From an optimization exercise on the open Yosys and OpenROAD flow, aimed at small area; shortcuts taken in it are not production practice. Only simulation tests tie the RTL to the original design; equivalence was not proved. Some runs may be left out. An edit can pass the tests and still lose a function that they never use.

### config.mk
export PLATFORM = sky130hd
export DESIGN_NAME = top_module
export DESIGN_NICKNAME = top_module
export VERILOG_FILES = /design/flow/design.v
export SDC_FILE = /design/flow/constraint.sdc
export NUM_CORES = 4
export LEC_CHECK = 0
export CAP_MARGIN = 20
export CORE_MARGIN = 2
export CORE_UTILIZATION = 40
export SLEW_MARGIN = 20
### run.sh
#!/bin/bash
# synth_recipe.tcl (not shown) runs the flow's synth.tcl, then flattens the netlist and writes it again
# the make line also repeats each setting of config.mk as NAME=value (left out here)
make -C /OpenROAD-flow-scripts/flow DESIGN_CONFIG=/design/flow/config.mk WORK_HOME=/design/flow/orfs CLKGATE_MAP_FILE= SYNTH_SCRIPT=/design/flow/synth_recipe.tcl finish
### design.v
`timescale 1ns / 1ps
module half_clock(
    input CLOCK,
    input reset,
    output reg HALF_CLOCK,
    output HALF_RISE
    );
    reg [2:0] COUNT;
    always @ (posedge CLOCK) begin
        if (reset) begin
            COUNT <= 3'b000;
            HALF_CLOCK <= 1'b0;
        end else begin
            COUNT <= COUNT + 1;
            HALF_CLOCK <= (COUNT == 3'b000) ? ~HALF_CLOCK : HALF_CLOCK;
        end
    end
    assign HALF_RISE = (COUNT == 3'b000) & ~HALF_CLOCK;
endmodule
`timescale 1ns / 1ps
module DAC_clock(
    input CLOCK,
    input reset,
    output reg DAC_CLOCK
    );
    reg [31:0] COUNT;
    reg [31:0] MAX_COUNT;
    always @ (posedge CLOCK) begin
        if (reset) begin
            COUNT <= 0;
            MAX_COUNT <= 0;
            DAC_CLOCK <= 1'b0;
        end else begin
            MAX_COUNT <= 1000;
            DAC_CLOCK <= (COUNT == MAX_COUNT/2) ? ~DAC_CLOCK : DAC_CLOCK;
            COUNT <= (COUNT == MAX_COUNT/2) ? 0 : (COUNT + 1);
        end
    end
endmodule
`timescale 1ns / 1ps
module clock_2s(
    input CLOCK,
    input reset,
    output reg show_freq
    );
    reg [31:0] COUNT;
    reg [31:0] MAX_COUNT;
    always @ (posedge CLOCK) begin
        if (reset) begin
            COUNT <= 0;
            MAX_COUNT <= 0;
            show_freq <= 1'b0;
        end else begin
            MAX_COUNT <= 200000;
            show_freq <= (COUNT == MAX_COUNT/2) ? ~show_freq : show_freq;
            COUNT <= (COUNT == MAX_COUNT/2) ? 0 : (COUNT + 1);
        end
    end
endmodule
`timescale 1ns / 1ps
module start_clock(
    input CLOCK,reset,
    input [11:0] Freq_Req,
    input [7:0] step,
    output reg START_CLOCK,
    output START_RISE
    );
    reg [31:0] COUNT;
    reg [31:0] MAX_COUNT;
    wire [11:0] Freq_Div = (Freq_Req == 12'd0) ? 12'd1 : Freq_Req;
    wire wrap = (COUNT >= MAX_COUNT/2);
    always@(posedge CLOCK) begin
        if(reset) begin
            START_CLOCK <= 0;
            MAX_COUNT <= 0;
            COUNT <= 0;
        end else begin
            MAX_COUNT <= (100000000*step) / (Freq_Div *8192);
            START_CLOCK <= wrap ? ~START_CLOCK : START_CLOCK;
            COUNT <= wrap ? 0 : (COUNT + 1);
        end
    end
    assign START_RISE = wrap & ~START_CLOCK;
endmodule
`timescale 1ns / 1ps
module DA2RefComp(
    input CLOCK,
    input CLK_EN,
    input RST,
    output D1,
    output D2,
    output CLK_OUT,
    output reg nSYNC,
    input [11:0] DATA1,
    input [11:0] DATA2,
    input START,
    output reg DONE
    );
    localparam [3:0] control = 4'b0000;
    localparam [1:0] Idle = 2'd0, ShiftOut = 2'd1, SyncData = 2'd2;
    reg [1:0] current_state;
    reg [1:0] next_state;
    reg [15:0] temp1;
    reg [15:0] temp2;
    reg [27:0] clk_counter;
    reg [3:0] shiftCounter;
    reg enShiftCounter;
    reg enParalelLoad;
    wire clk_div = clk_counter[0];
    wire div_rise = CLK_EN & ~clk_counter[0];
    always @(posedge CLOCK) begin
        if (RST)
            clk_counter <= 28'd0;
        else if (CLK_EN)
            clk_counter <= clk_counter + 1'b1;
    end
    assign CLK_OUT = clk_counter[0];
    always @(posedge CLOCK) begin
        if (RST) begin
            shiftCounter <= 4'd0;
            temp1 <= 16'd0;
            temp2 <= 16'd0;
        end else if (div_rise) begin
            if (enParalelLoad) begin
                shiftCounter <= 4'd0;
                temp1 <= {control, DATA1};
                temp2 <= {control, DATA2};
            end else if (enShiftCounter) begin
                temp1 <= {temp1[14:0], temp1[15]};
                temp2 <= {temp2[14:0], temp2[15]};
                shiftCounter <= shiftCounter + 1'b1;
            end
        end
    end
    assign D1 = temp1[15];
    assign D2 = temp2[15];
    always @(posedge CLOCK) begin
        if (RST)
            current_state <= Idle;
        else if (div_rise)
            current_state <= next_state;
    end
    always @(*) begin
        if (current_state == Idle) begin
            enShiftCounter = 1'b0;
            DONE = 1'b1;
            nSYNC = 1'b1;
            enParalelLoad = 1'b1;
        end else if (current_state == ShiftOut) begin
            enShiftCounter = 1'b1;
            DONE = 1'b0;
            nSYNC = 1'b0;
            enParalelLoad = 1'b0;
        end else begin
            enShiftCounter = 1'b0;
            DONE = 1'b0;
            nSYNC = 1'b1;
            enParalelLoad = 1'b0;
        end
    end
    always @(*) begin
        next_state = current_state;
        case (current_state)
            Idle:     if (START == 1'b1) next_state = ShiftOut;
            ShiftOut: if (shiftCounter == 4'hF) next_state = SyncData;
            SyncData: if (START == 1'b0) next_state = Idle;
            default:  next_state = Idle;
        endcase
    end
endmodule
`timescale 1ns / 1ps
module my_DAC(
    input CLOCK,
    input RESET,
    input [11:0] Freq,Amp,
    input set_sqr,set_tri,set_sine,
    output [3:0] JA,
    output LED
    );
    reg [11:0] DATA_A;
    reg [10:0] COUNT;
    localparam [7:0] step = 32;
    reg [31:0] new_data_a;
    wire START_CLOCK, START_RISE;
    wire HALF_CLOCK, HALF_RISE;
    wire DAC_CLOCK;
    reg [11:0] SINE_LUT [0:255];
    initial $readmemh("sine.hex",SINE_LUT);
    half_clock c2(CLOCK, RESET, HALF_CLOCK, HALF_RISE);
    DAC_clock c3(CLOCK, RESET, DAC_CLOCK);
    start_clock c4(CLOCK,RESET,Freq,step,START_CLOCK,START_RISE);
    always @ (posedge CLOCK) begin
        if (RESET)
            new_data_a <= 0;
        else if (HALF_RISE)
            new_data_a <= (DATA_A * Amp) / 3300;
    end
    always @ (posedge CLOCK) begin
        if (RESET) begin
            DATA_A <= 12'b0;
            COUNT <= 11'b0;
        end else if (START_RISE) begin
            if(set_tri == 1) begin   
                if (COUNT == 1'b0)
                begin
                    if (DATA_A >= (12'hFFF-step))
                    begin
                        COUNT <= 1'b1;
                        DATA_A <= DATA_A - step;
                    end
                    else
                        DATA_A <= DATA_A + step;
                end
                else
                begin
                    if(DATA_A < step)  
                    begin
                        COUNT <= 1'b0;
                        DATA_A <= DATA_A + step;
                    end
                    else
                        DATA_A <= DATA_A - step;
                end
            end else if(set_sqr == 1) begin   
                DATA_A <= (COUNT <= (4096/step)) ? 0: 12'hFFF;
                COUNT <= (COUNT == (8192/step)) ? 0 : (COUNT + 1);
            end else if(set_sine == 1) begin   
                DATA_A <= SINE_LUT[COUNT[7:0]];
                COUNT <= (COUNT >= ((8192/step)-1)) ? 0 : (COUNT + 1);
            end
        end
    end
    DA2RefComp MY_BASIC_DAC(
        .CLOCK(CLOCK),
        .CLK_EN(HALF_RISE),
        .RST(RESET),
        .D1(JA[1]),
        .D2(JA[2]),
        .CLK_OUT(JA[3]),
        .nSYNC(JA[0]),
        .DATA1(new_data_a[11:0]),
        .DATA2(12'b0),
        .START(DAC_CLOCK),
        .DONE(LED)
        );
endmodule
`timescale 1ns / 1ps
module sevenseg(
 input clock, reset,
 input [3:0] in0, in1, in2, in3,   
 output reg [6:0] sseg_temp,  
 output [3:0] an    
 );
localparam N = 18;
reg [N-1:0]count;  
always @ (posedge clock)
 begin
  if (reset)
   count <= 0;
  else
   count <= count + 1;
 end
reg [3:0]sseg;  
reg [3:0]an_temp;  
always @ (*)
 begin
  case(count[N-1:N-2])  
   2'b00 :   
    begin
     sseg = in0;
     an_temp = 4'b1110;
    end
   2'b01:   
    begin
     sseg = in1;
     an_temp = 4'b1101;
    end
   2'b10:   
    begin
     sseg = in2;
     an_temp = 4'b1011;
    end
   2'b11:   
    begin
     sseg = in3;
     an_temp = 4'b0111;
    end
  endcase
 end
assign an = an_temp;
always @ (*)
 begin
  case(sseg)
   4'd0 : sseg_temp = 7'b1000000;  
   4'd1 : sseg_temp = 7'b1111001;  
   4'd2 : sseg_temp = 7'b0100100;  
   4'd3 : sseg_temp = 7'b0110000;  
   4'd4 : sseg_temp = 7'b0011001;  
   4'd5 : sseg_temp = 7'b0010010;  
   4'd6 : sseg_temp = 7'b0000010;  
   4'd7 : sseg_temp = 7'b1111000;  
   4'd8 : sseg_temp = 7'b0000000;  
   4'd9 : sseg_temp = 7'b0010000;  
   default : sseg_temp = 7'b0111111;  
  endcase
 end
endmodule
`timescale 1ns / 1ps
module mouse(
	input wire CLOCK,
	input wire reset,
	input wire clk,  
	input wire data,  
	output reg [1:0] d
);
reg [7:0] data_curr;
reg [3:0] b;
reg [1:0] c1;
reg flag;
reg clk_s1, clk_s2, data_s1;
wire clk_fall = clk_s2 & ~clk_s1;
wire flag_rise = clk_fall & (b == 4'd10) & ~flag;
always @(posedge CLOCK)
begin
	if (reset) begin
		clk_s1 <= 1'b1;
		clk_s2 <= 1'b1;
		data_s1 <= 1'b1;
	end else begin
		clk_s1 <= clk;
		clk_s2 <= clk_s1;
		data_s1 <= data;
	end
end
always @(posedge CLOCK)  
begin
if (reset) begin
	b <= 4'd0;
	flag <= 1'b0;
	data_curr <= 8'hf0;
end else if (clk_fall) begin
case(b)
	1:;  
	2:data_curr[0]<=data_s1;
	3:data_curr[1]<=data_s1;
	4:data_curr[2]<=data_s1;
	5:data_curr[3]<=data_s1;
	6:data_curr[4]<=data_s1;
	7:data_curr[5]<=data_s1;
	8:data_curr[6]<=data_s1;
	9:data_curr[7]<=data_s1;
	10:flag<=1'b1;  
	11:flag<=1'b0;  
	default:;
endcase
 if(b<=10)
	b <= b+1;
 else if(b==11)
	b <= 1;
end
end
always @(posedge CLOCK)  
begin
if (reset) begin
	c1 <= 2'd0;
	d <= 2'd0;
end else if (flag_rise) begin
	if(c1 == 2)
		c1 <= 0;
	else
		c1 <= c1+1;
	if(c1 == 0)
		if(data_curr[1] == 1)
			if(d == 2)
				d <= 0;
			else
				d <= d+1;
end
end
endmodule
`timescale 1ns / 1ps
module top_module(
	input CLOCK,
	input reset,
	input PS2Clk,  
	input PS2Data,  
	input [15:1] SW,
	input PB1,PB2,
	output [6:0] seg,  
	output [3:0] an,    
	output [3:0] JA,
	output LED
    );
	reg [11:0] Freq,Amp;
	reg [11:0] Freq1,Amp1;
	reg [3:0] d0,d1,d2,d3;
	wire show_freq;
	wire slow_clock, slow_rise;
	wire [1:0] sel;
	reg set_sqr,set_tri,set_sine;
sevenseg seg7(CLOCK,reset,d0,d1,d2,d3,seg,an);
clock_2s clock_2second(CLOCK,reset,show_freq);
my_DAC dac(CLOCK,reset,Freq,Amp,set_sqr,set_tri,set_sine,JA,LED);
half_clock hc(CLOCK,reset,slow_clock,slow_rise);
mouse mouse1(CLOCK,reset,PS2Clk,PS2Data,sel);
	always@(sel,SW[15:13])
	begin
		set_sqr = 0;
		set_tri = 0;
		set_sine = 0;
		if(SW[15] == 1) begin
			if(sel == 0) begin
				set_sqr = 1;
				set_tri = 0;
				set_sine = 0;
			end else if(sel == 1) begin
				set_sqr = 0;
				set_tri = 1;
				set_sine = 0;
			end else if(sel == 2) begin
				set_sqr = 0;
				set_tri = 0;
				set_sine = 1;
			end
		end else begin
			if(SW[14:13] == 0) begin
				set_sqr = 1;
				set_tri = 0;
				set_sine = 0;
			end else if(SW[14:13] == 1) begin
				set_sqr = 1;
				set_tri = 0;
				set_sine = 0;
			end else if(SW[14:13] == 2) begin
				set_sqr = 0;
				set_tri = 1;
				set_sine = 0;
			end else if(SW[14:13] == 3) begin
				set_sqr = 0;
				set_tri = 0;
				set_sine = 1;
			end
		end
	end
	always@(posedge CLOCK)
        begin
            if(reset) begin
                Freq <= 1;
                Amp <= 1;
            end else begin
                if(PB1 == 1) begin
                    Freq <= SW[12:1];
                end else if(PB2 == 1) begin
                    Amp <= SW[12:1];
                end
            end
        end
	always@(posedge CLOCK)
	begin
		if (reset) begin
			d0 = 4'd0;
			d1 = 4'd0;
			d2 = 4'd0;
			d3 = 4'd0;
		end else if (slow_rise) begin
			Freq1 = Freq;
			Amp1 = Amp;
			if(show_freq == 1) begin
				d3 = Freq1 / 1000;
				Freq1 = Freq1 - d3*1000;
				d2 = Freq1 / 100;
				Freq1 = Freq1 - d2*100;
				d1 = Freq1 / 10;
				Freq1 = Freq1 - d1*10;
				d0 = Freq1;
			end else begin
				d3 = Amp1 / 1000;
				Amp1 = Amp1 - d3*1000;
				d2 = Amp1 / 100;
				Amp1 = Amp1 - d2*100;
				d1 = Amp1 / 10;
				Amp1 = Amp1 - d1*10;
				d0 = Amp1;
			end
		end
	end
endmodule
### constraint.sdc
create_clock -name core_clock -period 44.0 [get_ports {CLOCK}]
set_input_delay 8.8000 -clock core_clock [delete_from_list [all_inputs] [get_ports {CLOCK}]]
set_output_delay 8.8000 -clock core_clock [all_outputs]
set_load 0.01 [all_outputs]
### sine.hex
800
832
864
896
8c8
8fa
92c
95e
98f
9c0
9f1
a22
a52
a82
ab1
ae0
b0f
b3d
b6b
b98
bc5
bf1
c1c
c47
c71
c9a
cc3
ceb
d12
d39
d5f
d83
da7
dca
ded
e0e
e2e
e4e
e6c
e8a
ea6
ec1
edc
ef5
f0d
f24
f3a
f4f
f63
f76
f87
f98
fa7
fb5
fc2
fcd
fd8
fe1
fe9
ff0
ff5
ff9
ffd
ffe
fff
ffe
ffd
ff9
ff5
ff0
fe9
fe1
fd8
fcd
fc2
fb5
fa7
f98
f87
f76
f63
f4f
f3a
f24
f0d
ef5
edc
ec1
ea6
e8a
e6c
e4e
e2e
e0e
ded
dca
da7
d83
d5f
d39
d12
ceb
cc3
c9a
c71
c47
c1c
bf1
bc5
b98
b6b
b3d
b0f
ae0
ab1
a82
a52
a22
9f1
9c0
98f
95e
92c
8fa
8c8
896
864
832
800
7cd
79b
769
737
705
6d3
6a1
670
63f
60e
5dd
5ad
57d
54e
51f
4f0
4c2
494
467
43a
40e
3e3
3b8
38e
365
33c
314
2ed
2c6
2a0
27c
258
235
212
1f1
1d1
1b1
193
175
159
13e
123
10a
f2
db
c5
b0
9c
89
78
67
58
4a
3d
32
27
1e
16
f
a
6
2
1
0
1
2
6
a
f
16
1e
27
32
3d
4a
58
67
78
89
9c
b0
c5
db
f2
10a
123
13e
159
175
193
1b1
1d1
1f1
212
235
258
27c
2a0
2c6
2ed
314
33c
365
38e
3b8
3e3
40e
43a
467
494
4c2
4f0
51f
54e
57d
5ad
5dd
60e
63f
670
6a1
6d3
705
737
769
79b
7cd
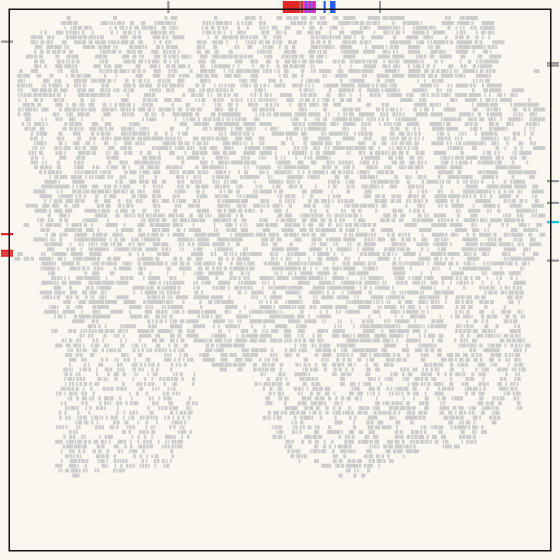
Run 1: pin placement
Pins as bars across the die edge, other pins in grey.
- LED: cyan (pins 1; direction output; edge right)
- seg: blue (pins 7; direction output; edge top)
- an: magenta (pins 4; direction output; edge top)
- all pins by edge: 26 top, 6 right, 5 left
overall die height: 305 um
Die X-Extent: 305 um
port bufs: 36

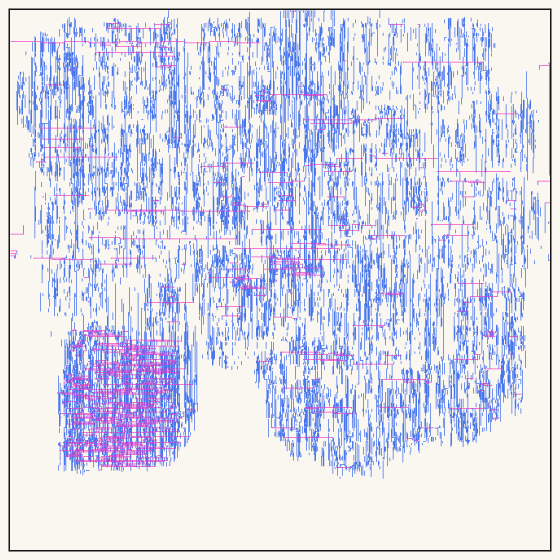
Run 1: routed metal, one colour a layer
Only two layers are drawn.
- metal 3: magenta (wire length 5,250 um)
- metal 2: blue (wire length 43.6 mm)
wire length reported by the detailed router: 97.9 mm
total routing resource utilization after global routing: 0.204
Routed wire per std cell: 16.2 um

==> metrics.log, run 1 <==
INFO  metric run_status = complete, no violations
INFO  metric worst_path_most_repeated_cell = sky130_fd_sc_hd__a21o_1
INFO  metric critPathKind = reg2reg
INFO  metric number_of_antenna_violations_at_the_first_check_in_global_routing = 2
INFO  metric cpMaxStageDelayCell = sky130_fd_sc_hd__nor4_2
INFO  metric clkSlewWorstSetupHoldPaths = 0.07 ns
INFO  metric unrepaired_setup_endpoints_after_global_routing = false
INFO  metric min_period_over_period = 0.904
INFO  metric cts.htree.levels = 1
INFO  metric tritoncts.num_buffers = 30
INFO  metric post_synth_and_or_nand_nor_area_fraction = 0.238
INFO  metric hold-path-cell-count = 1
INFO  metric hp-class = reg2reg
INFO  metric number_of_sinks_on_the_clock_net = 283
INFO  metric grt_overflow = 0
INFO  metric seq_total_area_yosys = 0.156
INFO  metric grt_pass1_wl = 165 mm
INFO  metric ys_seq_elements = 283
INFO  metric top_signal_layer_used = met4
INFO  metric yosysWarnings = 9
INFO  metric most_common_library_cell_in_the_layout_ignoring_fill_and_taps = sky130_fd_sc_hd__nand2_1
INFO  metric clk_buf_depth = 3
INFO  metric netlist.area_leader.share = 0.156
INFO  metric met2_wirelength = 43.6 mm
INFO  metric synth-compound-area-share = 0.257
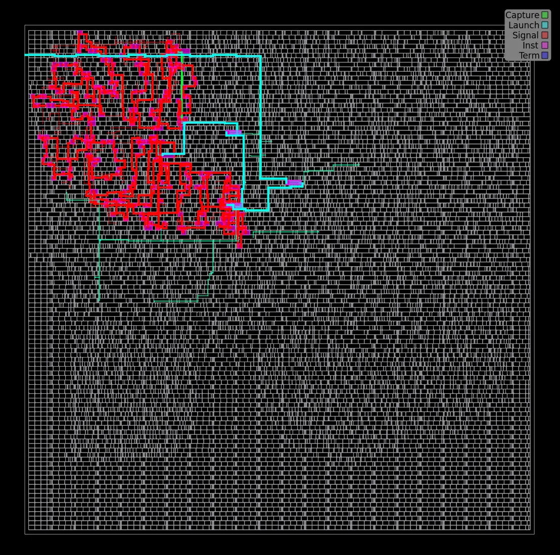
Run 1: critical path on the layout
count of non-filler cells in the finished layout: 6,046
least setup slack across all paths after layout: 4.24 ns
share of the core filled with cells: 0.429

## run 1: routing by layer
metal,global-route usage,vias up
met5,0,-
met4,0.0479,0
met3,0.0226,196
met2,0.337,921
met1,0.286,16300
li1,-,17500
## run 1: what timing repair did
action                     in CTS  in global routing
gates resized for setup         0                 12
buffers inserted                0                  0
hold buffers                    0                  0
setup endpoints to repair       0                  2
## run 1: layout make-up
class	count	area, um^2
fill	9318	51400
clock buffer	42	856
inverter	300	1130
tap	1176	1470
sequential	283	5670
multi-input combinational	4163	28600
antenna	2	5.00
timing repair buffer	68	602
clock inverter	12	151
## run 1: per-stage QoR
| stage | instance area, um^2 | setup slack (ns) |
|---|---|---|
| 3_5_place_dp | 37500 | 2.34 |
| 5_1_grt | 38500 | 0.179 |
| 4_1_cts | 38500 | 2.20 |
| 6_report | 38500 | 4.24 |
| 2_1_floorplan | 36300 | 5.49 |
| 3_3_place_gp | 37500 | 2.95 |
Run 1, gate families picked out:
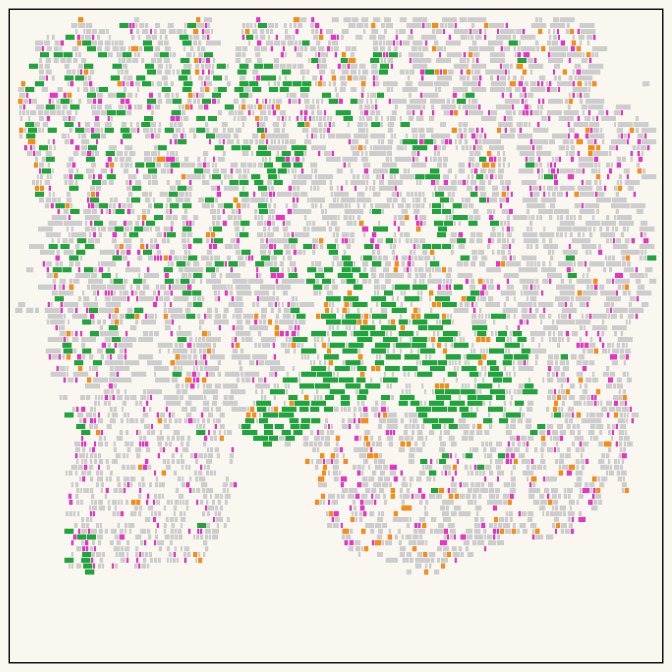

==> run 2: a larger rewrite; changed files in full <==
removed: sine.hex
==> design.v <==
`timescale 1ns / 1ps
module top_module(
	input CLOCK,
	input reset,
	input PS2Clk,
	input PS2Data,
	input [15:1] SW,
	input PB1,PB2,
	output [6:0] seg,
	output [3:0] an,
	output [3:0] JA,
	output LED
    );
    reg [17:0] cnt;
    always @(posedge CLOCK)
        if (reset) cnt <= 18'd0;
        else       cnt <= cnt + 1'b1;
    wire hr       = (cnt[3:0] == 4'd0);    
    wire div_rise = hr & ~cnt[4];           
    wire cap      = hr &  cnt[4];           
    assign JA[3]  = ~(cnt[4] ^ hr);         
    reg [11:0] Freq, Amp;
    always @(posedge CLOCK)
        if (reset) begin
            Freq <= 12'd1;
            Amp  <= 12'd1;
        end else if (PB1)
            Freq <= SW[12:1];
        else if (PB2)
            Amp <= SW[12:1];
    reg [16:0] c2;
    reg show_freq;
    always @(posedge CLOCK)
        if (reset) begin
            c2 <= 17'd100000;
            show_freq <= 1'b0;
        end else if (c2 == 17'd100000) begin
            c2 <= 17'd0;
            show_freq <= ~show_freq;
        end else
            c2 <= c2 + 1'b1;
    reg [8:0] c3;
    reg dac_start;
    always @(posedge CLOCK)
        if (reset) begin
            c3 <= 9'd500;
            dac_start <= 1'b0;
        end else if (c3 == 9'd500) begin
            c3 <= 9'd0;
            dac_start <= ~dac_start;
        end else
            c3 <= c3 + 1'b1;
    reg [17:0] sc_cnt;
    reg sc_w, sc_clk;
    wire [11:0] Fd = (Freq == 12'd0) ? 12'd1 : Freq;
    wire [17:0] T = 18'd195312 / Fd;
    wire [17:0] sc_next = sc_w ? 18'd0 : sc_cnt + 1'b1;
    always @(posedge CLOCK) begin
        sc_cnt <= sc_next;
        if (reset) begin
            sc_w <= 1'b1;
            sc_clk <= 1'b0;
        end else begin
            sc_w <= (sc_next >= T);
            if (sc_w) sc_clk <= ~sc_clk;
        end
    end
    wire start_rise = sc_w & ~sc_clk;
    wire [1:0] msel;
    reg set_sqr, set_tri, set_sine;
    always @(*) begin
        set_sqr = 1'b0; set_tri = 1'b0; set_sine = 1'b0;
        if (SW[15]) begin
            set_sqr  = (msel == 2'd0);
            set_tri  = (msel == 2'd1);
            set_sine = (msel == 2'd2);
        end else begin
            set_sqr  = ~SW[14];
            set_tri  = SW[14] & ~SW[13];
            set_sine = SW[14] &  SW[13];
        end
    end
    reg [8:0] wc;
    reg [11:0] data_a;
    wire [6:0] sj = wc[6:0];
    wire [6:0] sidx = sj[6] ? (7'd0 - sj) : sj;
    reg [10:0] qv;
    always @(*) begin
        case (sidx)
            7'd0: qv = 11'h000;
            7'd1: qv = 11'h032;
            7'd2: qv = 11'h064;
            7'd3: qv = 11'h096;
            7'd4: qv = 11'h0c8;
            7'd5: qv = 11'h0fa;
            7'd6: qv = 11'h12c;
            7'd7: qv = 11'h15e;
            7'd8: qv = 11'h18f;
            7'd9: qv = 11'h1c0;
            7'd10: qv = 11'h1f1;
            7'd11: qv = 11'h222;
            7'd12: qv = 11'h252;
            7'd13: qv = 11'h282;
            7'd14: qv = 11'h2b1;
            7'd15: qv = 11'h2e0;
            7'd16: qv = 11'h30f;
            7'd17: qv = 11'h33d;
            7'd18: qv = 11'h36b;
            7'd19: qv = 11'h398;
            7'd20: qv = 11'h3c5;
            7'd21: qv = 11'h3f1;
            7'd22: qv = 11'h41c;
            7'd23: qv = 11'h447;
            7'd24: qv = 11'h471;
            7'd25: qv = 11'h49a;
            7'd26: qv = 11'h4c3;
            7'd27: qv = 11'h4eb;
            7'd28: qv = 11'h512;
            7'd29: qv = 11'h539;
            7'd30: qv = 11'h55f;
            7'd31: qv = 11'h583;
            7'd32: qv = 11'h5a7;
            7'd33: qv = 11'h5ca;
            7'd34: qv = 11'h5ed;
            7'd35: qv = 11'h60e;
            7'd36: qv = 11'h62e;
            7'd37: qv = 11'h64e;
            7'd38: qv = 11'h66c;
            7'd39: qv = 11'h68a;
            7'd40: qv = 11'h6a6;
            7'd41: qv = 11'h6c1;
            7'd42: qv = 11'h6dc;
            7'd43: qv = 11'h6f5;
            7'd44: qv = 11'h70d;
            7'd45: qv = 11'h724;
            7'd46: qv = 11'h73a;
            7'd47: qv = 11'h74f;
            7'd48: qv = 11'h763;
            7'd49: qv = 11'h776;
            7'd50: qv = 11'h787;
            7'd51: qv = 11'h798;
            7'd52: qv = 11'h7a7;
            7'd53: qv = 11'h7b5;
            7'd54: qv = 11'h7c2;
            7'd55: qv = 11'h7cd;
            7'd56: qv = 11'h7d8;
            7'd57: qv = 11'h7e1;
            7'd58: qv = 11'h7e9;
            7'd59: qv = 11'h7f0;
            7'd60: qv = 11'h7f5;
            7'd61: qv = 11'h7f9;
            7'd62: qv = 11'h7fd;
            7'd63: qv = 11'h7fe;
            7'd64: qv = 11'h7ff;
            default: qv = 11'h7ff;
        endcase
    end
    wire [11:0] sine_val = ~wc[7] ? {1'b1, qv} :
                           (sj == 7'd0) ? 12'h800 : {1'b0, ~qv};
    always @(posedge CLOCK)
        if (reset) begin
            data_a <= 12'd0;
            wc <= 9'd0;
        end else if (start_rise) begin
            if (set_tri) begin
                if (wc == 9'd0) begin
                    if (data_a >= 12'd4063) begin
                        wc <= 9'd1;
                        data_a[11:5] <= data_a[11:5] - 1'b1;
                    end else
                        data_a[11:5] <= data_a[11:5] + 1'b1;
                end else begin
                    if (data_a < 12'd32) begin
                        wc <= 9'd0;
                        data_a[11:5] <= data_a[11:5] + 1'b1;
                    end else
                        data_a[11:5] <= data_a[11:5] - 1'b1;
                end
            end else if (set_sqr) begin
                data_a <= (wc <= 9'd128) ? 12'h000 : 12'hFFF;
                wc <= (wc == 9'd256) ? 9'd0 : wc + 1'b1;
            end else if (set_sine) begin
                data_a <= sine_val;
                wc <= (wc >= 9'd255) ? 9'd0 : wc + 1'b1;
            end
        end
    reg busy, shifting;       
    reg [3:0] k;              
    reg [11:0] Dm;
    reg [11:0] H;
    reg [12:0] L;
    wire mul_step = ~busy & cnt[4] & (cnt[3:0] != 4'd0) & (cnt[3:0] <= 4'd13);
    wire div_step = shifting & div_rise & (k >= 4'd2) & (k != 4'd15);
    wire [12:0] msum = {1'b0, H} + (L[0] ? {1'b0, Dm} : 13'd0);
    wire [12:0] dx = {H, L[12]};
    wire dq = (dx >= 13'd3300);
    wire [12:0] dr = dq ? dx - 13'd3300 : dx;
    always @(posedge CLOCK) begin
        if (cap & ~busy) begin
            Dm <= data_a;
            H <= 12'd0;
            L <= {1'b0, Amp};
        end else if (mul_step) begin
            H <= msum[12:1];
            L <= {msum[0], L[12:1]};
        end else if (div_step) begin
            H <= dr[11:0];
            L <= {L[11:0], dq};
        end
    end
    always @(posedge CLOCK)
        if (reset) begin
            busy <= 1'b0;
            shifting <= 1'b0;
            k <= 4'd0;
        end else if (div_rise) begin
            if (~busy) begin
                if (dac_start) begin
                    busy <= 1'b1;
                    shifting <= 1'b1;
                end
            end else if (shifting) begin
                k <= k + 1'b1;
                if (k == 4'd15) shifting <= 1'b0;
            end else if (~dac_start)
                busy <= 1'b0;
        end
    assign JA[0] = ~shifting;
    assign JA[1] = shifting & (k[3] | k[2]) & L[0];
    assign JA[2] = 1'b0;
    assign LED = ~busy;
    reg ps_c1, ps_c2, ps_d;
    reg [3:0] b;
    reg dbit;
    reg [1:0] c1, ms;
    wire clk_fall = ps_c2 & ~ps_c1;
    always @(posedge CLOCK) begin
        ps_d <= PS2Data;
        if (reset) begin
            ps_c1 <= 1'b1;
            ps_c2 <= 1'b1;
        end else begin
            ps_c1 <= PS2Clk;
            ps_c2 <= ps_c1;
        end
    end
    always @(posedge CLOCK)
        if (reset) begin
            b <= 4'd0;
            dbit <= 1'b0;
        end else if (clk_fall) begin
            if (b == 4'd3) dbit <= ps_d;
            if (b <= 4'd10) b <= b + 1'b1;
            else if (b == 4'd11) b <= 4'd1;
        end
    wire flag_rise = clk_fall & (b == 4'd10);
    always @(posedge CLOCK)
        if (reset) begin
            c1 <= 2'd0;
            ms <= 2'd0;
        end else if (flag_rise) begin
            c1 <= (c1 == 2'd2) ? 2'd0 : c1 + 1'b1;
            if (c1 == 2'd0 && dbit)
                ms <= (ms == 2'd2) ? 2'd0 : ms + 1'b1;
        end
    assign msel = ms;
    reg [11:0] X;
    always @(posedge CLOCK)
        if (reset) X <= 12'd0;
        else if (hr) X <= show_freq ? Freq : Amp;
    reg [15:0] bcd;
    integer i;
    always @(*) begin
        bcd = 16'd0;
        for (i = 11; i >= 0; i = i - 1) begin
            if (bcd[3:0]   >= 4'd5) bcd[3:0]   = bcd[3:0]   + 4'd3;
            if (bcd[7:4]   >= 4'd5) bcd[7:4]   = bcd[7:4]   + 4'd3;
            if (bcd[11:8]  >= 4'd5) bcd[11:8]  = bcd[11:8]  + 4'd3;
            bcd = {bcd[14:0], X[i]};
        end
    end
    reg [3:0] dig;
    reg [3:0] an_r;
    always @(*) begin
        case (cnt[17:16])
            2'd0: begin dig = bcd[3:0];   an_r = 4'b1110; end
            2'd1: begin dig = bcd[7:4];   an_r = 4'b1101; end
            2'd2: begin dig = bcd[11:8];  an_r = 4'b1011; end
            default: begin dig = bcd[15:12]; an_r = 4'b0111; end
        endcase
    end
    assign an = an_r;
    reg [6:0] seg_r;
    always @(*) begin
        case (dig)
            4'd0 : seg_r = 7'b1000000;
            4'd1 : seg_r = 7'b1111001;
            4'd2 : seg_r = 7'b0100100;
            4'd3 : seg_r = 7'b0110000;
            4'd4 : seg_r = 7'b0011001;
            4'd5 : seg_r = 7'b0010010;
            4'd6 : seg_r = 7'b0000010;
            4'd7 : seg_r = 7'b1111000;
            4'd8 : seg_r = 7'b0000000;
            4'd9 : seg_r = 7'b0010000;
            default : seg_r = 7'b0111111;
        endcase
    end
    assign seg = seg_r;
endmodule
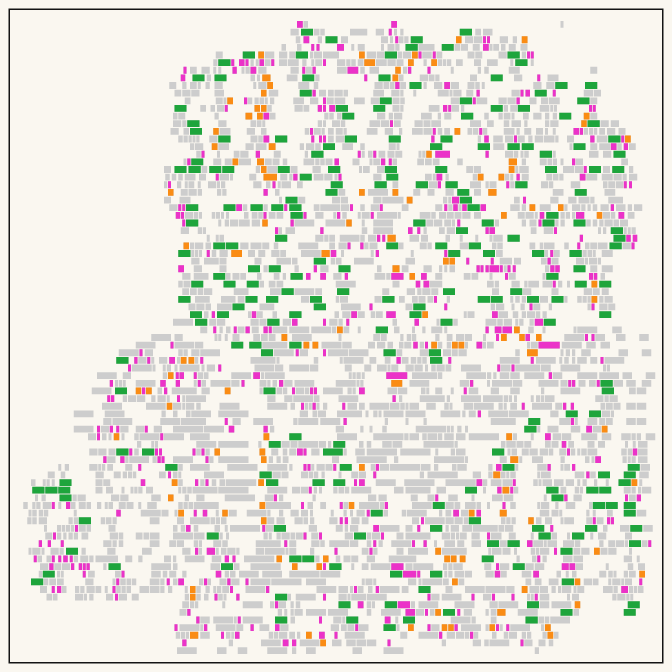
Run 2: gate families picked out
- AND and OR gates: orange (cells 126; most used and3_1)
- NOR gates: magenta (cells 425; most used nor2_1; where spread over the die)
- adder and majority cells: green (cells 235; most used ha_1; where spread over the die)
most common library cell in the layout ignoring fill and taps: sky130_fd_sc_hd__nor2_1
count of non-filler cells in the finished layout: 3,400
multi-input combinational area share: 0.719

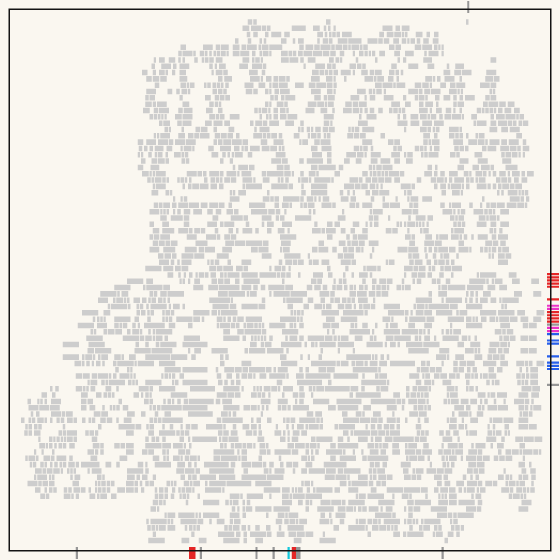
Run 2: pin placement
Pins as bars across the die edge, other pins in grey.
- seg: blue (pins 7; direction output; edge right)
- LED: cyan (pins 1; direction output; edge bottom)
- an: magenta (pins 4; direction output; edge right)
Die X-Extent: 232 um
overall die height: 232 um

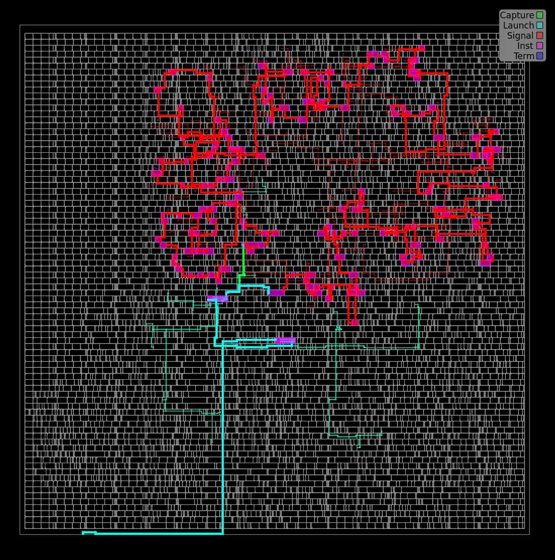
Run 2: critical path on the layout
share of the core filled with cells: 0.436
least setup slack across all paths after layout: 6.91 ns
min cycle time layout: 37.09 ns
setup TNS after final layout: 0 ns

==> metrics.log, run 2 <==
INFO  metric run_status = complete, no violations
INFO  metric hp-class = reg2reg
INFO  metric totalWireLength = 58.9 mm
INFO  metric grt_pass1_wl = 96.0 mm
INFO  metric post_cts_buffers = 0
INFO  metric num_rows = 83
INFO  metric multi_input_area = 16,100 um^2
INFO  metric reg2reg_setup_slack = 6.91 ns
INFO  metric min_period_over_period = 0.843
INFO  metric place_worst_setup_slack = 7.65 ns
INFO  metric max_slew.worst_pin.slew = 1.10 ns
INFO  metric synth_xor_area_frac = 0.0761
INFO  metric number_of_antenna_violations_at_the_first_check_in_global_routing = 0
INFO  metric diodes = 0
INFO  metric grt_overflow = 0
INFO  metric ys_seq_elements = 178
INFO  metric clk_buf_depth = 2
INFO  metric area_delta_synth_final = 7.44%
INFO  metric number_of_sinks_on_the_clock_net = 178
INFO  metric seq_total_area_yosys = 0.182
INFO  metric cts_repair_resize_count = 0
INFO  metric io_buffers = 35
INFO  metric post_synth_and_or_nand_nor_area_fraction = 0.232
INFO  metric unrepaired_setup_endpoints_after_global_routing = false
INFO  metric postPlaceCellArea = 21,800 um^2
INFO  metric hold-path-cell-count = 0
INFO  metric tritoncts.num_buffers = 17
INFO  metric grt_use_total = 0.215
INFO  metric mostFrequentLayoutCells = sky130_fd_sc_hd__nor2_1, sky130_fd_sc_hd__nand2_1, sky130_fd_sc_hd__ha_1
INFO  metric clkSlewWorstSetupHoldPaths = 0.07 ns
INFO  metric netlist.area_leader.share = 0.148
INFO  metric hold_buffers = 0
INFO  metric worst_path_most_repeated_cell = sky130_fd_sc_hd__ha_1
INFO  metric cpMaxStageDelayCell = sky130_fd_sc_hd__dfxtp_1
INFO  metric area.sequential = 3800 um^2
INFO  metric fill_cell_total_of_the_finished_layout = 5,153
INFO  metric synth-compound-area-share = 0.243
INFO  metric cts.htree.levels = 4
INFO  metric insertion_delay_of_the_later_clocked_pin_in_the_worst_skew_pair = 0.43 ns
INFO  metric dp.cells = 3,367
INFO  metric placeableCoreArea = 51,400 um^2
INFO  metric finalSetupViolCount = 0
INFO  metric critPathKind = reg2reg
INFO  metric worstHoldEndpoint = Dm[1]$_DFFE_PP_
==> run 2: cell count changes in the layout (fill, tap and decap cells not counted), sizes merged, moves of 56 or more <==
cell   before  now
nand2     606  237
nor2      497  299
a21oi     376  179
inv       296  136
o21ai     324  165
dfxtp     283  154
ha        346  234
fa        110    1
xnor2     182   95
nor3      122   59
xor2      148   86
a21o      118   57
and2       88   32
==> run 2: final cells by class <==
class | instances | share of cell area
sequential | 178 | 0.170
inverter | 135 | 0.0226
clock inverter | 13 | 0.00581
clock buffer | 19 | 0.0193
timing repair buffer | 62 | 0.0254
tap | 680 | 0.0380
multi-input combinational | 2313 | 0.719
==> run 2: metal layers <==
layer  routed length [um]  track usage  up-vias  share of wire
li1                     -            -     9922              -
met1                28100        0.295     9344           0.48
met2                26900        0.359      548           0.46
met3                 2760       0.0232       77          0.047
met4                 1050       0.0497        0          0.018
met5                    0            0        -              0
Run 2, routed metal, one colour a layer:
Only two layers are drawn.
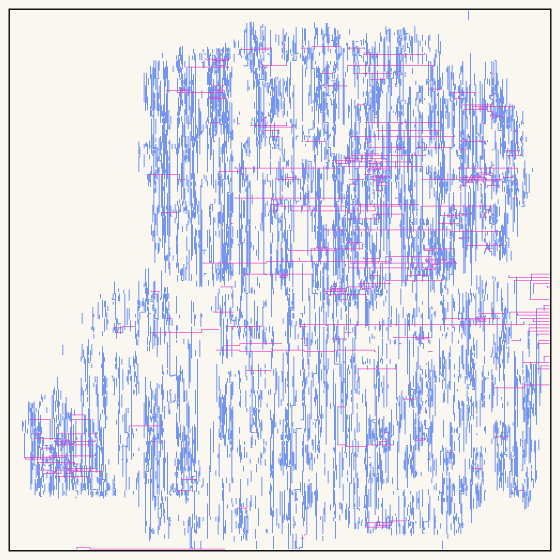

--- run 3 (diff from run 2) ---
==> flow/run.sh (new file) <==
#!/bin/bash
# Own layout flow: the standard synthesis (registers and their names
# unchanged), then the combinational logic between the registers
# re-optimised for area by ABC, then the standard layout from floorplan
# to finish.  Each tool writes its full output to a log of its own here.
set -euo pipefail
W=$(pwd)
F=$W/flow
R=$W/orfs/results/${FLOW_PLATFORM:-sky130hd}/top_module/base
export REOPT_LIB=$FLOW_HOME/platforms/sky130hd/lib/sky130_fd_sc_hd__tt_025C_1v80.lib
export REOPT_DIR=$W/reopt
mkdir -p "$REOPT_DIR"

# 1. standard synthesis only
bash standard.sh "$R/1_2_yosys.v" > "$W/flow_synth.log" 2>&1
cp "$R/1_2_yosys.v" "$REOPT_DIR/std.v"

# 2. combinational re-optimisation
grep -o -- "-dont_use [A-Za-z0-9_]*" "$W/orfs/logs/${FLOW_PLATFORM:-sky130hd}/top_module/base/1_2_yosys.log" \
    | sort -u | tr '\n' ' ' > "$REOPT_DIR/dont_use.txt" || true
yosys -q -p "read_liberty -ignore_miss_func $REOPT_LIB; write_verilog -noattr $REOPT_DIR/cells_all.v" \
    > "$W/flow_cells.log" 2>&1
python3 "$F/comb_cells.py" "$REOPT_DIR/cells_all.v" "$REOPT_DIR/cells_comb.v" > "$W/flow_comb_cells.log" 2>&1
export REOPT_IN=$REOPT_DIR/std.v
export REOPT_OUT=$REOPT_DIR/reopt.v
export REOPT_SCRIPT=$F/area.abc
yosys -c "$F/reopt.tcl" > "$W/flow_reopt.log" 2>&1
cp "$REOPT_OUT" "$R/1_2_yosys.v"

# 3. standard layout from the re-optimised netlist
bash standard.sh > "$W/flow_layout.log" 2>&1
==> flow/area.abc (new file) <==
strash
&get -n
&fraig -x
&put
dc2
dc2
strash
&get -n
&deepsyn -T 60
&put
strash
&get -n
&dch -f
&nf -R 1000
&put
==> flow/comb_cells.py (new file) <==
#!/usr/bin/env python3
# Keeps the combinational cells of the liberty dump (argv[1]) as a techmap
# file (argv[2]): every module without a register, minus tie/fill/tap/etc.
import re, sys
src = open(sys.argv[1]).read()
mods = re.split(r'(?=^module )', src, flags=re.M)
skip = re.compile(r'module sky130_fd_sc_hd__(df|edf|sdf|dl|sdl|lpflow|probe|tap|fill|decap|diode|conb|macro)')
keep = [m for m in mods if m.startswith('module') and not skip.match(m) and 'reg ' not in m]
open(sys.argv[2], 'w').write(''.join(keep))
print(len(keep), 'combinational cells')
==> flow/reopt.tcl (new file) <==
# Re-optimise the combinational logic of the standard netlist for area.
# Registers (and every other non-combinational cell) stay as they are.
yosys -import
set lib $::env(REOPT_LIB)
set du [string trim [read [open $::env(REOPT_DIR)/dont_use.txt]]]
read_liberty -lib $lib
read_verilog $::env(REOPT_IN)
hierarchy -check -top top_module
tee -o $::env(REOPT_DIR)/stat_before.txt stat -liberty $lib
techmap -map $::env(REOPT_DIR)/cells_comb.v
techmap
opt -purge
eval abc -script $::env(REOPT_SCRIPT) -liberty $lib $du
opt_clean -purge
hilomap -singleton -hicell sky130_fd_sc_hd__conb_1 HI -locell sky130_fd_sc_hd__conb_1 LO
insbuf -buf sky130_fd_sc_hd__buf_4 A X
splitnets
opt_clean -purge
check -assert
tee -o $::env(REOPT_DIR)/stat_after.txt stat -liberty $lib
write_verilog -noattr -nohex -nodec $::env(REOPT_OUT)
==> standard.sh (new file) <==
#!/bin/bash
# synth_recipe.tcl (not shown) runs the flow's synth.tcl, then flattens the netlist and writes it again
# the make line also repeats each setting of config.mk as NAME=value (left out here)
make -C /OpenROAD-flow-scripts/flow DESIGN_CONFIG=/design/flow/config.mk WORK_HOME=/design/flow/orfs CLKGATE_MAP_FILE= SYNTH_SCRIPT=/design/flow/synth_recipe.tcl "${@:-finish}"
removed: run.sh
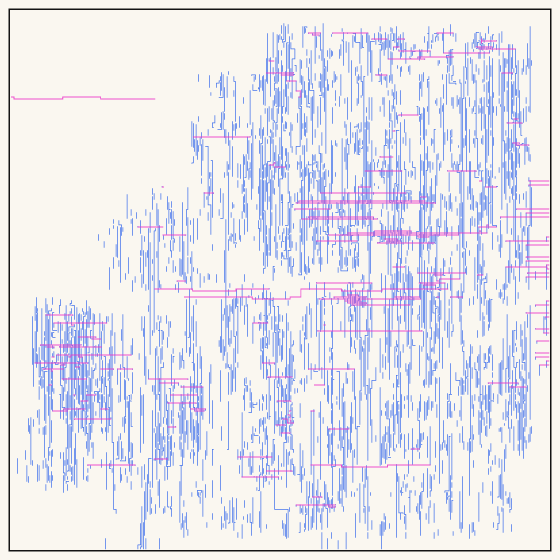
Run 3: routed metal, one colour a layer
Only two layers are drawn.
- metal 2: blue (wire length 15,100 um)
- metal 3: magenta (wire length 1,540 um)
via count: 13,000
total routing resource utilization after global routing: 0.204
Routed wire per std cell: 14.7 um
wire length reported by the detailed router: 33.8 mm

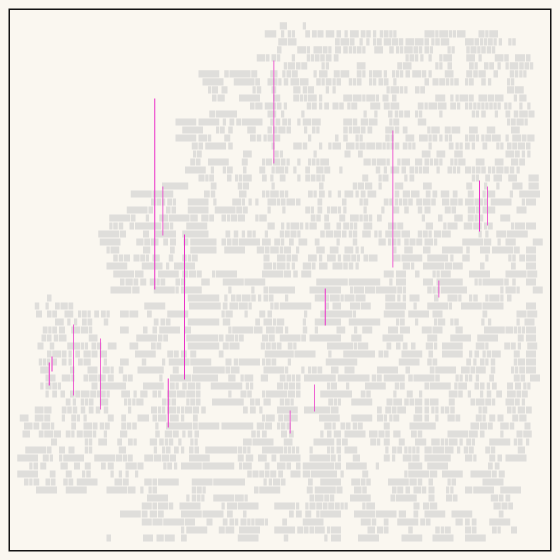
Run 3: metal 4
Cells faint in the background.
- share of all routed wire: 1.0%
- longest straight run: 64.6 um
- wire length on this layer: 351 um
- nets with wire on the layer: 12

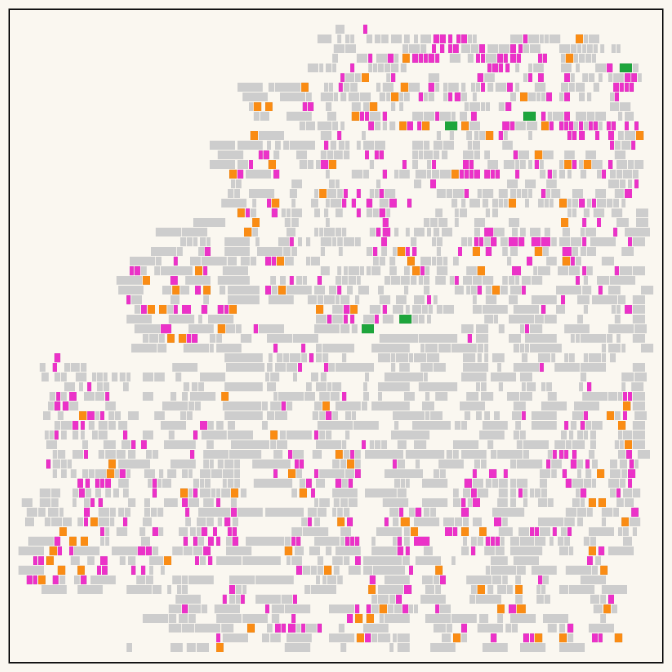
Run 3: gate families picked out
multi-input combinational area share: 0.602
count of non-filler cells in the finished layout: 2,302

==> metrics.log, run 3 <==
INFO  metric diodes = 0
INFO  metric number_of_sinks_on_the_clock_net = 178
INFO  metric post_cts_buffers = 0
INFO  metric die_width = 184 um
INFO  metric unrepaired_setup_endpoints_after_global_routing = false
INFO  metric timing.final.crit_period = 37.07 ns
INFO  metric worst_path_most_repeated_cell = sky130_fd_sc_hd__nor2_1
INFO  metric tritoncts.num_buffers = 17
INFO  metric met1Wirelength = 16.8 mm
INFO  metric dp.cells = 2,270
INFO  metric final_design_area_no_fill = 14,400 um^2
INFO  metric yosysWarnings = 1
INFO  metric most_common_library_cell_in_the_layout_ignoring_fill_and_taps = sky130_fd_sc_hd__nor2_1
INFO  metric io_buffers = 35
INFO  metric grt_pass1_wl = 57.2 mm
INFO  metric run_status = complete, no violations
INFO  metric top_signal_layer_used = met4
INFO  metric cpMaxStageDelayCell = sky130_fd_sc_hd__dfxtp_1
INFO  metric max_slew.worst_pin.slew = 1.06 ns
INFO  metric clkSlewWorstSetupHoldPaths = 0.07 ns
INFO  metric hold_buffers = 0
INFO  metric num_rows = 65
INFO  metric die_height = 184 um
INFO  metric critPathKind = reg2reg
INFO  metric multi_input_area = 8700 um^2
INFO  metric timing.final.ws_setup = 6.93 ns
run 3: path summary, 6_finish.rpt:
| check | from | endpoint | slack (ns) | depth (start not counted) |
|---|---|---|---|---|
| worst max register to register | Freq[9]$_SDFFE_PP0P_ | sc_w$_SDFF_PP1_ | 6.93 | 227 |
| worst min-delay path | ps_c1$_SDFF_PP1_ | ps_c2$_SDFF_PP1_ | 0.45 | 1 |
| worst min register to register | ps_c1$_SDFF_PP1_ | ps_c2$_SDFF_PP1_ | 0.45 | 1 |
| worst max-delay path | Freq[9]$_SDFFE_PP0P_ | sc_w$_SDFF_PP1_ | 6.93 | 227 |
run 3: final cells by class:
| class | count | area share |
|---|---|---|
| inverter | 78 | 0.0203 |
| clock buffer | 20 | 0.0324 |
| multi-input combinational | 1551 | 0.602 |
| clock inverter | 11 | 0.00788 |
| sequential | 178 | 0.263 |
| tap | 402 | 0.0348 |
| timing repair buffer | 62 | 0.0393 |
Run 3, pin placement:
Pins as bars across the die edge, other pins in grey.
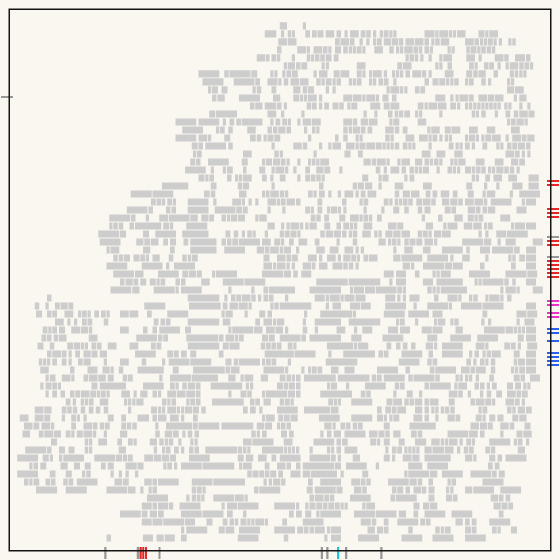

--- run 4 (diff from run 3) ---
--- a/design.v
+++ b/design.v
@@ -32,24 +32,24 @@
     reg show_freq;
     always @(posedge CLOCK)
         if (reset) begin
-            c2 <= 17'd100000;
+            c2 <= 17'h15728;
             show_freq <= 1'b0;
-        end else if (c2 == 17'd100000) begin
-            c2 <= 17'd0;
+        end else if (c2 == 17'h15728) begin
+            c2 <= 17'h1ffff;
             show_freq <= ~show_freq;
         end else
-            c2 <= c2 + 1'b1;
+            c2 <= {c2[15:0], c2[16] ^ c2[13]};
     reg [8:0] c3;
     reg dac_start;
     always @(posedge CLOCK)
         if (reset) begin
-            c3 <= 9'd500;
+            c3 <= 9'h1bc;
             dac_start <= 1'b0;
-        end else if (c3 == 9'd500) begin
-            c3 <= 9'd0;
+        end else if (c3 == 9'h1bc) begin
+            c3 <= 9'h1ff;
             dac_start <= ~dac_start;
         end else
-            c3 <= c3 + 1'b1;
+            c3 <= {c3[7:0], c3[8] ^ c3[4]};
     reg [17:0] sc_cnt;
     reg sc_w, sc_clk;
     wire [11:0] Fd = (Freq == 12'd0) ? 12'd1 : Freq;
@@ -157,12 +157,24 @@
     end
     wire [11:0] sine_val = ~wc[7] ? {1'b1, qv} :
                            (sj == 7'd0) ? 12'h800 : {1'b0, ~qv};
+    wire inwin = cnt[4] & (cnt[3:0] <= 4'd12);
+    wire [1:0] mode_now = set_tri ? 2'd1 : set_sqr ? 2'd2 : set_sine ? 2'd3 : 2'd0;
+    reg pend;
+    reg [1:0] pmode;
+    always @(posedge CLOCK) begin
+        if (start_rise & inwin) pmode <= mode_now;
+        if (reset) pend <= 1'b0;
+        else if (start_rise & inwin) pend <= 1'b1;
+        else if (~inwin) pend <= 1'b0;
+    end
+    wire upd = (start_rise | pend) & ~inwin;
+    wire [1:0] mode = pend ? pmode : mode_now;
     always @(posedge CLOCK)
         if (reset) begin
             data_a <= 12'd0;
             wc <= 9'd0;
-        end else if (start_rise) begin
-            if (set_tri) begin
+        end else if (upd) begin
+            if (mode == 2'd1) begin
                 if (wc == 9'd0) begin
                     if (data_a >= 12'd4063) begin
                         wc <= 9'd1;
@@ -176,28 +188,26 @@
                     end else
                         data_a[11:5] <= data_a[11:5] - 1'b1;
                 end
-            end else if (set_sqr) begin
+            end else if (mode == 2'd2) begin
                 data_a <= (wc <= 9'd128) ? 12'h000 : 12'hFFF;
                 wc <= (wc == 9'd256) ? 9'd0 : wc + 1'b1;
-            end else if (set_sine) begin
+            end else if (mode == 2'd3) begin
                 data_a <= sine_val;
                 wc <= (wc >= 9'd255) ? 9'd0 : wc + 1'b1;
             end
         end
     reg busy, shifting;       
     reg [3:0] k;              
-    reg [11:0] Dm;
     reg [11:0] H;
     reg [12:0] L;
     wire mul_step = ~busy & cnt[4] & (cnt[3:0] != 4'd0) & (cnt[3:0] <= 4'd13);
     wire div_step = shifting & div_rise & (k >= 4'd2) & (k != 4'd15);
-    wire [12:0] msum = {1'b0, H} + (L[0] ? {1'b0, Dm} : 13'd0);
+    wire [12:0] msum = {1'b0, H} + (L[0] ? {1'b0, data_a} : 13'd0);
     wire [12:0] dx = {H, L[12]};
     wire dq = (dx >= 13'd3300);
     wire [12:0] dr = dq ? dx - 13'd3300 : dx;
     always @(posedge CLOCK) begin
         if (cap & ~busy) begin
-            Dm <= data_a;
             H <= 12'd0;
             L <= {1'b0, Amp};
         end else if (mul_step) begin
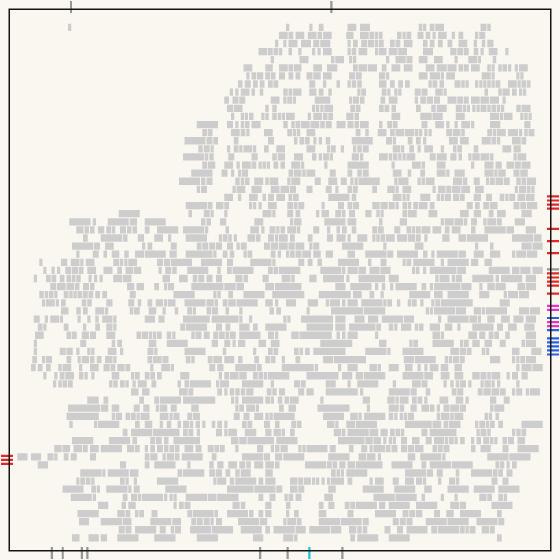
Run 4: pin placement
Pins as bars across the die edge, other pins in grey.
- LED: cyan (pins 1; direction output; edge bottom)
- an: magenta (pins 4; direction output; edge right)
- seg: blue (pins 7; direction output; edge right)
- all pins by edge: 24 right, 8 bottom, 3 left, 2 top
Die X-Extent: 181 um
port bufs: 35

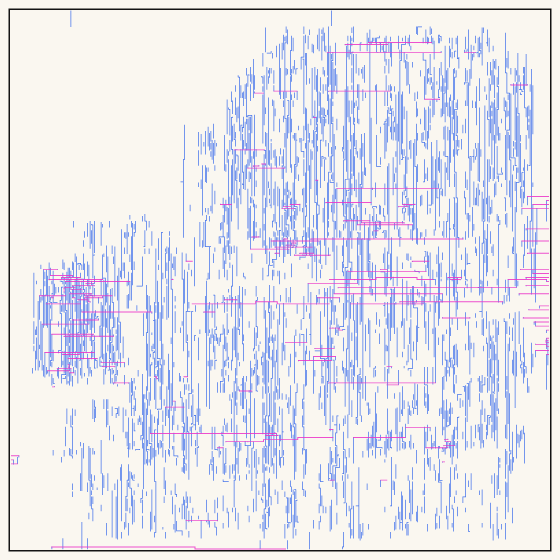
Run 4: routed metal, one colour a layer
Only two layers are drawn.
wire length reported by the detailed router: 33.0 mm
Routed wire per std cell: 14.8 um
via count: 12,400
total routing resource utilization after global routing: 0.201

==> metrics.log, run 4 <==
INFO  metric r2r_worst_path_depth = 212
INFO  metric timing.final.crit_period = 38.81 ns
INFO  metric number_of_antenna_violations_at_the_first_check_in_global_routing = 0
INFO  metric min_period_over_period = 0.882
INFO  metric cpMaxStageDelayCell = sky130_fd_sc_hd__nor4_1
INFO  metric final_design_area_no_fill = 14,100 um^2
INFO  metric post_cts_buffers = 0
INFO  metric cts.htree.levels = 4
INFO  metric clk_buf_depth = 2
INFO  metric critical_path_destination = sc_w$_SDFF_PP1_
INFO  metric cts_repair_resize_count = 0
INFO  metric yosysWarnings = 1
INFO  metric reg2reg_setup_slack = 5.19 ns
INFO  metric worst_setup_path_end_kind = flip-flop
INFO  metric mostFrequentLayoutCells = sky130_fd_sc_hd__nor2_1, sky130_fd_sc_hd__nand2_1, sky130_fd_sc_hd__dfxtp_1
INFO  metric postPlaceCellArea = 13,500 um^2
INFO  metric tritoncts.num_buffers = 17
INFO  metric place_worst_setup_slack = 3.79 ns
INFO  metric grt_pass1_wl = 55.7 mm
INFO  metric finalSetupViolCount = 0
INFO  metric diodes = 0
INFO  metric hold-path-cell-count = 1
INFO  metric num_rows = 64
INFO  metric hold_start = c2[2]$_SDFF_PP0_
INFO  metric timing.setup.tns = 0 ns
INFO  metric unrepaired_setup_endpoints_after_global_routing = false
INFO  metric critPathKind = reg2reg
INFO  metric postLayoutCoreUtil = 0.460
INFO  metric worst_path_most_repeated_cell = sky130_fd_sc_hd__nor2_1
INFO  metric hold_buffers = 0
INFO  metric hp-class = reg2reg
INFO  metric run_status = complete, no violations
INFO  metric max_slew.worst_pin.slew = 0.885 ns
INFO  metric area_delta_synth_final = 12.6%
INFO  metric r2r-start = Freq[10]$_SDFFE_PP0P_
INFO  metric clkSlewWorstSetupHoldPaths = 0.07 ns
INFO  metric dp.cells = 2,192
INFO  metric number_of_sinks_on_the_clock_net = 169
INFO  metric insertion_delay_of_the_later_clocked_pin_in_the_worst_skew_pair = 0.43 ns
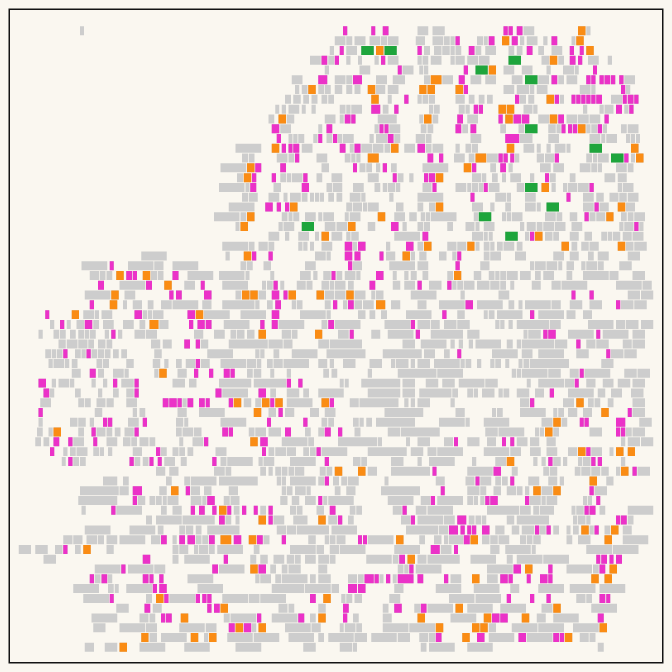
Run 4: gate families picked out
- adder and majority cells: green (cells 13; most used maj3_1; where top right)
- NOR gates: magenta (cells 379; most used nor2_1; where spread over the die)
- AND and OR gates: orange (cells 130; most used and2_0; where spread over the die)
multi-input combinational area share: 0.616
count of non-filler cells in the finished layout: 2,224

[run 4: worst max-delay path: cells and delay by family (launching register included)]
kind | cells | cell delay [ns]
muxes | 1 | 0.15
buffers and inverters | 7 | 1.05
DFF | 1 | 0.30
xor gates and xnor gates | 6 | 1.18
adders and majority gates | 12 | 4.10
AOI/OAI and AO/OA | 83 | 16.05
and+or+nand+nor | 103 | 15.79
[run 4: per-layer routing]
layer  track usage  wire length (um)
met1         0.274             16200
met2         0.338             15000
met3        0.0288              1430
met4        0.0429               348
met5             0                 0
[run 4: how the worst min path moves through the flow]
stage | endpoint | slack, ns
after floorplan | c2[12]$_SDFF_PP1_ | 0.41
after global placement | c2[12]$_SDFF_PP1_ | 0.42
after detailed placement | c3[4]$_SDFF_PP1_ | 0.43
after CTS | c2[3]$_SDFF_PP1_ | 0.45
after global routing | c3[2]$_SDFF_PP1_ | 0.46
final | c2[3]$_SDFF_PP1_ | 0.44
[run 4: area by class of cell]
class                           instances  area, um^2
Inverter                               68         255
Sequential cell                       169        3520
Clock inverter                         14         184
Clock buffer                           18         429
Timing Repair Buffer                   62         551
Tap cell                              396         495
Fill cell                            3183       16600
Multi-Input combinational cell       1497        8710
Run 4, metal 4:
Cells faint in the background.
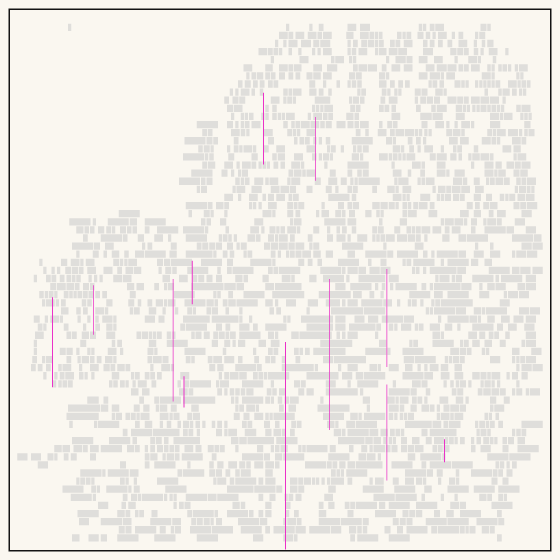

--- run 5 (diff from run 4) ---
--- a/flow/run.sh
+++ b/flow/run.sh
@@ -27,5 +27,8 @@
 yosys -c "$F/reopt.tcl" > "$W/flow_reopt.log" 2>&1
 cp "$REOPT_OUT" "$R/1_2_yosys.v"
 
-# 3. standard layout from the re-optimised netlist
+# 3. standard layout from the re-optimised netlist, with small port
+#    buffers and a clock tree of small buffers
+export BUFFER_PORTS_ARGS="-buffer_cell sky130_fd_sc_hd__buf_1"
+export CTS_ARGS="-sink_clustering_enable -repair_clock_nets -buf_list sky130_fd_sc_hd__clkbuf_8 -root_buf sky130_fd_sc_hd__clkbuf_16 -dont_use_dummy_load"
 bash standard.sh > "$W/flow_layout.log" 2>&1
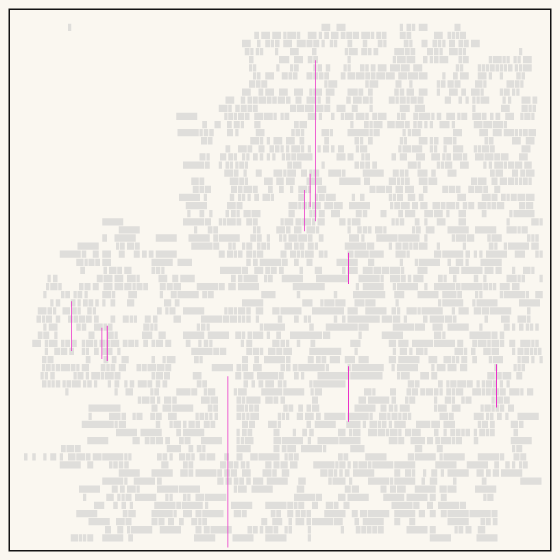
Run 5: metal 4
Cells faint in the background.
- nets with wire on the layer: 9
- longest straight run: 57.1 um
- main direction: vertical
- share of all routed wire: 0.65%
wire length reported by the detailed router: 33.2 mm
via count: 12,400

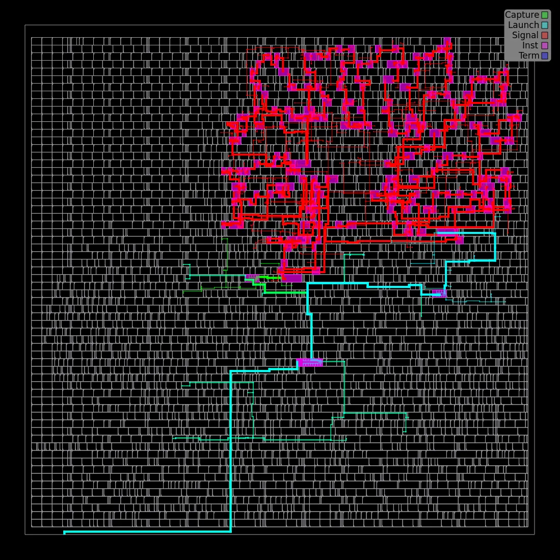
Run 5: critical path on the layout
min cycle time layout: 38.90 ns
count of non-filler cells in the finished layout: 2,208
least setup slack across all paths after layout: 5.10 ns

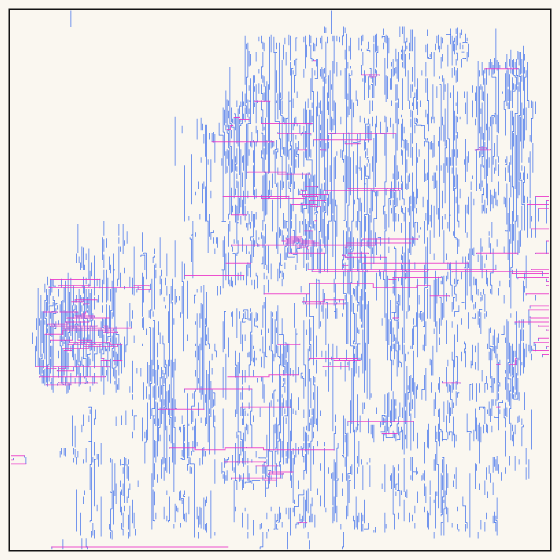
Run 5: routed metal, one colour a layer
Only two layers are drawn.
- metal 2: blue (wire length 14,900 um)
- metal 3: magenta (wire length 1,570 um)
Routed wire per std cell: 15.0 um
total routing resource utilization after global routing: 0.200

==> metrics.log, run 5 <==
INFO  metric run_status = complete, no violations
INFO  metric max_slew.worst_pin.slew = 0.956 ns
INFO  metric met1Wirelength = 16.5 mm
INFO  metric io_buffers = 35
INFO  metric placeableCoreArea = 30,700 um^2
INFO  metric crit_family = compound AO/OA/AOI/OAI gates
INFO  metric hp-class = reg2reg
INFO  metric tritoncts.num_buffers = 17
INFO  metric diodes = 0
INFO  metric grt_pass1_wl = 55.2 mm
INFO  metric dp.cells = 2,191
INFO  metric postPlaceCellArea = 13,300 um^2
INFO  metric cts.htree.levels = 4
INFO  metric insertion_delay_of_the_later_clocked_pin_in_the_worst_skew_pair = 0.39 ns
INFO  metric mostFrequentLayoutCells = sky130_fd_sc_hd__nor2_1, sky130_fd_sc_hd__nand2_1, sky130_fd_sc_hd__dfxtp_1
INFO  metric crit_start = Freq[11]$_SDFFE_PP0P_
INFO  metric critPathKind = reg2reg
INFO  metric wl_met3 = 1.57 mm
INFO  metric area_delta_synth_final = 7.94%
INFO  metric finalSetupViolCount = 0
INFO  metric post_cts_buffers = 0
INFO  metric worstPathBufferInverterCount = 8
INFO  metric grtUsageMet3 = 0.0286
INFO  metric timing.setup.tns = 0 ns
INFO  metric num_rows = 64
INFO  metric hold_start = c2[4]$_SDFF_PP0_
INFO  metric clkSlewWorstSetupHoldPaths = 0.10 ns
INFO  metric global_route.usage.met1 = 0.279
INFO  metric min_period_over_period = 0.884
INFO  metric r2r-start = Freq[11]$_SDFFE_PP0P_
INFO  metric number_of_sinks_on_the_clock_net = 169
INFO  metric grt_overflow = 0
INFO  metric cts_repair_resize_count = 0
INFO  metric final_design_area_no_fill = 13,600 um^2
==> run 5: stage by stage <==
step | util | setup WS [ns]
floorplan | - | 8.47
global placement | 0.432 | 5.37
detailed placement | 0.432 | 4.13
CTS | 0.440 | 3.92
global route | 0.441 | -0.0437
finish | 0.441 | 5.10
==> run 5: final cells by class <==
type / instances / area [um^2]
sequential: 169 / 3520
inverter: 68 / 255
clock buffer: 17 / 245
multi-input combinational: 1497 / 8710
fill: 3189 / 17200
timing repair buffer: 61 / 330
tap: 396 / 495
==> run 5: worst paths after layout <==
kind                                         end  slack, ns  cells past startpoint
worst max-delay path             sc_w$_SDFF_PP1_       5.10                    211
worst min-delay path            c2[5]$_SDFF_PP1_       0.43                      1
worst max register to register   sc_w$_SDFF_PP1_       5.10                    211
worst min register to register  c2[5]$_SDFF_PP1_       0.43                      1
Run 5, gate families picked out:
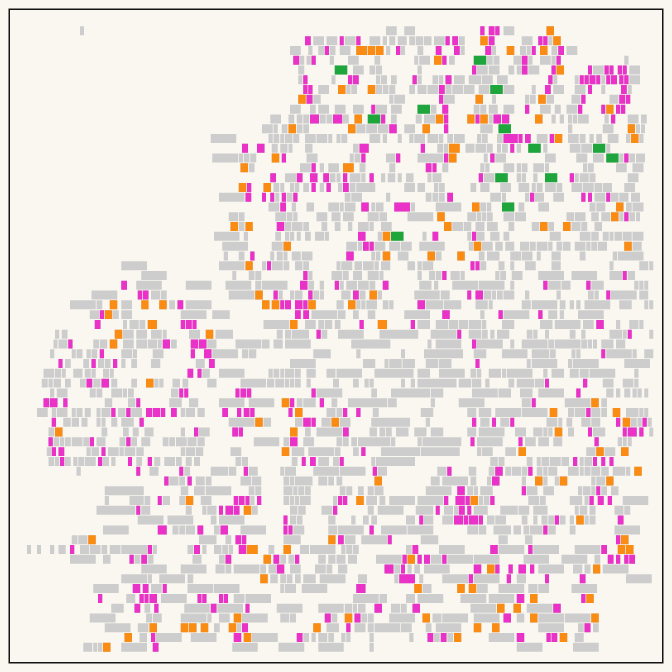

--- run 6 (diff from run 5) ---
--- a/design.v
+++ b/design.v
@@ -11,10 +11,23 @@
 	output [3:0] JA,
 	output LED
     );
-    reg [17:0] cnt;
+    reg [4:0] cnt;
+    reg [10:0] cmid;
+    reg [1:0] csel;
+    wire c_lo_end = (cnt == 5'd31);
+    wire cmid_z10 = (cmid[9:0] == 10'd0);
     always @(posedge CLOCK)
-        if (reset) cnt <= 18'd0;
-        else       cnt <= cnt + 1'b1;
+        if (reset) begin
+            cnt <= 5'd0;
+            cmid <= 11'h001;
+            csel <= 2'd0;
+        end else begin
+            cnt <= cnt + 1'b1;
+            if (c_lo_end) begin
+                cmid <= {cmid[9:0], cmid[10] ^ cmid[8] ^ cmid_z10};
+                if (cmid_z10 & ~cmid[10]) csel <= csel + 1'b1;
+            end
+        end
     wire hr       = (cnt[3:0] == 4'd0);    
     wire div_rise = hr & ~cnt[4];           
     wire cap      = hr &  cnt[4];           
@@ -292,7 +305,7 @@
     reg [3:0] dig;
     reg [3:0] an_r;
     always @(*) begin
-        case (cnt[17:16])
+        case (csel)
             2'd0: begin dig = bcd[3:0];   an_r = 4'b1110; end
             2'd1: begin dig = bcd[7:4];   an_r = 4'b1101; end
             2'd2: begin dig = bcd[11:8];  an_r = 4'b1011; end
--- a/flow/run.sh
+++ b/flow/run.sh
@@ -30,5 +30,5 @@
 # 3. standard layout from the re-optimised netlist, with small port
 #    buffers and a clock tree of small buffers
 export BUFFER_PORTS_ARGS="-buffer_cell sky130_fd_sc_hd__buf_1"
-export CTS_ARGS="-sink_clustering_enable -repair_clock_nets -buf_list sky130_fd_sc_hd__clkbuf_8 -root_buf sky130_fd_sc_hd__clkbuf_16 -dont_use_dummy_load"
+export CTS_ARGS="-sink_clustering_enable -repair_clock_nets -buf_list sky130_fd_sc_hd__clkbuf_8 -root_buf sky130_fd_sc_hd__clkbuf_16 -sink_clustering_size 16 -dont_use_dummy_load"
 bash standard.sh > "$W/flow_layout.log" 2>&1
--- a/flow/reopt.tcl
+++ b/flow/reopt.tcl
@@ -10,6 +10,9 @@
 techmap -map $::env(REOPT_DIR)/cells_comb.v
 techmap
 opt -purge
+# hide the names techmap gave the cells' internal nets, so that ports keep
+# their own nets and need no extra buffers
+yosys rename -hide w:*.*
 eval abc -script $::env(REOPT_SCRIPT) -liberty $lib $du
 opt_clean -purge
 hilomap -singleton -hicell sky130_fd_sc_hd__conb_1 HI -locell sky130_fd_sc_hd__conb_1 LO
--- a/config.mk
+++ b/config.mk
@@ -8,4 +8,5 @@
 export CAP_MARGIN = 20
 export CORE_MARGIN = 2
 export CORE_UTILIZATION = 40
+export GPL_TIMING_DRIVEN = 0
 export SLEW_MARGIN = 20
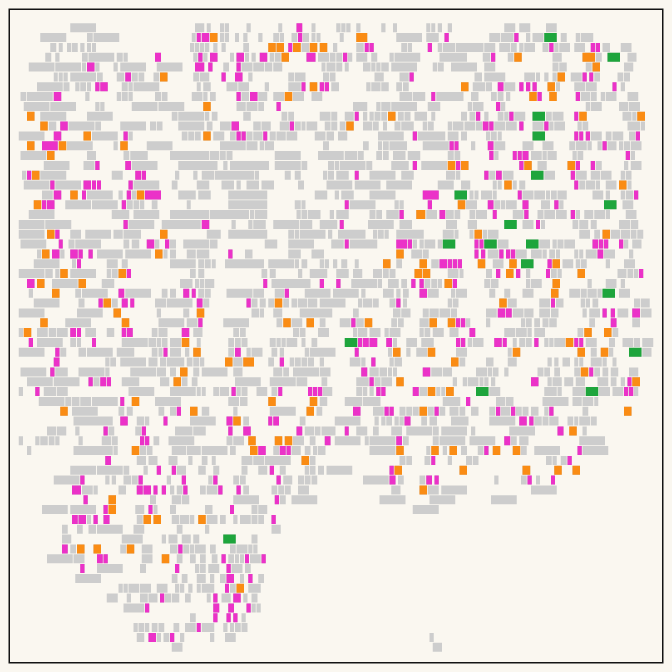
Run 6: gate families picked out
count of non-filler cells in the finished layout: 2,211
most common library cell in the layout ignoring fill and taps: sky130_fd_sc_hd__nand2_1
multi-input combinational area share: 0.646

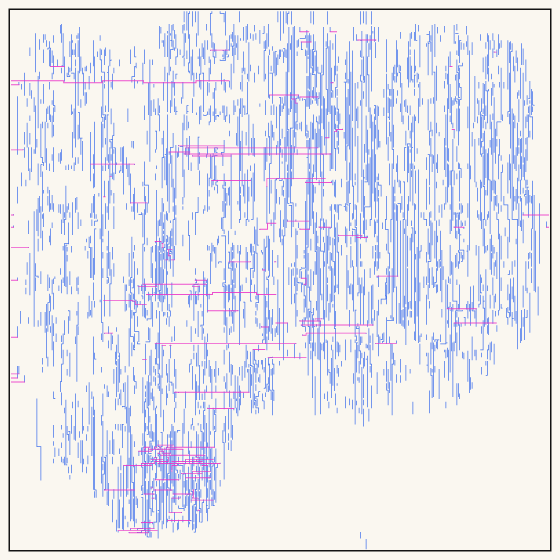
Run 6: routed metal, one colour a layer
Only two layers are drawn.
- metal 2: blue (wire length 14,900 um)
- metal 3: magenta (wire length 961 um)
wire length reported by the detailed router: 31.3 mm
total routing resource utilization after global routing: 0.190
via count: 12,300

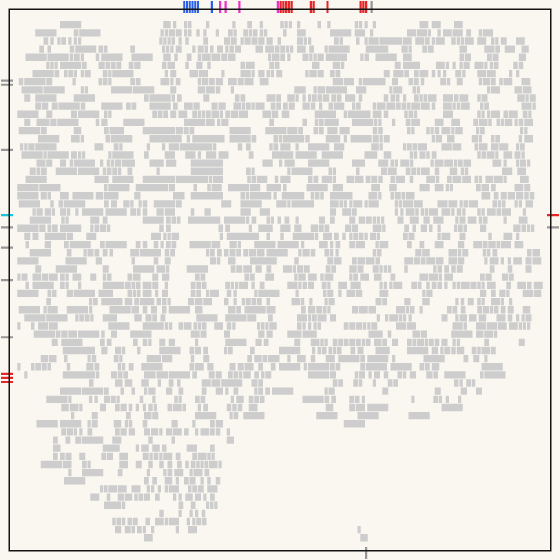
Run 6: pin placement
Pins as bars across the die edge, other pins in grey.
- seg: blue (pins 7; direction output; edge top)
- an: magenta (pins 4; direction output; edge top)
- LED: cyan (pins 1; direction output; edge left)
Die X-Extent: 180 um
overall die height: 180 um

==> metrics.log, run 6 <==
INFO  metric run_status = complete, no violations
INFO  metric top_signal_layer_used = met4
INFO  metric timing.setup.tns = 0 ns
INFO  metric wire_per_inst = 14.2 um
INFO  metric met2_wirelength = 14.9 mm
INFO  metric placeableCoreArea = 30,600 um^2
INFO  metric timing.final.crit_period = 39.60 ns
INFO  metric hold_buffers = 0
INFO  metric area_delta_synth_final = 8.47%
INFO  metric diodes = 0
INFO  metric crit_family = simple AND/OR/NAND/NOR gates
INFO  metric cpMaxStageDelayCell = sky130_fd_sc_hd__or4_1
INFO  metric number_of_antenna_violations_at_the_first_check_in_global_routing = 0
INFO  metric insertion_delay_of_the_later_clocked_pin_in_the_worst_skew_pair = 0.40 ns
INFO  metric grt_busiest_layer = met2
INFO  metric postLayoutCoreUtil = 0.441
INFO  metric worst_path_most_repeated_cell = sky130_fd_sc_hd__nor2_1
INFO  metric min_period_over_period = 0.900
INFO  metric critPathKind = reg2reg
INFO  metric worst_setup_path_end_kind = flip-flop
INFO  metric met1Wirelength = 14.8 mm
INFO  metric hp-class = reg2reg
INFO  metric dp.cells = 2,192
INFO  metric grt_pass1_wl = 53.2 mm
INFO  metric tritoncts.num_buffers = 17
INFO  metric grt.met2_usage = 0.335
INFO  metric io_buffers = 35
INFO  metric finalSetupViolCount = 0
INFO  metric grt_overflow = 0
INFO  metric grtUsageMet3 = 0.0224
-- run 6: path summary, 6_finish.rpt --
path | depth (start not counted) | from | slack [ns] | end
max | 213 | Freq[9]$_SDFFE_PP0P_ | 4.40 | sc_w$_SDFF_PP1_
min | 1 | c2[15]$_SDFF_PP0_ | 0.41 | c2[16]$_SDFF_PP1_
max reg2reg | 213 | Freq[9]$_SDFFE_PP0P_ | 4.40 | sc_w$_SDFF_PP1_
min reg2reg | 1 | c2[15]$_SDFF_PP0_ | 0.41 | c2[16]$_SDFF_PP1_
-- run 6: timing repair --
action	CTS	global route
setup buffers	0	2
hold endpoints to repair	0	0
resized for setup	0	16
endpoints found under the setup margin	0	1
-- run 6: cell type report --
type / count / area (um^2)
plain buffers: 2 / 15.0
clock buffers: 17 / 245
fillers: 3131 / 17100
inverters: 66 / 251
multi-input cells: 1515 / 8720
flip-flops and latches: 169 / 3530
well taps: 396 / 495
repair buffers: 46 / 236
-- run 6: through the flow --
| step | setup WS [ns] | instance area, um^2 |
|---|---|---|
| floorplan | 7.11 | 12400 |
| global placement | 0.172 | 13100 |
| detailed placement | 2.08 | 13200 |
| CTS | 1.92 | 13400 |
| global route | 0.111 | 13500 |
| finish | 4.40 | 13500 |
--- run 7 (diff from run 6) ---
--- a/flow/run.sh
+++ b/flow/run.sh
@@ -30,5 +30,5 @@
 # 3. standard layout from the re-optimised netlist, with small port
 #    buffers and a clock tree of small buffers
 export BUFFER_PORTS_ARGS="-buffer_cell sky130_fd_sc_hd__buf_1"
-export CTS_ARGS="-sink_clustering_enable -repair_clock_nets -buf_list sky130_fd_sc_hd__clkbuf_8 -root_buf sky130_fd_sc_hd__clkbuf_16 -sink_clustering_size 16 -dont_use_dummy_load"
+export CTS_ARGS="-sink_clustering_enable -repair_clock_nets -buf_list sky130_fd_sc_hd__clkbuf_8 -root_buf sky130_fd_sc_hd__clkbuf_16 -sink_clustering_size 8 -sink_clustering_max_diameter 30 -dont_use_dummy_load"
 bash standard.sh > "$W/flow_layout.log" 2>&1
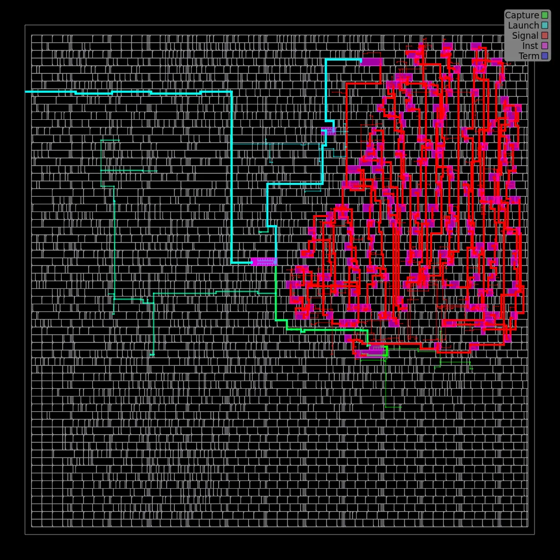
Run 7: critical path on the layout
least setup slack across all paths after layout: 4.40 ns
share of the core filled with cells: 0.441
min cycle time layout: 39.60 ns

==> metrics.log, run 7 <==
INFO  metric met2_wirelength = 14.9 mm
INFO  metric fill_cell_total_of_the_finished_layout = 3,131
INFO  metric hold-path-cell-count = 1
INFO  metric multi_input_area = 8720 um^2
INFO  metric clkSlewWorstSetupHoldPaths = 0.12 ns
INFO  metric r2r_worst_path_depth = 213
INFO  metric mostFrequentLayoutCells = sky130_fd_sc_hd__nand2_1, sky130_fd_sc_hd__nor2_1, sky130_fd_sc_hd__a21oi_1
INFO  metric grt_busiest_layer = met2
INFO  metric cpMaxStageDelayCell = sky130_fd_sc_hd__or4_1
INFO  metric wl_met3 = 960 um
INFO  metric area_delta_synth_final = 8.47%
INFO  metric crit_family = simple AND/OR/NAND/NOR gates
INFO  metric critical_path_destination = sc_w$_SDFF_PP1_
INFO  metric met1Wirelength = 14.8 mm
INFO  metric die_height = 180 um
INFO  metric critical_path_depth = 213
INFO  metric worstPathBufferInverterCount = 6
INFO  metric critPathKind = reg2reg
INFO  metric num_rows = 64
INFO  metric cts.htree.levels = 4
INFO  metric area.sequential = 3530 um^2
INFO  metric number_of_antenna_violations_at_the_first_check_in_global_routing = 0
INFO  metric unrepaired_setup_endpoints_after_global_routing = false
INFO  metric worstHoldEndpoint = c2[16]$_SDFF_PP1_
INFO  metric run_status = complete, no violations
INFO  metric reg2reg_setup_slack = 4.40 ns
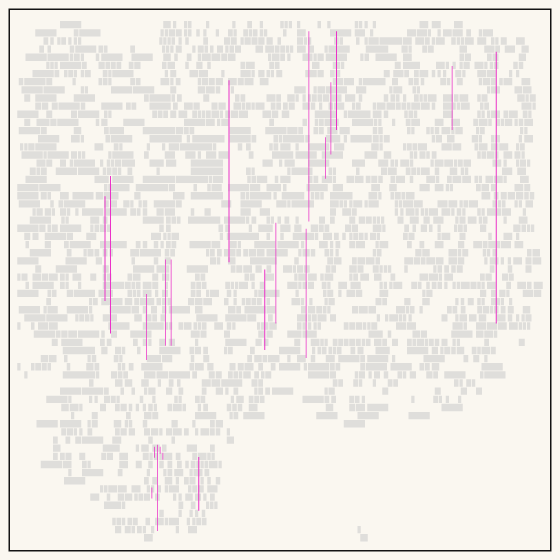
Run 7: metal 4
Cells faint in the background.
- share of all routed wire: 2.0%
- nets with wire on the layer: 18
- longest straight run: 90.4 um
- wire length on this layer: 631 um
- main direction: vertical

-- run 7: cell counts in the layout (fill, tap and decap cells not counted) --
Identical to the previous run, type by type.
-- run 7: area by class of cell --
cell class / count / area share
flip-flops and latches: 169 / 0.262
inverters: 66 / 0.0186
multi-input cells: 1515 / 0.646
clock buffers: 17 / 0.0182
repair buffers: 46 / 0.0175
plain buffers: 2 / 0.00111
well taps: 396 / 0.0367
-- run 7: worst register-to-register path, delay by kind of cell, from the launching register on --
family,cells,cell delay (ns)
AND/OR/NAND/NOR,113,17.29
XOR/XNOR,10,2.02
AO/OA/AOI/OAI,67,12.30
buffers and inverters,6,1.26
adder cells (fa/ha/maj),17,6.12
flip-flops,1,0.47
-- run 7: timing repair --
action	in CTS	in global routing
hold buffers	0	0
gates resized for setup	0	16
setup endpoints to repair	0	1
buffers inserted	0	2
-- run 7: stage by stage --
stage          area [um^2]  setup WS [ns]  instances
2_1_floorplan        12400           7.11       1752
3_3_place_gp         13100          0.172       2183
3_5_place_dp         13200           2.08       2192
4_1_cts              13400           1.92       2209
5_1_grt              13500          0.111       2211
6_report             13500           4.40       2211
--- run 8 (diff from run 7) ---
--- a/flow/run.sh
+++ b/flow/run.sh
@@ -22,13 +22,22 @@
     > "$W/flow_cells.log" 2>&1
 python3 "$F/comb_cells.py" "$REOPT_DIR/cells_all.v" "$REOPT_DIR/cells_comb.v" > "$W/flow_comb_cells.log" 2>&1
 export REOPT_IN=$REOPT_DIR/std.v
-export REOPT_OUT=$REOPT_DIR/reopt.v
-export REOPT_SCRIPT=$F/area.abc
-yosys -c "$F/reopt.tcl" > "$W/flow_reopt.log" 2>&1
-cp "$REOPT_OUT" "$R/1_2_yosys.v"
+# four ABC runs with different seeds side by side; the smallest is kept
+for seed in 1 2 3 4; do
+    sed "s/&deepsyn -T 60/\&deepsyn -T 150 -S $seed/" "$F/area.abc" > "$REOPT_DIR/area_$seed.abc"
+    REOPT_SCRIPT=$REOPT_DIR/area_$seed.abc REOPT_OUT=$REOPT_DIR/reopt_$seed.v REOPT_TAG=_$seed \
+        yosys -c "$F/reopt.tcl" > "$W/flow_reopt_$seed.log" 2>&1 &
+done
+wait
+best=$(for seed in 1 2 3 4; do
+    a=$(sed -n "s/.*Chip area for module .*: //p" "$REOPT_DIR/stat_after_$seed.txt" 2>/dev/null)
+    [ -n "$a" ] && [ -s "$REOPT_DIR/reopt_$seed.v" ] && echo "$a $seed"
+done | sort -g | head -n 1 | cut -d' ' -f2)
+echo "kept ABC run $best" > "$W/flow_reopt_pick.log"
+cp "$REOPT_DIR/reopt_$best.v" "$R/1_2_yosys.v"
 
 # 3. standard layout from the re-optimised netlist, with small port
 #    buffers and a clock tree of small buffers
 export BUFFER_PORTS_ARGS="-buffer_cell sky130_fd_sc_hd__buf_1"
-export CTS_ARGS="-sink_clustering_enable -repair_clock_nets -buf_list sky130_fd_sc_hd__clkbuf_8 -root_buf sky130_fd_sc_hd__clkbuf_16 -sink_clustering_size 8 -sink_clustering_max_diameter 30 -dont_use_dummy_load"
+export CTS_ARGS="-sink_clustering_enable -repair_clock_nets -buf_list sky130_fd_sc_hd__clkbuf_8 -root_buf sky130_fd_sc_hd__clkbuf_16 -sink_clustering_size 16 -dont_use_dummy_load"
 bash standard.sh > "$W/flow_layout.log" 2>&1
--- a/flow/reopt.tcl
+++ b/flow/reopt.tcl
@@ -6,7 +6,7 @@
 read_liberty -lib $lib
 read_verilog $::env(REOPT_IN)
 hierarchy -check -top top_module
-tee -o $::env(REOPT_DIR)/stat_before.txt stat -liberty $lib
+tee -o $::env(REOPT_DIR)/stat_before$::env(REOPT_TAG).txt stat -liberty $lib
 techmap -map $::env(REOPT_DIR)/cells_comb.v
 techmap
 opt -purge
@@ -20,5 +20,5 @@
 splitnets
 opt_clean -purge
 check -assert
-tee -o $::env(REOPT_DIR)/stat_after.txt stat -liberty $lib
+tee -o $::env(REOPT_DIR)/stat_after$::env(REOPT_TAG).txt stat -liberty $lib
 write_verilog -noattr -nohex -nodec $::env(REOPT_OUT)
--- a/config.mk
+++ b/config.mk
@@ -7,6 +7,6 @@
 export LEC_CHECK = 0
 export CAP_MARGIN = 20
 export CORE_MARGIN = 2
-export CORE_UTILIZATION = 40
+export CORE_UTILIZATION = 55
 export GPL_TIMING_DRIVEN = 0
 export SLEW_MARGIN = 20
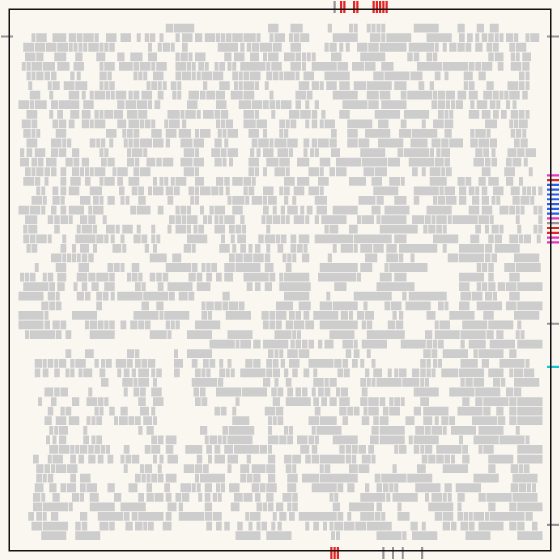
Run 8: pin placement
Pins as bars across the die edge, other pins in grey.
Die X-Extent: 153 um
overall die height: 153 um

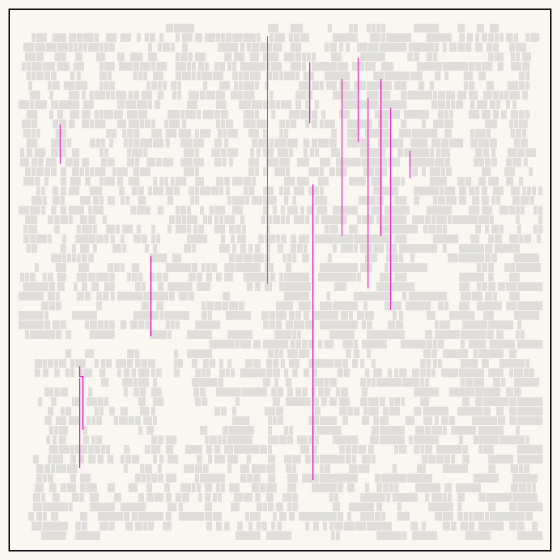
Run 8: metal 4
Cells faint in the background.
- main direction: vertical
- longest straight run: 83.6 um
- wire length on this layer: 478 um
- nets with wire on the layer: 11
via count: 12,100
wire length reported by the detailed router: 29.9 mm

==> metrics.log, run 8 <==
INFO  metric worst_path_most_repeated_cell = sky130_fd_sc_hd__nor2_1
INFO  metric most_common_library_cell_in_the_layout_ignoring_fill_and_taps = sky130_fd_sc_hd__nor2_1
INFO  metric hp-class = reg2reg
INFO  metric mostFrequentLayoutCells = sky130_fd_sc_hd__nor2_1, sky130_fd_sc_hd__nand2_1, sky130_fd_sc_hd__dfxtp_1
INFO  metric num_rows = 54
INFO  metric min_period_over_period = 0.902
INFO  metric unrepaired_setup_endpoints_after_global_routing = false
INFO  metric cts.htree.levels = 4
INFO  metric diodes = 0
INFO  metric placeableCoreArea = 21,900 um^2
INFO  metric hold_buffers = 0
INFO  metric insertion_delay_of_the_later_clocked_pin_in_the_worst_skew_pair = 0.39 ns
INFO  metric hold_start = c2[2]$_SDFF_PP0_
INFO  metric hold-path-cell-count = 1
INFO  metric dp.cells = 2,009
INFO  metric cpMaxStageDelayCell = sky130_fd_sc_hd__dfxtp_1
INFO  metric run_status = complete, no violations
INFO  metric number_of_antenna_violations_at_the_first_check_in_global_routing = 0
INFO  metric timing.final.ws_setup = 4.30 ns
INFO  metric grt_overflow = 0
INFO  metric r2r_end = sc_w$_SDFF_PP1_
INFO  metric finalNonFillerCells = 2,028
INFO  metric place_worst_setup_slack = 2.86 ns
INFO  metric max_slew.worst_pin.slew = 1.10 ns
INFO  metric critPathKind = reg2reg
INFO  metric timing.setup.tns = 0 ns
INFO  metric postPlaceCellArea = 12,800 um^2
INFO  metric number_of_sinks_on_the_clock_net = 169
INFO  metric reg2reg_setup_slack = 4.30 ns
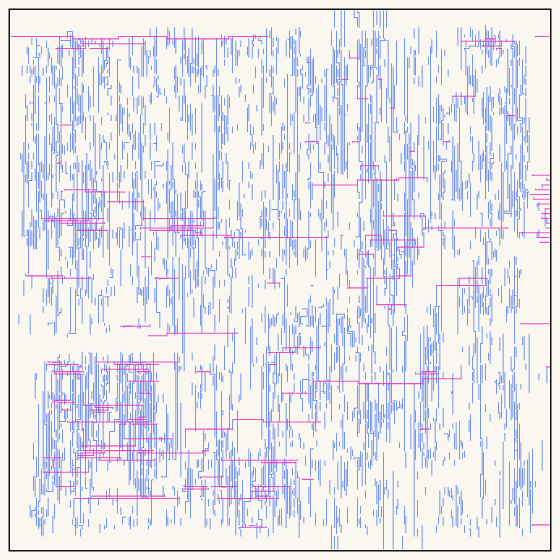
Run 8: routed metal, one colour a layer
Only two layers are drawn.
- metal 2: blue (wire length 13,500 um)
- metal 3: magenta (wire length 1,230 um)
total routing resource utilization after global routing: 0.250
Routed wire per std cell: 14.7 um

## run 8: metal layers
layer | vias to the layer above | global-route usage | wire [um]
met5 | - | 0 | 0
met4 | 0 | 0.0747 | 478
met3 | 29 | 0.0369 | 1230
met2 | 265 | 0.400 | 13500
met1 | 5574 | 0.350 | 14700
li1 | 6203 | - | -
## run 8: layout make-up
cell class	instances	area, um^2
Fill cell	2039	8730
Multi-Input combinational cell	1453	8560
Sequential cell	169	3520
Tap cell	280	350
Inverter	66	248
Clock buffer	17	245
Timing Repair Buffer	41	220
Buffer	2	15.0
## run 8: timing repair
action / 4_1_cts / 5_1_grt
endpoints found under the setup margin: 0 / 1
buffers inserted: 0 / 2
resized for setup: 0 / 12
## run 8: worst max-delay path: cells and delay by family, from the launching register on
kind	cells	cell delay, ns
DFF	1	0.55
muxes	1	0.32
adders and majority gates	19	6.73
and+or+nand+nor	94	14.19
buffers and inverters	7	0.99
xor gates and xnor gates	10	2.04
AOI/OAI and AO/OA	73	14.63
Run 8, critical path on the layout:
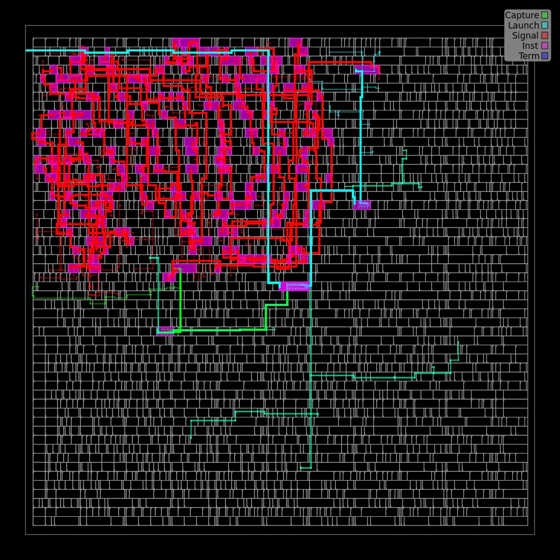

--- run 9 (diff from run 8) ---
--- a/config.mk
+++ b/config.mk
@@ -5,8 +5,9 @@
 export SDC_FILE = /design/flow/constraint.sdc
 export NUM_CORES = 4
 export LEC_CHECK = 0
-export CAP_MARGIN = 20
+export CAP_MARGIN = 5
 export CORE_MARGIN = 2
 export CORE_UTILIZATION = 55
 export GPL_TIMING_DRIVEN = 0
-export SLEW_MARGIN = 20
+export SETUP_SLACK_MARGIN = -2
+export SLEW_MARGIN = 5
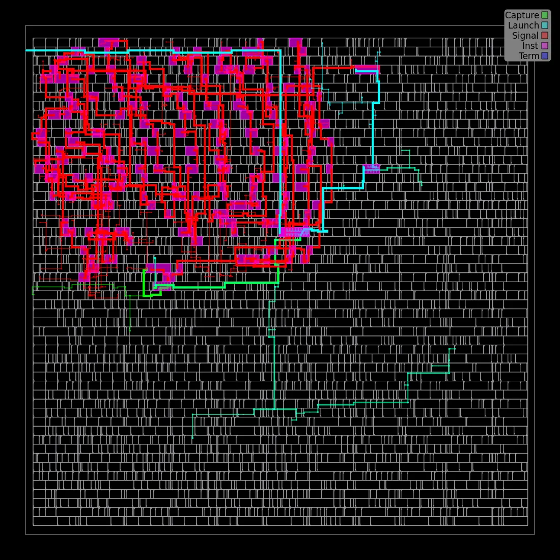
Run 9: critical path on the layout
share of the core filled with cells: 0.597
min cycle time layout: 41.45 ns
least setup slack across all paths after layout: 2.55 ns
count of non-filler cells in the finished layout: 2,024

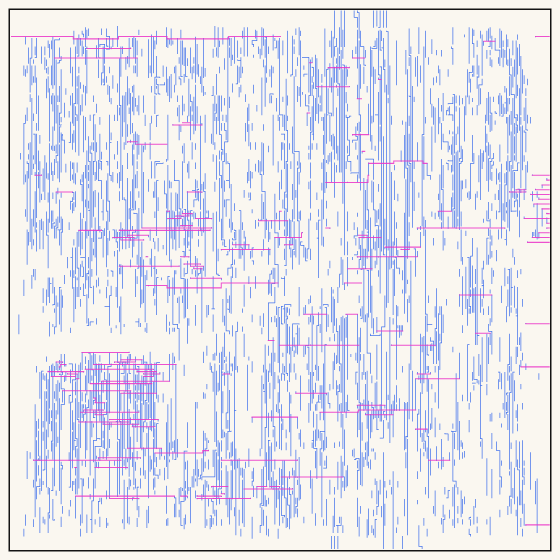
Run 9: routed metal, one colour a layer
Only two layers are drawn.
total routing resource utilization after global routing: 0.250
Routed wire per std cell: 14.8 um

==> metrics.log, run 9 <==
INFO  metric run_status = complete, no violations
INFO  metric grt_busiest_layer = met2
INFO  metric final_design_area_no_fill = 13,100 um^2
INFO  metric layout-drive-gt1-share = 0.0155
INFO  metric area_delta_synth_final = 6.46%
INFO  metric post_cts_buffers = 0
INFO  metric met1Wirelength = 14.7 mm
INFO  metric drtAntennaViolNets = 0
INFO  metric die_height = 153 um
INFO  metric multi_input_area = 8520 um^2
INFO  metric yosysWarnings = 1
INFO  metric number_of_sinks_on_the_clock_net = 169
INFO  metric grt_pass1_wl = 50.5 mm
INFO  metric num_rows = 54
INFO  metric cpMaxStageDelayCell = sky130_fd_sc_hd__o21ai_1
INFO  metric largest_reg_flops = 18
INFO  metric top_signal_layer_used = met4
INFO  metric cts_repair_resize_count = 0
INFO  metric grt.met2_usage = 0.406
INFO  metric number_of_antenna_violations_at_the_first_check_in_global_routing = 0
INFO  metric most_common_library_cell_in_the_layout_ignoring_fill_and_taps = sky130_fd_sc_hd__nor2_1
INFO  metric place_worst_setup_slack = 1.36 ns
INFO  metric syn-cell-area = 12,300 um^2
INFO  metric min_period_over_period = 0.942
INFO  metric clkSlewWorstSetupHoldPaths = 0.11 ns
INFO  metric cpPeakStageDelay = 0.70 ns
INFO  metric vias = 11,900
INFO  metric hold_buffers = 0
INFO  metric netlist_instances = 1,690
INFO  metric wl_met3 = 1.18 mm
INFO  metric placeableCoreArea = 21,900 um^2
INFO  metric insertion_delay_of_the_later_clocked_pin_in_the_worst_skew_pair = 0.40 ns
INFO  metric global_route.usage.met1 = 0.355
INFO  metric max_slew.worst_pin.slew = 1.12 ns
INFO  metric worst_setup_path_end_kind = flip-flop
INFO  metric finalSetupViolCount = 0
INFO  metric hp-class = reg2reg
INFO  metric grtUsageMet3 = 0.0337
INFO  metric clk_buf_depth = 2
INFO  metric dp.cells = 2,006
INFO  metric area.sequential = 3520 um^2
INFO  metric die_width = 153 um
INFO  metric postPlaceCellArea = 12,800 um^2
INFO  metric grt_overflow = 0
INFO  metric reg2reg_setup_slack = 2.55 ns
INFO  metric met2_wirelength = 13.7 mm
INFO  metric via_count_of_the_first_global_routing_pass = 10,500
INFO  metric cts.htree.levels = 4
INFO  metric io_buffers = 35
INFO  metric tritoncts.num_buffers = 17
INFO  metric totalWireLength = 29.9 mm
INFO  metric diodes = 0
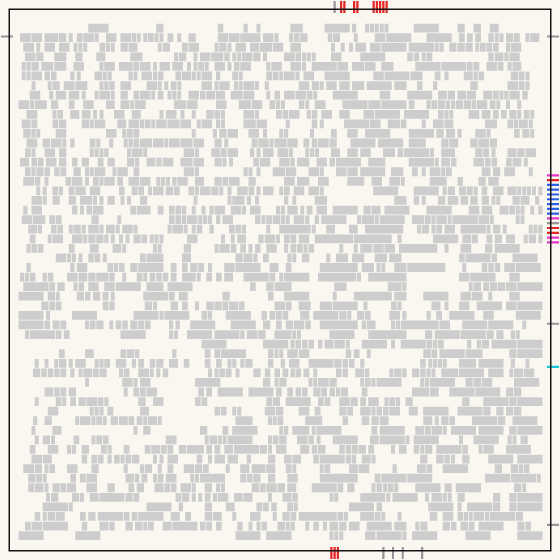
Run 9: pin placement
Pins as bars across the die edge, other pins in grey.
- LED: cyan (pins 1; direction output; edge right)
- an: magenta (pins 4; direction output; edge right)
- seg: blue (pins 7; direction output; edge right)

run 9: worst max-delay path: cells and delay by family (launching register included):
family | cells | cell delay, ns
simple gates | 95 | 15.87
compound gates | 71 | 15.44
fa+ha+maj | 19 | 6.75
xor+xnor | 10 | 2.16
flops | 1 | 0.55
mux | 1 | 0.31
buf+inv | 1 | 0.10
run 9: path summary, 6_finish.rpt:
kind,to,cells past startpoint,start
min,c2[3]$_SDFF_PP1_,1,c2[2]$_SDFF_PP0_
max,sc_w$_SDFF_PP1_,197,Freq[9]$_SDFFE_PP0P_
max reg2reg,sc_w$_SDFF_PP1_,197,Freq[9]$_SDFFE_PP0P_
min reg2reg,c2[3]$_SDFF_PP1_,1,c2[2]$_SDFF_PP0_
run 9: layout make-up:
type,count,area share
well taps,280,0.0268
clock buffers,17,0.0188
repair buffers,37,0.0125
multi-input cells,1453,0.652
inverters,66,0.0190
plain buffers,2,0.00115
flip-flops and latches,169,0.270
Run 9, metal 4:
Cells faint in the background.
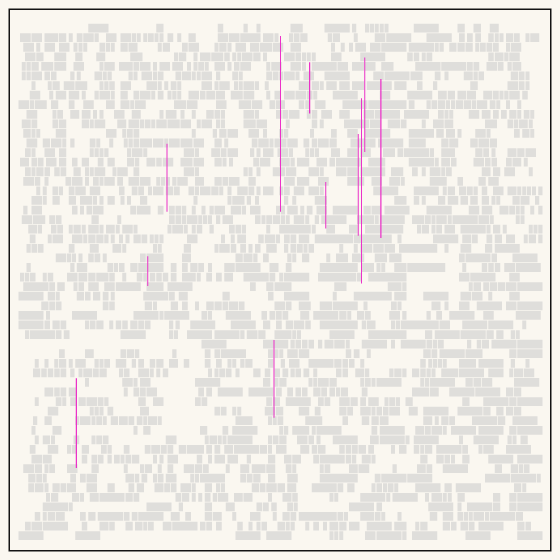

--- run 10 (diff from run 9) ---
--- a/config.mk
+++ b/config.mk
@@ -7,7 +7,7 @@
 export LEC_CHECK = 0
 export CAP_MARGIN = 5
 export CORE_MARGIN = 2
-export CORE_UTILIZATION = 55
+export CORE_UTILIZATION = 65
 export GPL_TIMING_DRIVEN = 0
 export SETUP_SLACK_MARGIN = -2
 export SLEW_MARGIN = 5
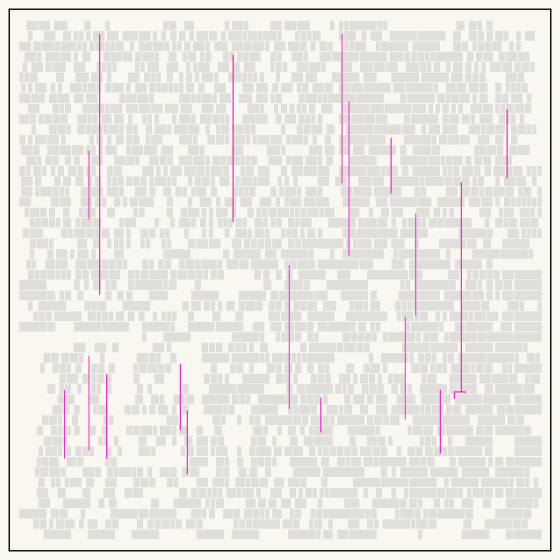
Run 10: metal 4
Cells faint in the background.
via count: 12,300
wire length reported by the detailed router: 29.6 mm

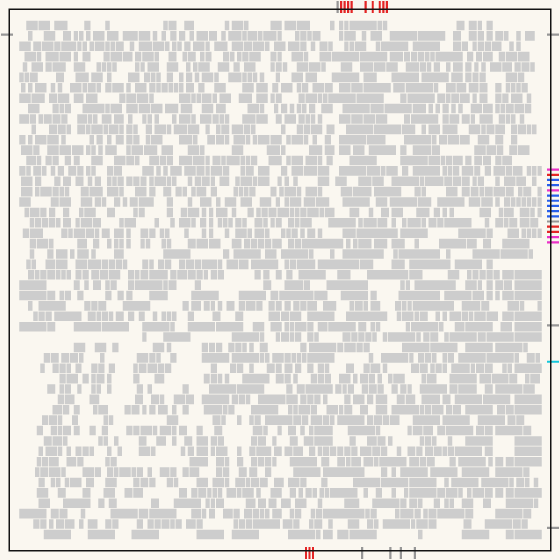
Run 10: pin placement
Pins as bars across the die edge, other pins in grey.
overall die height: 141 um
Die X-Extent: 141 um

==> metrics.log, run 10 <==
INFO  metric run_status = complete, no violations
INFO  metric area_delta_synth_final = 5.85%
INFO  metric grtUsageMet3 = 0.0418
INFO  metric worstHoldEndpoint = ps_c2$_SDFF_PP1_
INFO  metric layout.comb_gates.multi_input = 1,453
INFO  metric number_of_antenna_violations_at_the_first_check_in_global_routing = 0
INFO  metric max_slew.worst_pin.slew = 1.26 ns
INFO  metric nonClockBufferCount = 38
INFO  metric yosysWarnings = 1
INFO  metric bufAreaShareNonClock = 0.0129
INFO  metric netlist_instances = 1,690
INFO  metric finalSetupViolCount = 0
INFO  metric hold-path-cell-count = 1
INFO  metric syn-cell-area = 12,300 um^2
INFO  metric min_period_over_period = 0.950
INFO  metric via_count_of_the_first_global_routing_pass = 10,800
INFO  metric wl_met3 = 1.35 mm
INFO  metric r2r_worst_path_depth = 196
INFO  metric hold_buffers = 0
INFO  metric cts_repair_resize_count = 0
INFO  metric global_route.usage.met1 = 0.401
INFO  metric tritoncts.num_buffers = 17
INFO  metric clkSlewWorstSetupHoldPaths = 0.09 ns
INFO  metric grt_pass1_wl = 49.7 mm
INFO  metric r2r_end = sc_w$_SDFF_PP1_
INFO  metric met2_wirelength = 13.8 mm
INFO  metric diodes = 0
INFO  metric top_area_cell_class = multi-input gates
INFO  metric critical_path_depth = 196
INFO  metric grt_busiest_layer = met2
INFO  metric drtAntennaViolNets = 0
INFO  metric crit_family = simple AND/OR/NAND/NOR gates
INFO  metric most_common_library_cell_in_the_layout_ignoring_fill_and_taps = sky130_fd_sc_hd__nor2_1
INFO  metric tap-cell-count = 234
INFO  metric layout.clock_buffers = 17
INFO  metric register_share_of_the_cell_area = 0.271
INFO  metric multi_input_area_share = 0.655
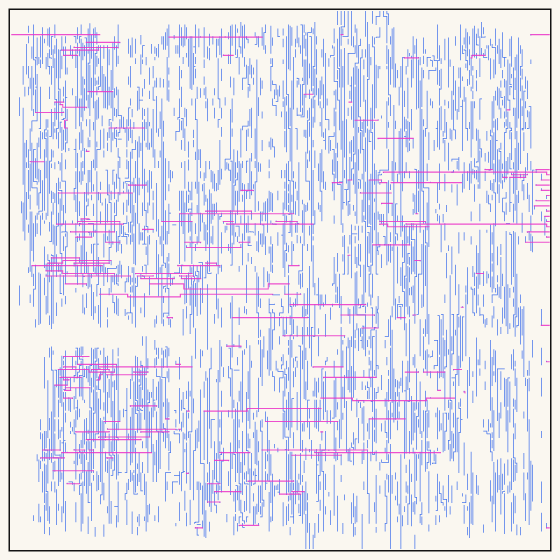
Run 10: routed metal, one colour a layer
Only two layers are drawn.
Routed wire per std cell: 15.0 um
total routing resource utilization after global routing: 0.293

[run 10: cell types whose count changed in the layout (fill, tap and decap cells not counted)]
cell,change
sky130_fd_sc_hd__nor3_4,-1
sky130_fd_sc_hd__buf_6,-1
sky130_fd_sc_hd__nor3_2,+1
[run 10: worst reg2reg max path: cells and delay by family, from the launching register on]
kind | cells | cell delay, ns
and+or+nand+nor | 94 | 16.15
muxes | 1 | 0.31
DFF | 1 | 0.56
AOI/OAI and AO/OA | 71 | 15.53
adders and majority gates | 19 | 6.79
buffers and inverters | 1 | 0.12
xor gates and xnor gates | 10 | 2.21
[run 10: through the flow]
stage          cell area, um^2  TNS, ns  setup WS (ns)  std cells
2_1_floorplan            12300        0           7.60       1690
3_3_place_gp             12700        0           2.07       1959
3_5_place_dp             12700        0           1.57       1960
4_1_cts                  13000        0           1.32       1977
5_1_grt                  13000    -1.85          -1.85       1977
6_report                 13000        0           2.21       1977
--- run 11 (diff from run 10) ---
--- a/flow/run.sh
+++ b/flow/run.sh
@@ -23,13 +23,13 @@
 python3 "$F/comb_cells.py" "$REOPT_DIR/cells_all.v" "$REOPT_DIR/cells_comb.v" > "$W/flow_comb_cells.log" 2>&1
 export REOPT_IN=$REOPT_DIR/std.v
 # four ABC runs with different seeds side by side; the smallest is kept
-for seed in 1 2 3 4; do
+for seed in 4; do
     sed "s/&deepsyn -T 60/\&deepsyn -T 150 -S $seed/" "$F/area.abc" > "$REOPT_DIR/area_$seed.abc"
     REOPT_SCRIPT=$REOPT_DIR/area_$seed.abc REOPT_OUT=$REOPT_DIR/reopt_$seed.v REOPT_TAG=_$seed \
         yosys -c "$F/reopt.tcl" > "$W/flow_reopt_$seed.log" 2>&1 &
 done
 wait
-best=$(for seed in 1 2 3 4; do
+best=$(for seed in 4; do
     a=$(sed -n "s/.*Chip area for module .*: //p" "$REOPT_DIR/stat_after_$seed.txt" 2>/dev/null)
     [ -n "$a" ] && [ -s "$REOPT_DIR/reopt_$seed.v" ] && echo "$a $seed"
 done | sort -g | head -n 1 | cut -d' ' -f2)
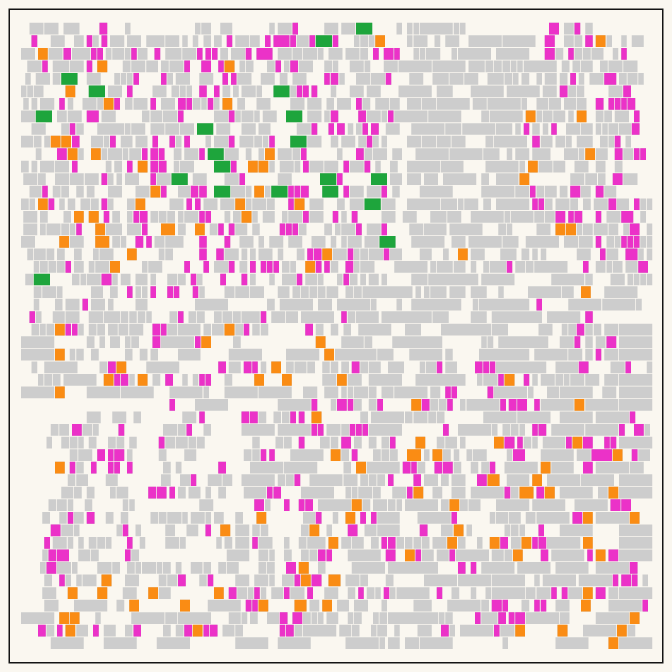
Run 11: gate families picked out
- NOR gates: magenta (cells 400; most used nor2_1; where spread over the die)
- AND and OR gates: orange (cells 118; where spread over the die)
- adder and majority cells: green (cells 20; most used maj3_1)
multi-input combinational area share: 0.655
most common library cell in the layout ignoring fill and taps: sky130_fd_sc_hd__nor2_1
count of non-filler cells in the finished layout: 1,977

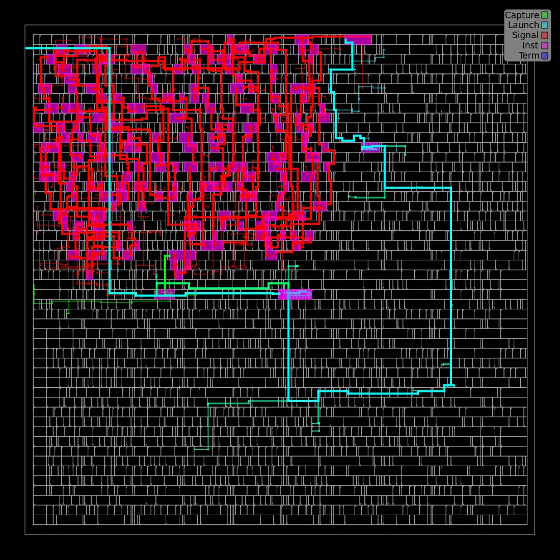
Run 11: critical path on the layout
share of the core filled with cells: 0.697
min cycle time layout: 41.79 ns
least setup slack across all paths after layout: 2.21 ns

==> metrics.log, run 11 <==
INFO  metric run_status = complete, no violations
INFO  metric critical_path_destination = sc_w$_SDFF_PP1_
INFO  metric via_count_of_the_first_global_routing_pass = 10,800
INFO  metric crit_start = Freq[10]$_SDFFE_PP0P_
INFO  metric global_route.usage.met1 = 0.401
INFO  metric grt_pass1_wl = 49.7 mm
INFO  metric clk_buf_depth = 2
INFO  metric fill_cell_total_of_the_finished_layout = 1,599
INFO  metric grt.met2_usage = 0.482
INFO  metric worst_setup_path_end_kind = flip-flop
INFO  metric grtUsageMet3 = 0.0418
INFO  metric critical_path_depth = 196
INFO  metric insertion_delay_of_the_later_clocked_pin_in_the_worst_skew_pair = 0.39 ns
INFO  metric area.sequential = 3520 um^2
INFO  metric die_height = 141 um
INFO  metric wl_met3 = 1.35 mm
INFO  metric timing.setup.tns = 0 ns
INFO  metric die_width = 141 um
INFO  metric bufAreaShareNonClock = 0.0129
INFO  metric vias = 12,300
INFO  metric cpMaxStageDelayCell = sky130_fd_sc_hd__nor3_2
INFO  metric number_of_antenna_violations_at_the_first_check_in_global_routing = 0
INFO  metric nonClockBufferCount = 38
INFO  metric max_slew.worst_pin.slew = 1.26 ns
INFO  metric drtAntennaViolNets = 0
INFO  metric area_delta_synth_final = 5.85%
INFO  metric hp-class = reg2reg
INFO  metric cts.htree.levels = 4
## run 11: cell counts in the layout (fill, tap and decap cells not counted)
No cell type changed its count.
## run 11: how the worst min path moves through the flow
stage,start,slack (ns),depth (start not counted),end
2_1_floorplan,c2[2]$_SDFF_PP0_,0.40,1,c2[3]$_SDFF_PP1_
3_3_place_gp,c2[2]$_SDFF_PP0_,0.42,1,c2[3]$_SDFF_PP1_
3_5_place_dp,c2[15]$_SDFF_PP0_,0.43,1,c2[16]$_SDFF_PP1_
4_1_cts,ps_c1$_SDFF_PP1_,0.43,1,ps_c2$_SDFF_PP1_
5_1_grt,ps_c1$_SDFF_PP1_,0.47,1,ps_c2$_SDFF_PP1_
6_report,ps_c1$_SDFF_PP1_,0.43,1,ps_c2$_SDFF_PP1_
## run 11: per-stage QoR
stage	hold slack (ns)	area, um^2	setup WS [ns]
floorplan	0.405	12300	7.60
global placement	0.417	12700	2.07
detailed placement	0.429	12700	1.57
CTS	0.434	13000	1.32
global route	0.465	13000	-1.85
finish	0.433	13000	2.21

## port drivers added, routing unchanged
How much do the figures lean on ideal ports? The routed layouts below were timed once more, with nothing changed but the port constraints. Step 1: set_driving_cell puts a clkbuf_16 on CLOCK and a buf_2 on each other input, an assumption about the parent block. Step 2 times the ports against the registers' clock, not the clock port: input delays grow and output delays shrink by t, the midpoint of the rising clock arrivals with the driver on. Slacks: ideal ports / drivers / drivers and shift; pairs: ideal ports / drivers.
run | shift t [ns] | setup slack, ns | latest minus earliest clock arrival (ns)
run 1 | 0.638 | 4.243 / 4.243 / 4.243 | 0.012 / 0.012
run 2 | 0.475 | 6.910 / 6.910 / 6.910 | 0.014 / 0.013
run 3 | 0.477 | 6.926 / 6.926 / 6.926 | 0.014 / 0.015
run 4 | 0.468 | 5.187 / 5.187 / 5.187 | 0.018 / 0.019
run 5 | 0.414 | 5.104 / 5.104 / 5.104 | 0.040 / 0.040
run 6 | 0.423 | 4.398 / 4.398 / 4.398 | 0.050 / 0.051
run 7 | 0.423 | 4.398 / 4.398 / 4.398 | 0.050 / 0.051
run 8 | 0.417 | 4.304 / 4.304 / 4.304 | 0.037 / 0.037
run 9 | 0.418 | 2.551 / 2.551 / 2.551 | 0.049 / 0.050
run 10 | 0.420 | 2.212 / 2.212 / 2.212 | 0.041 / 0.041
run 11 | 0.420 | 2.212 / 2.212 / 2.212 | 0.041 / 0.041
After both steps setup and hold are still met in every run listed.
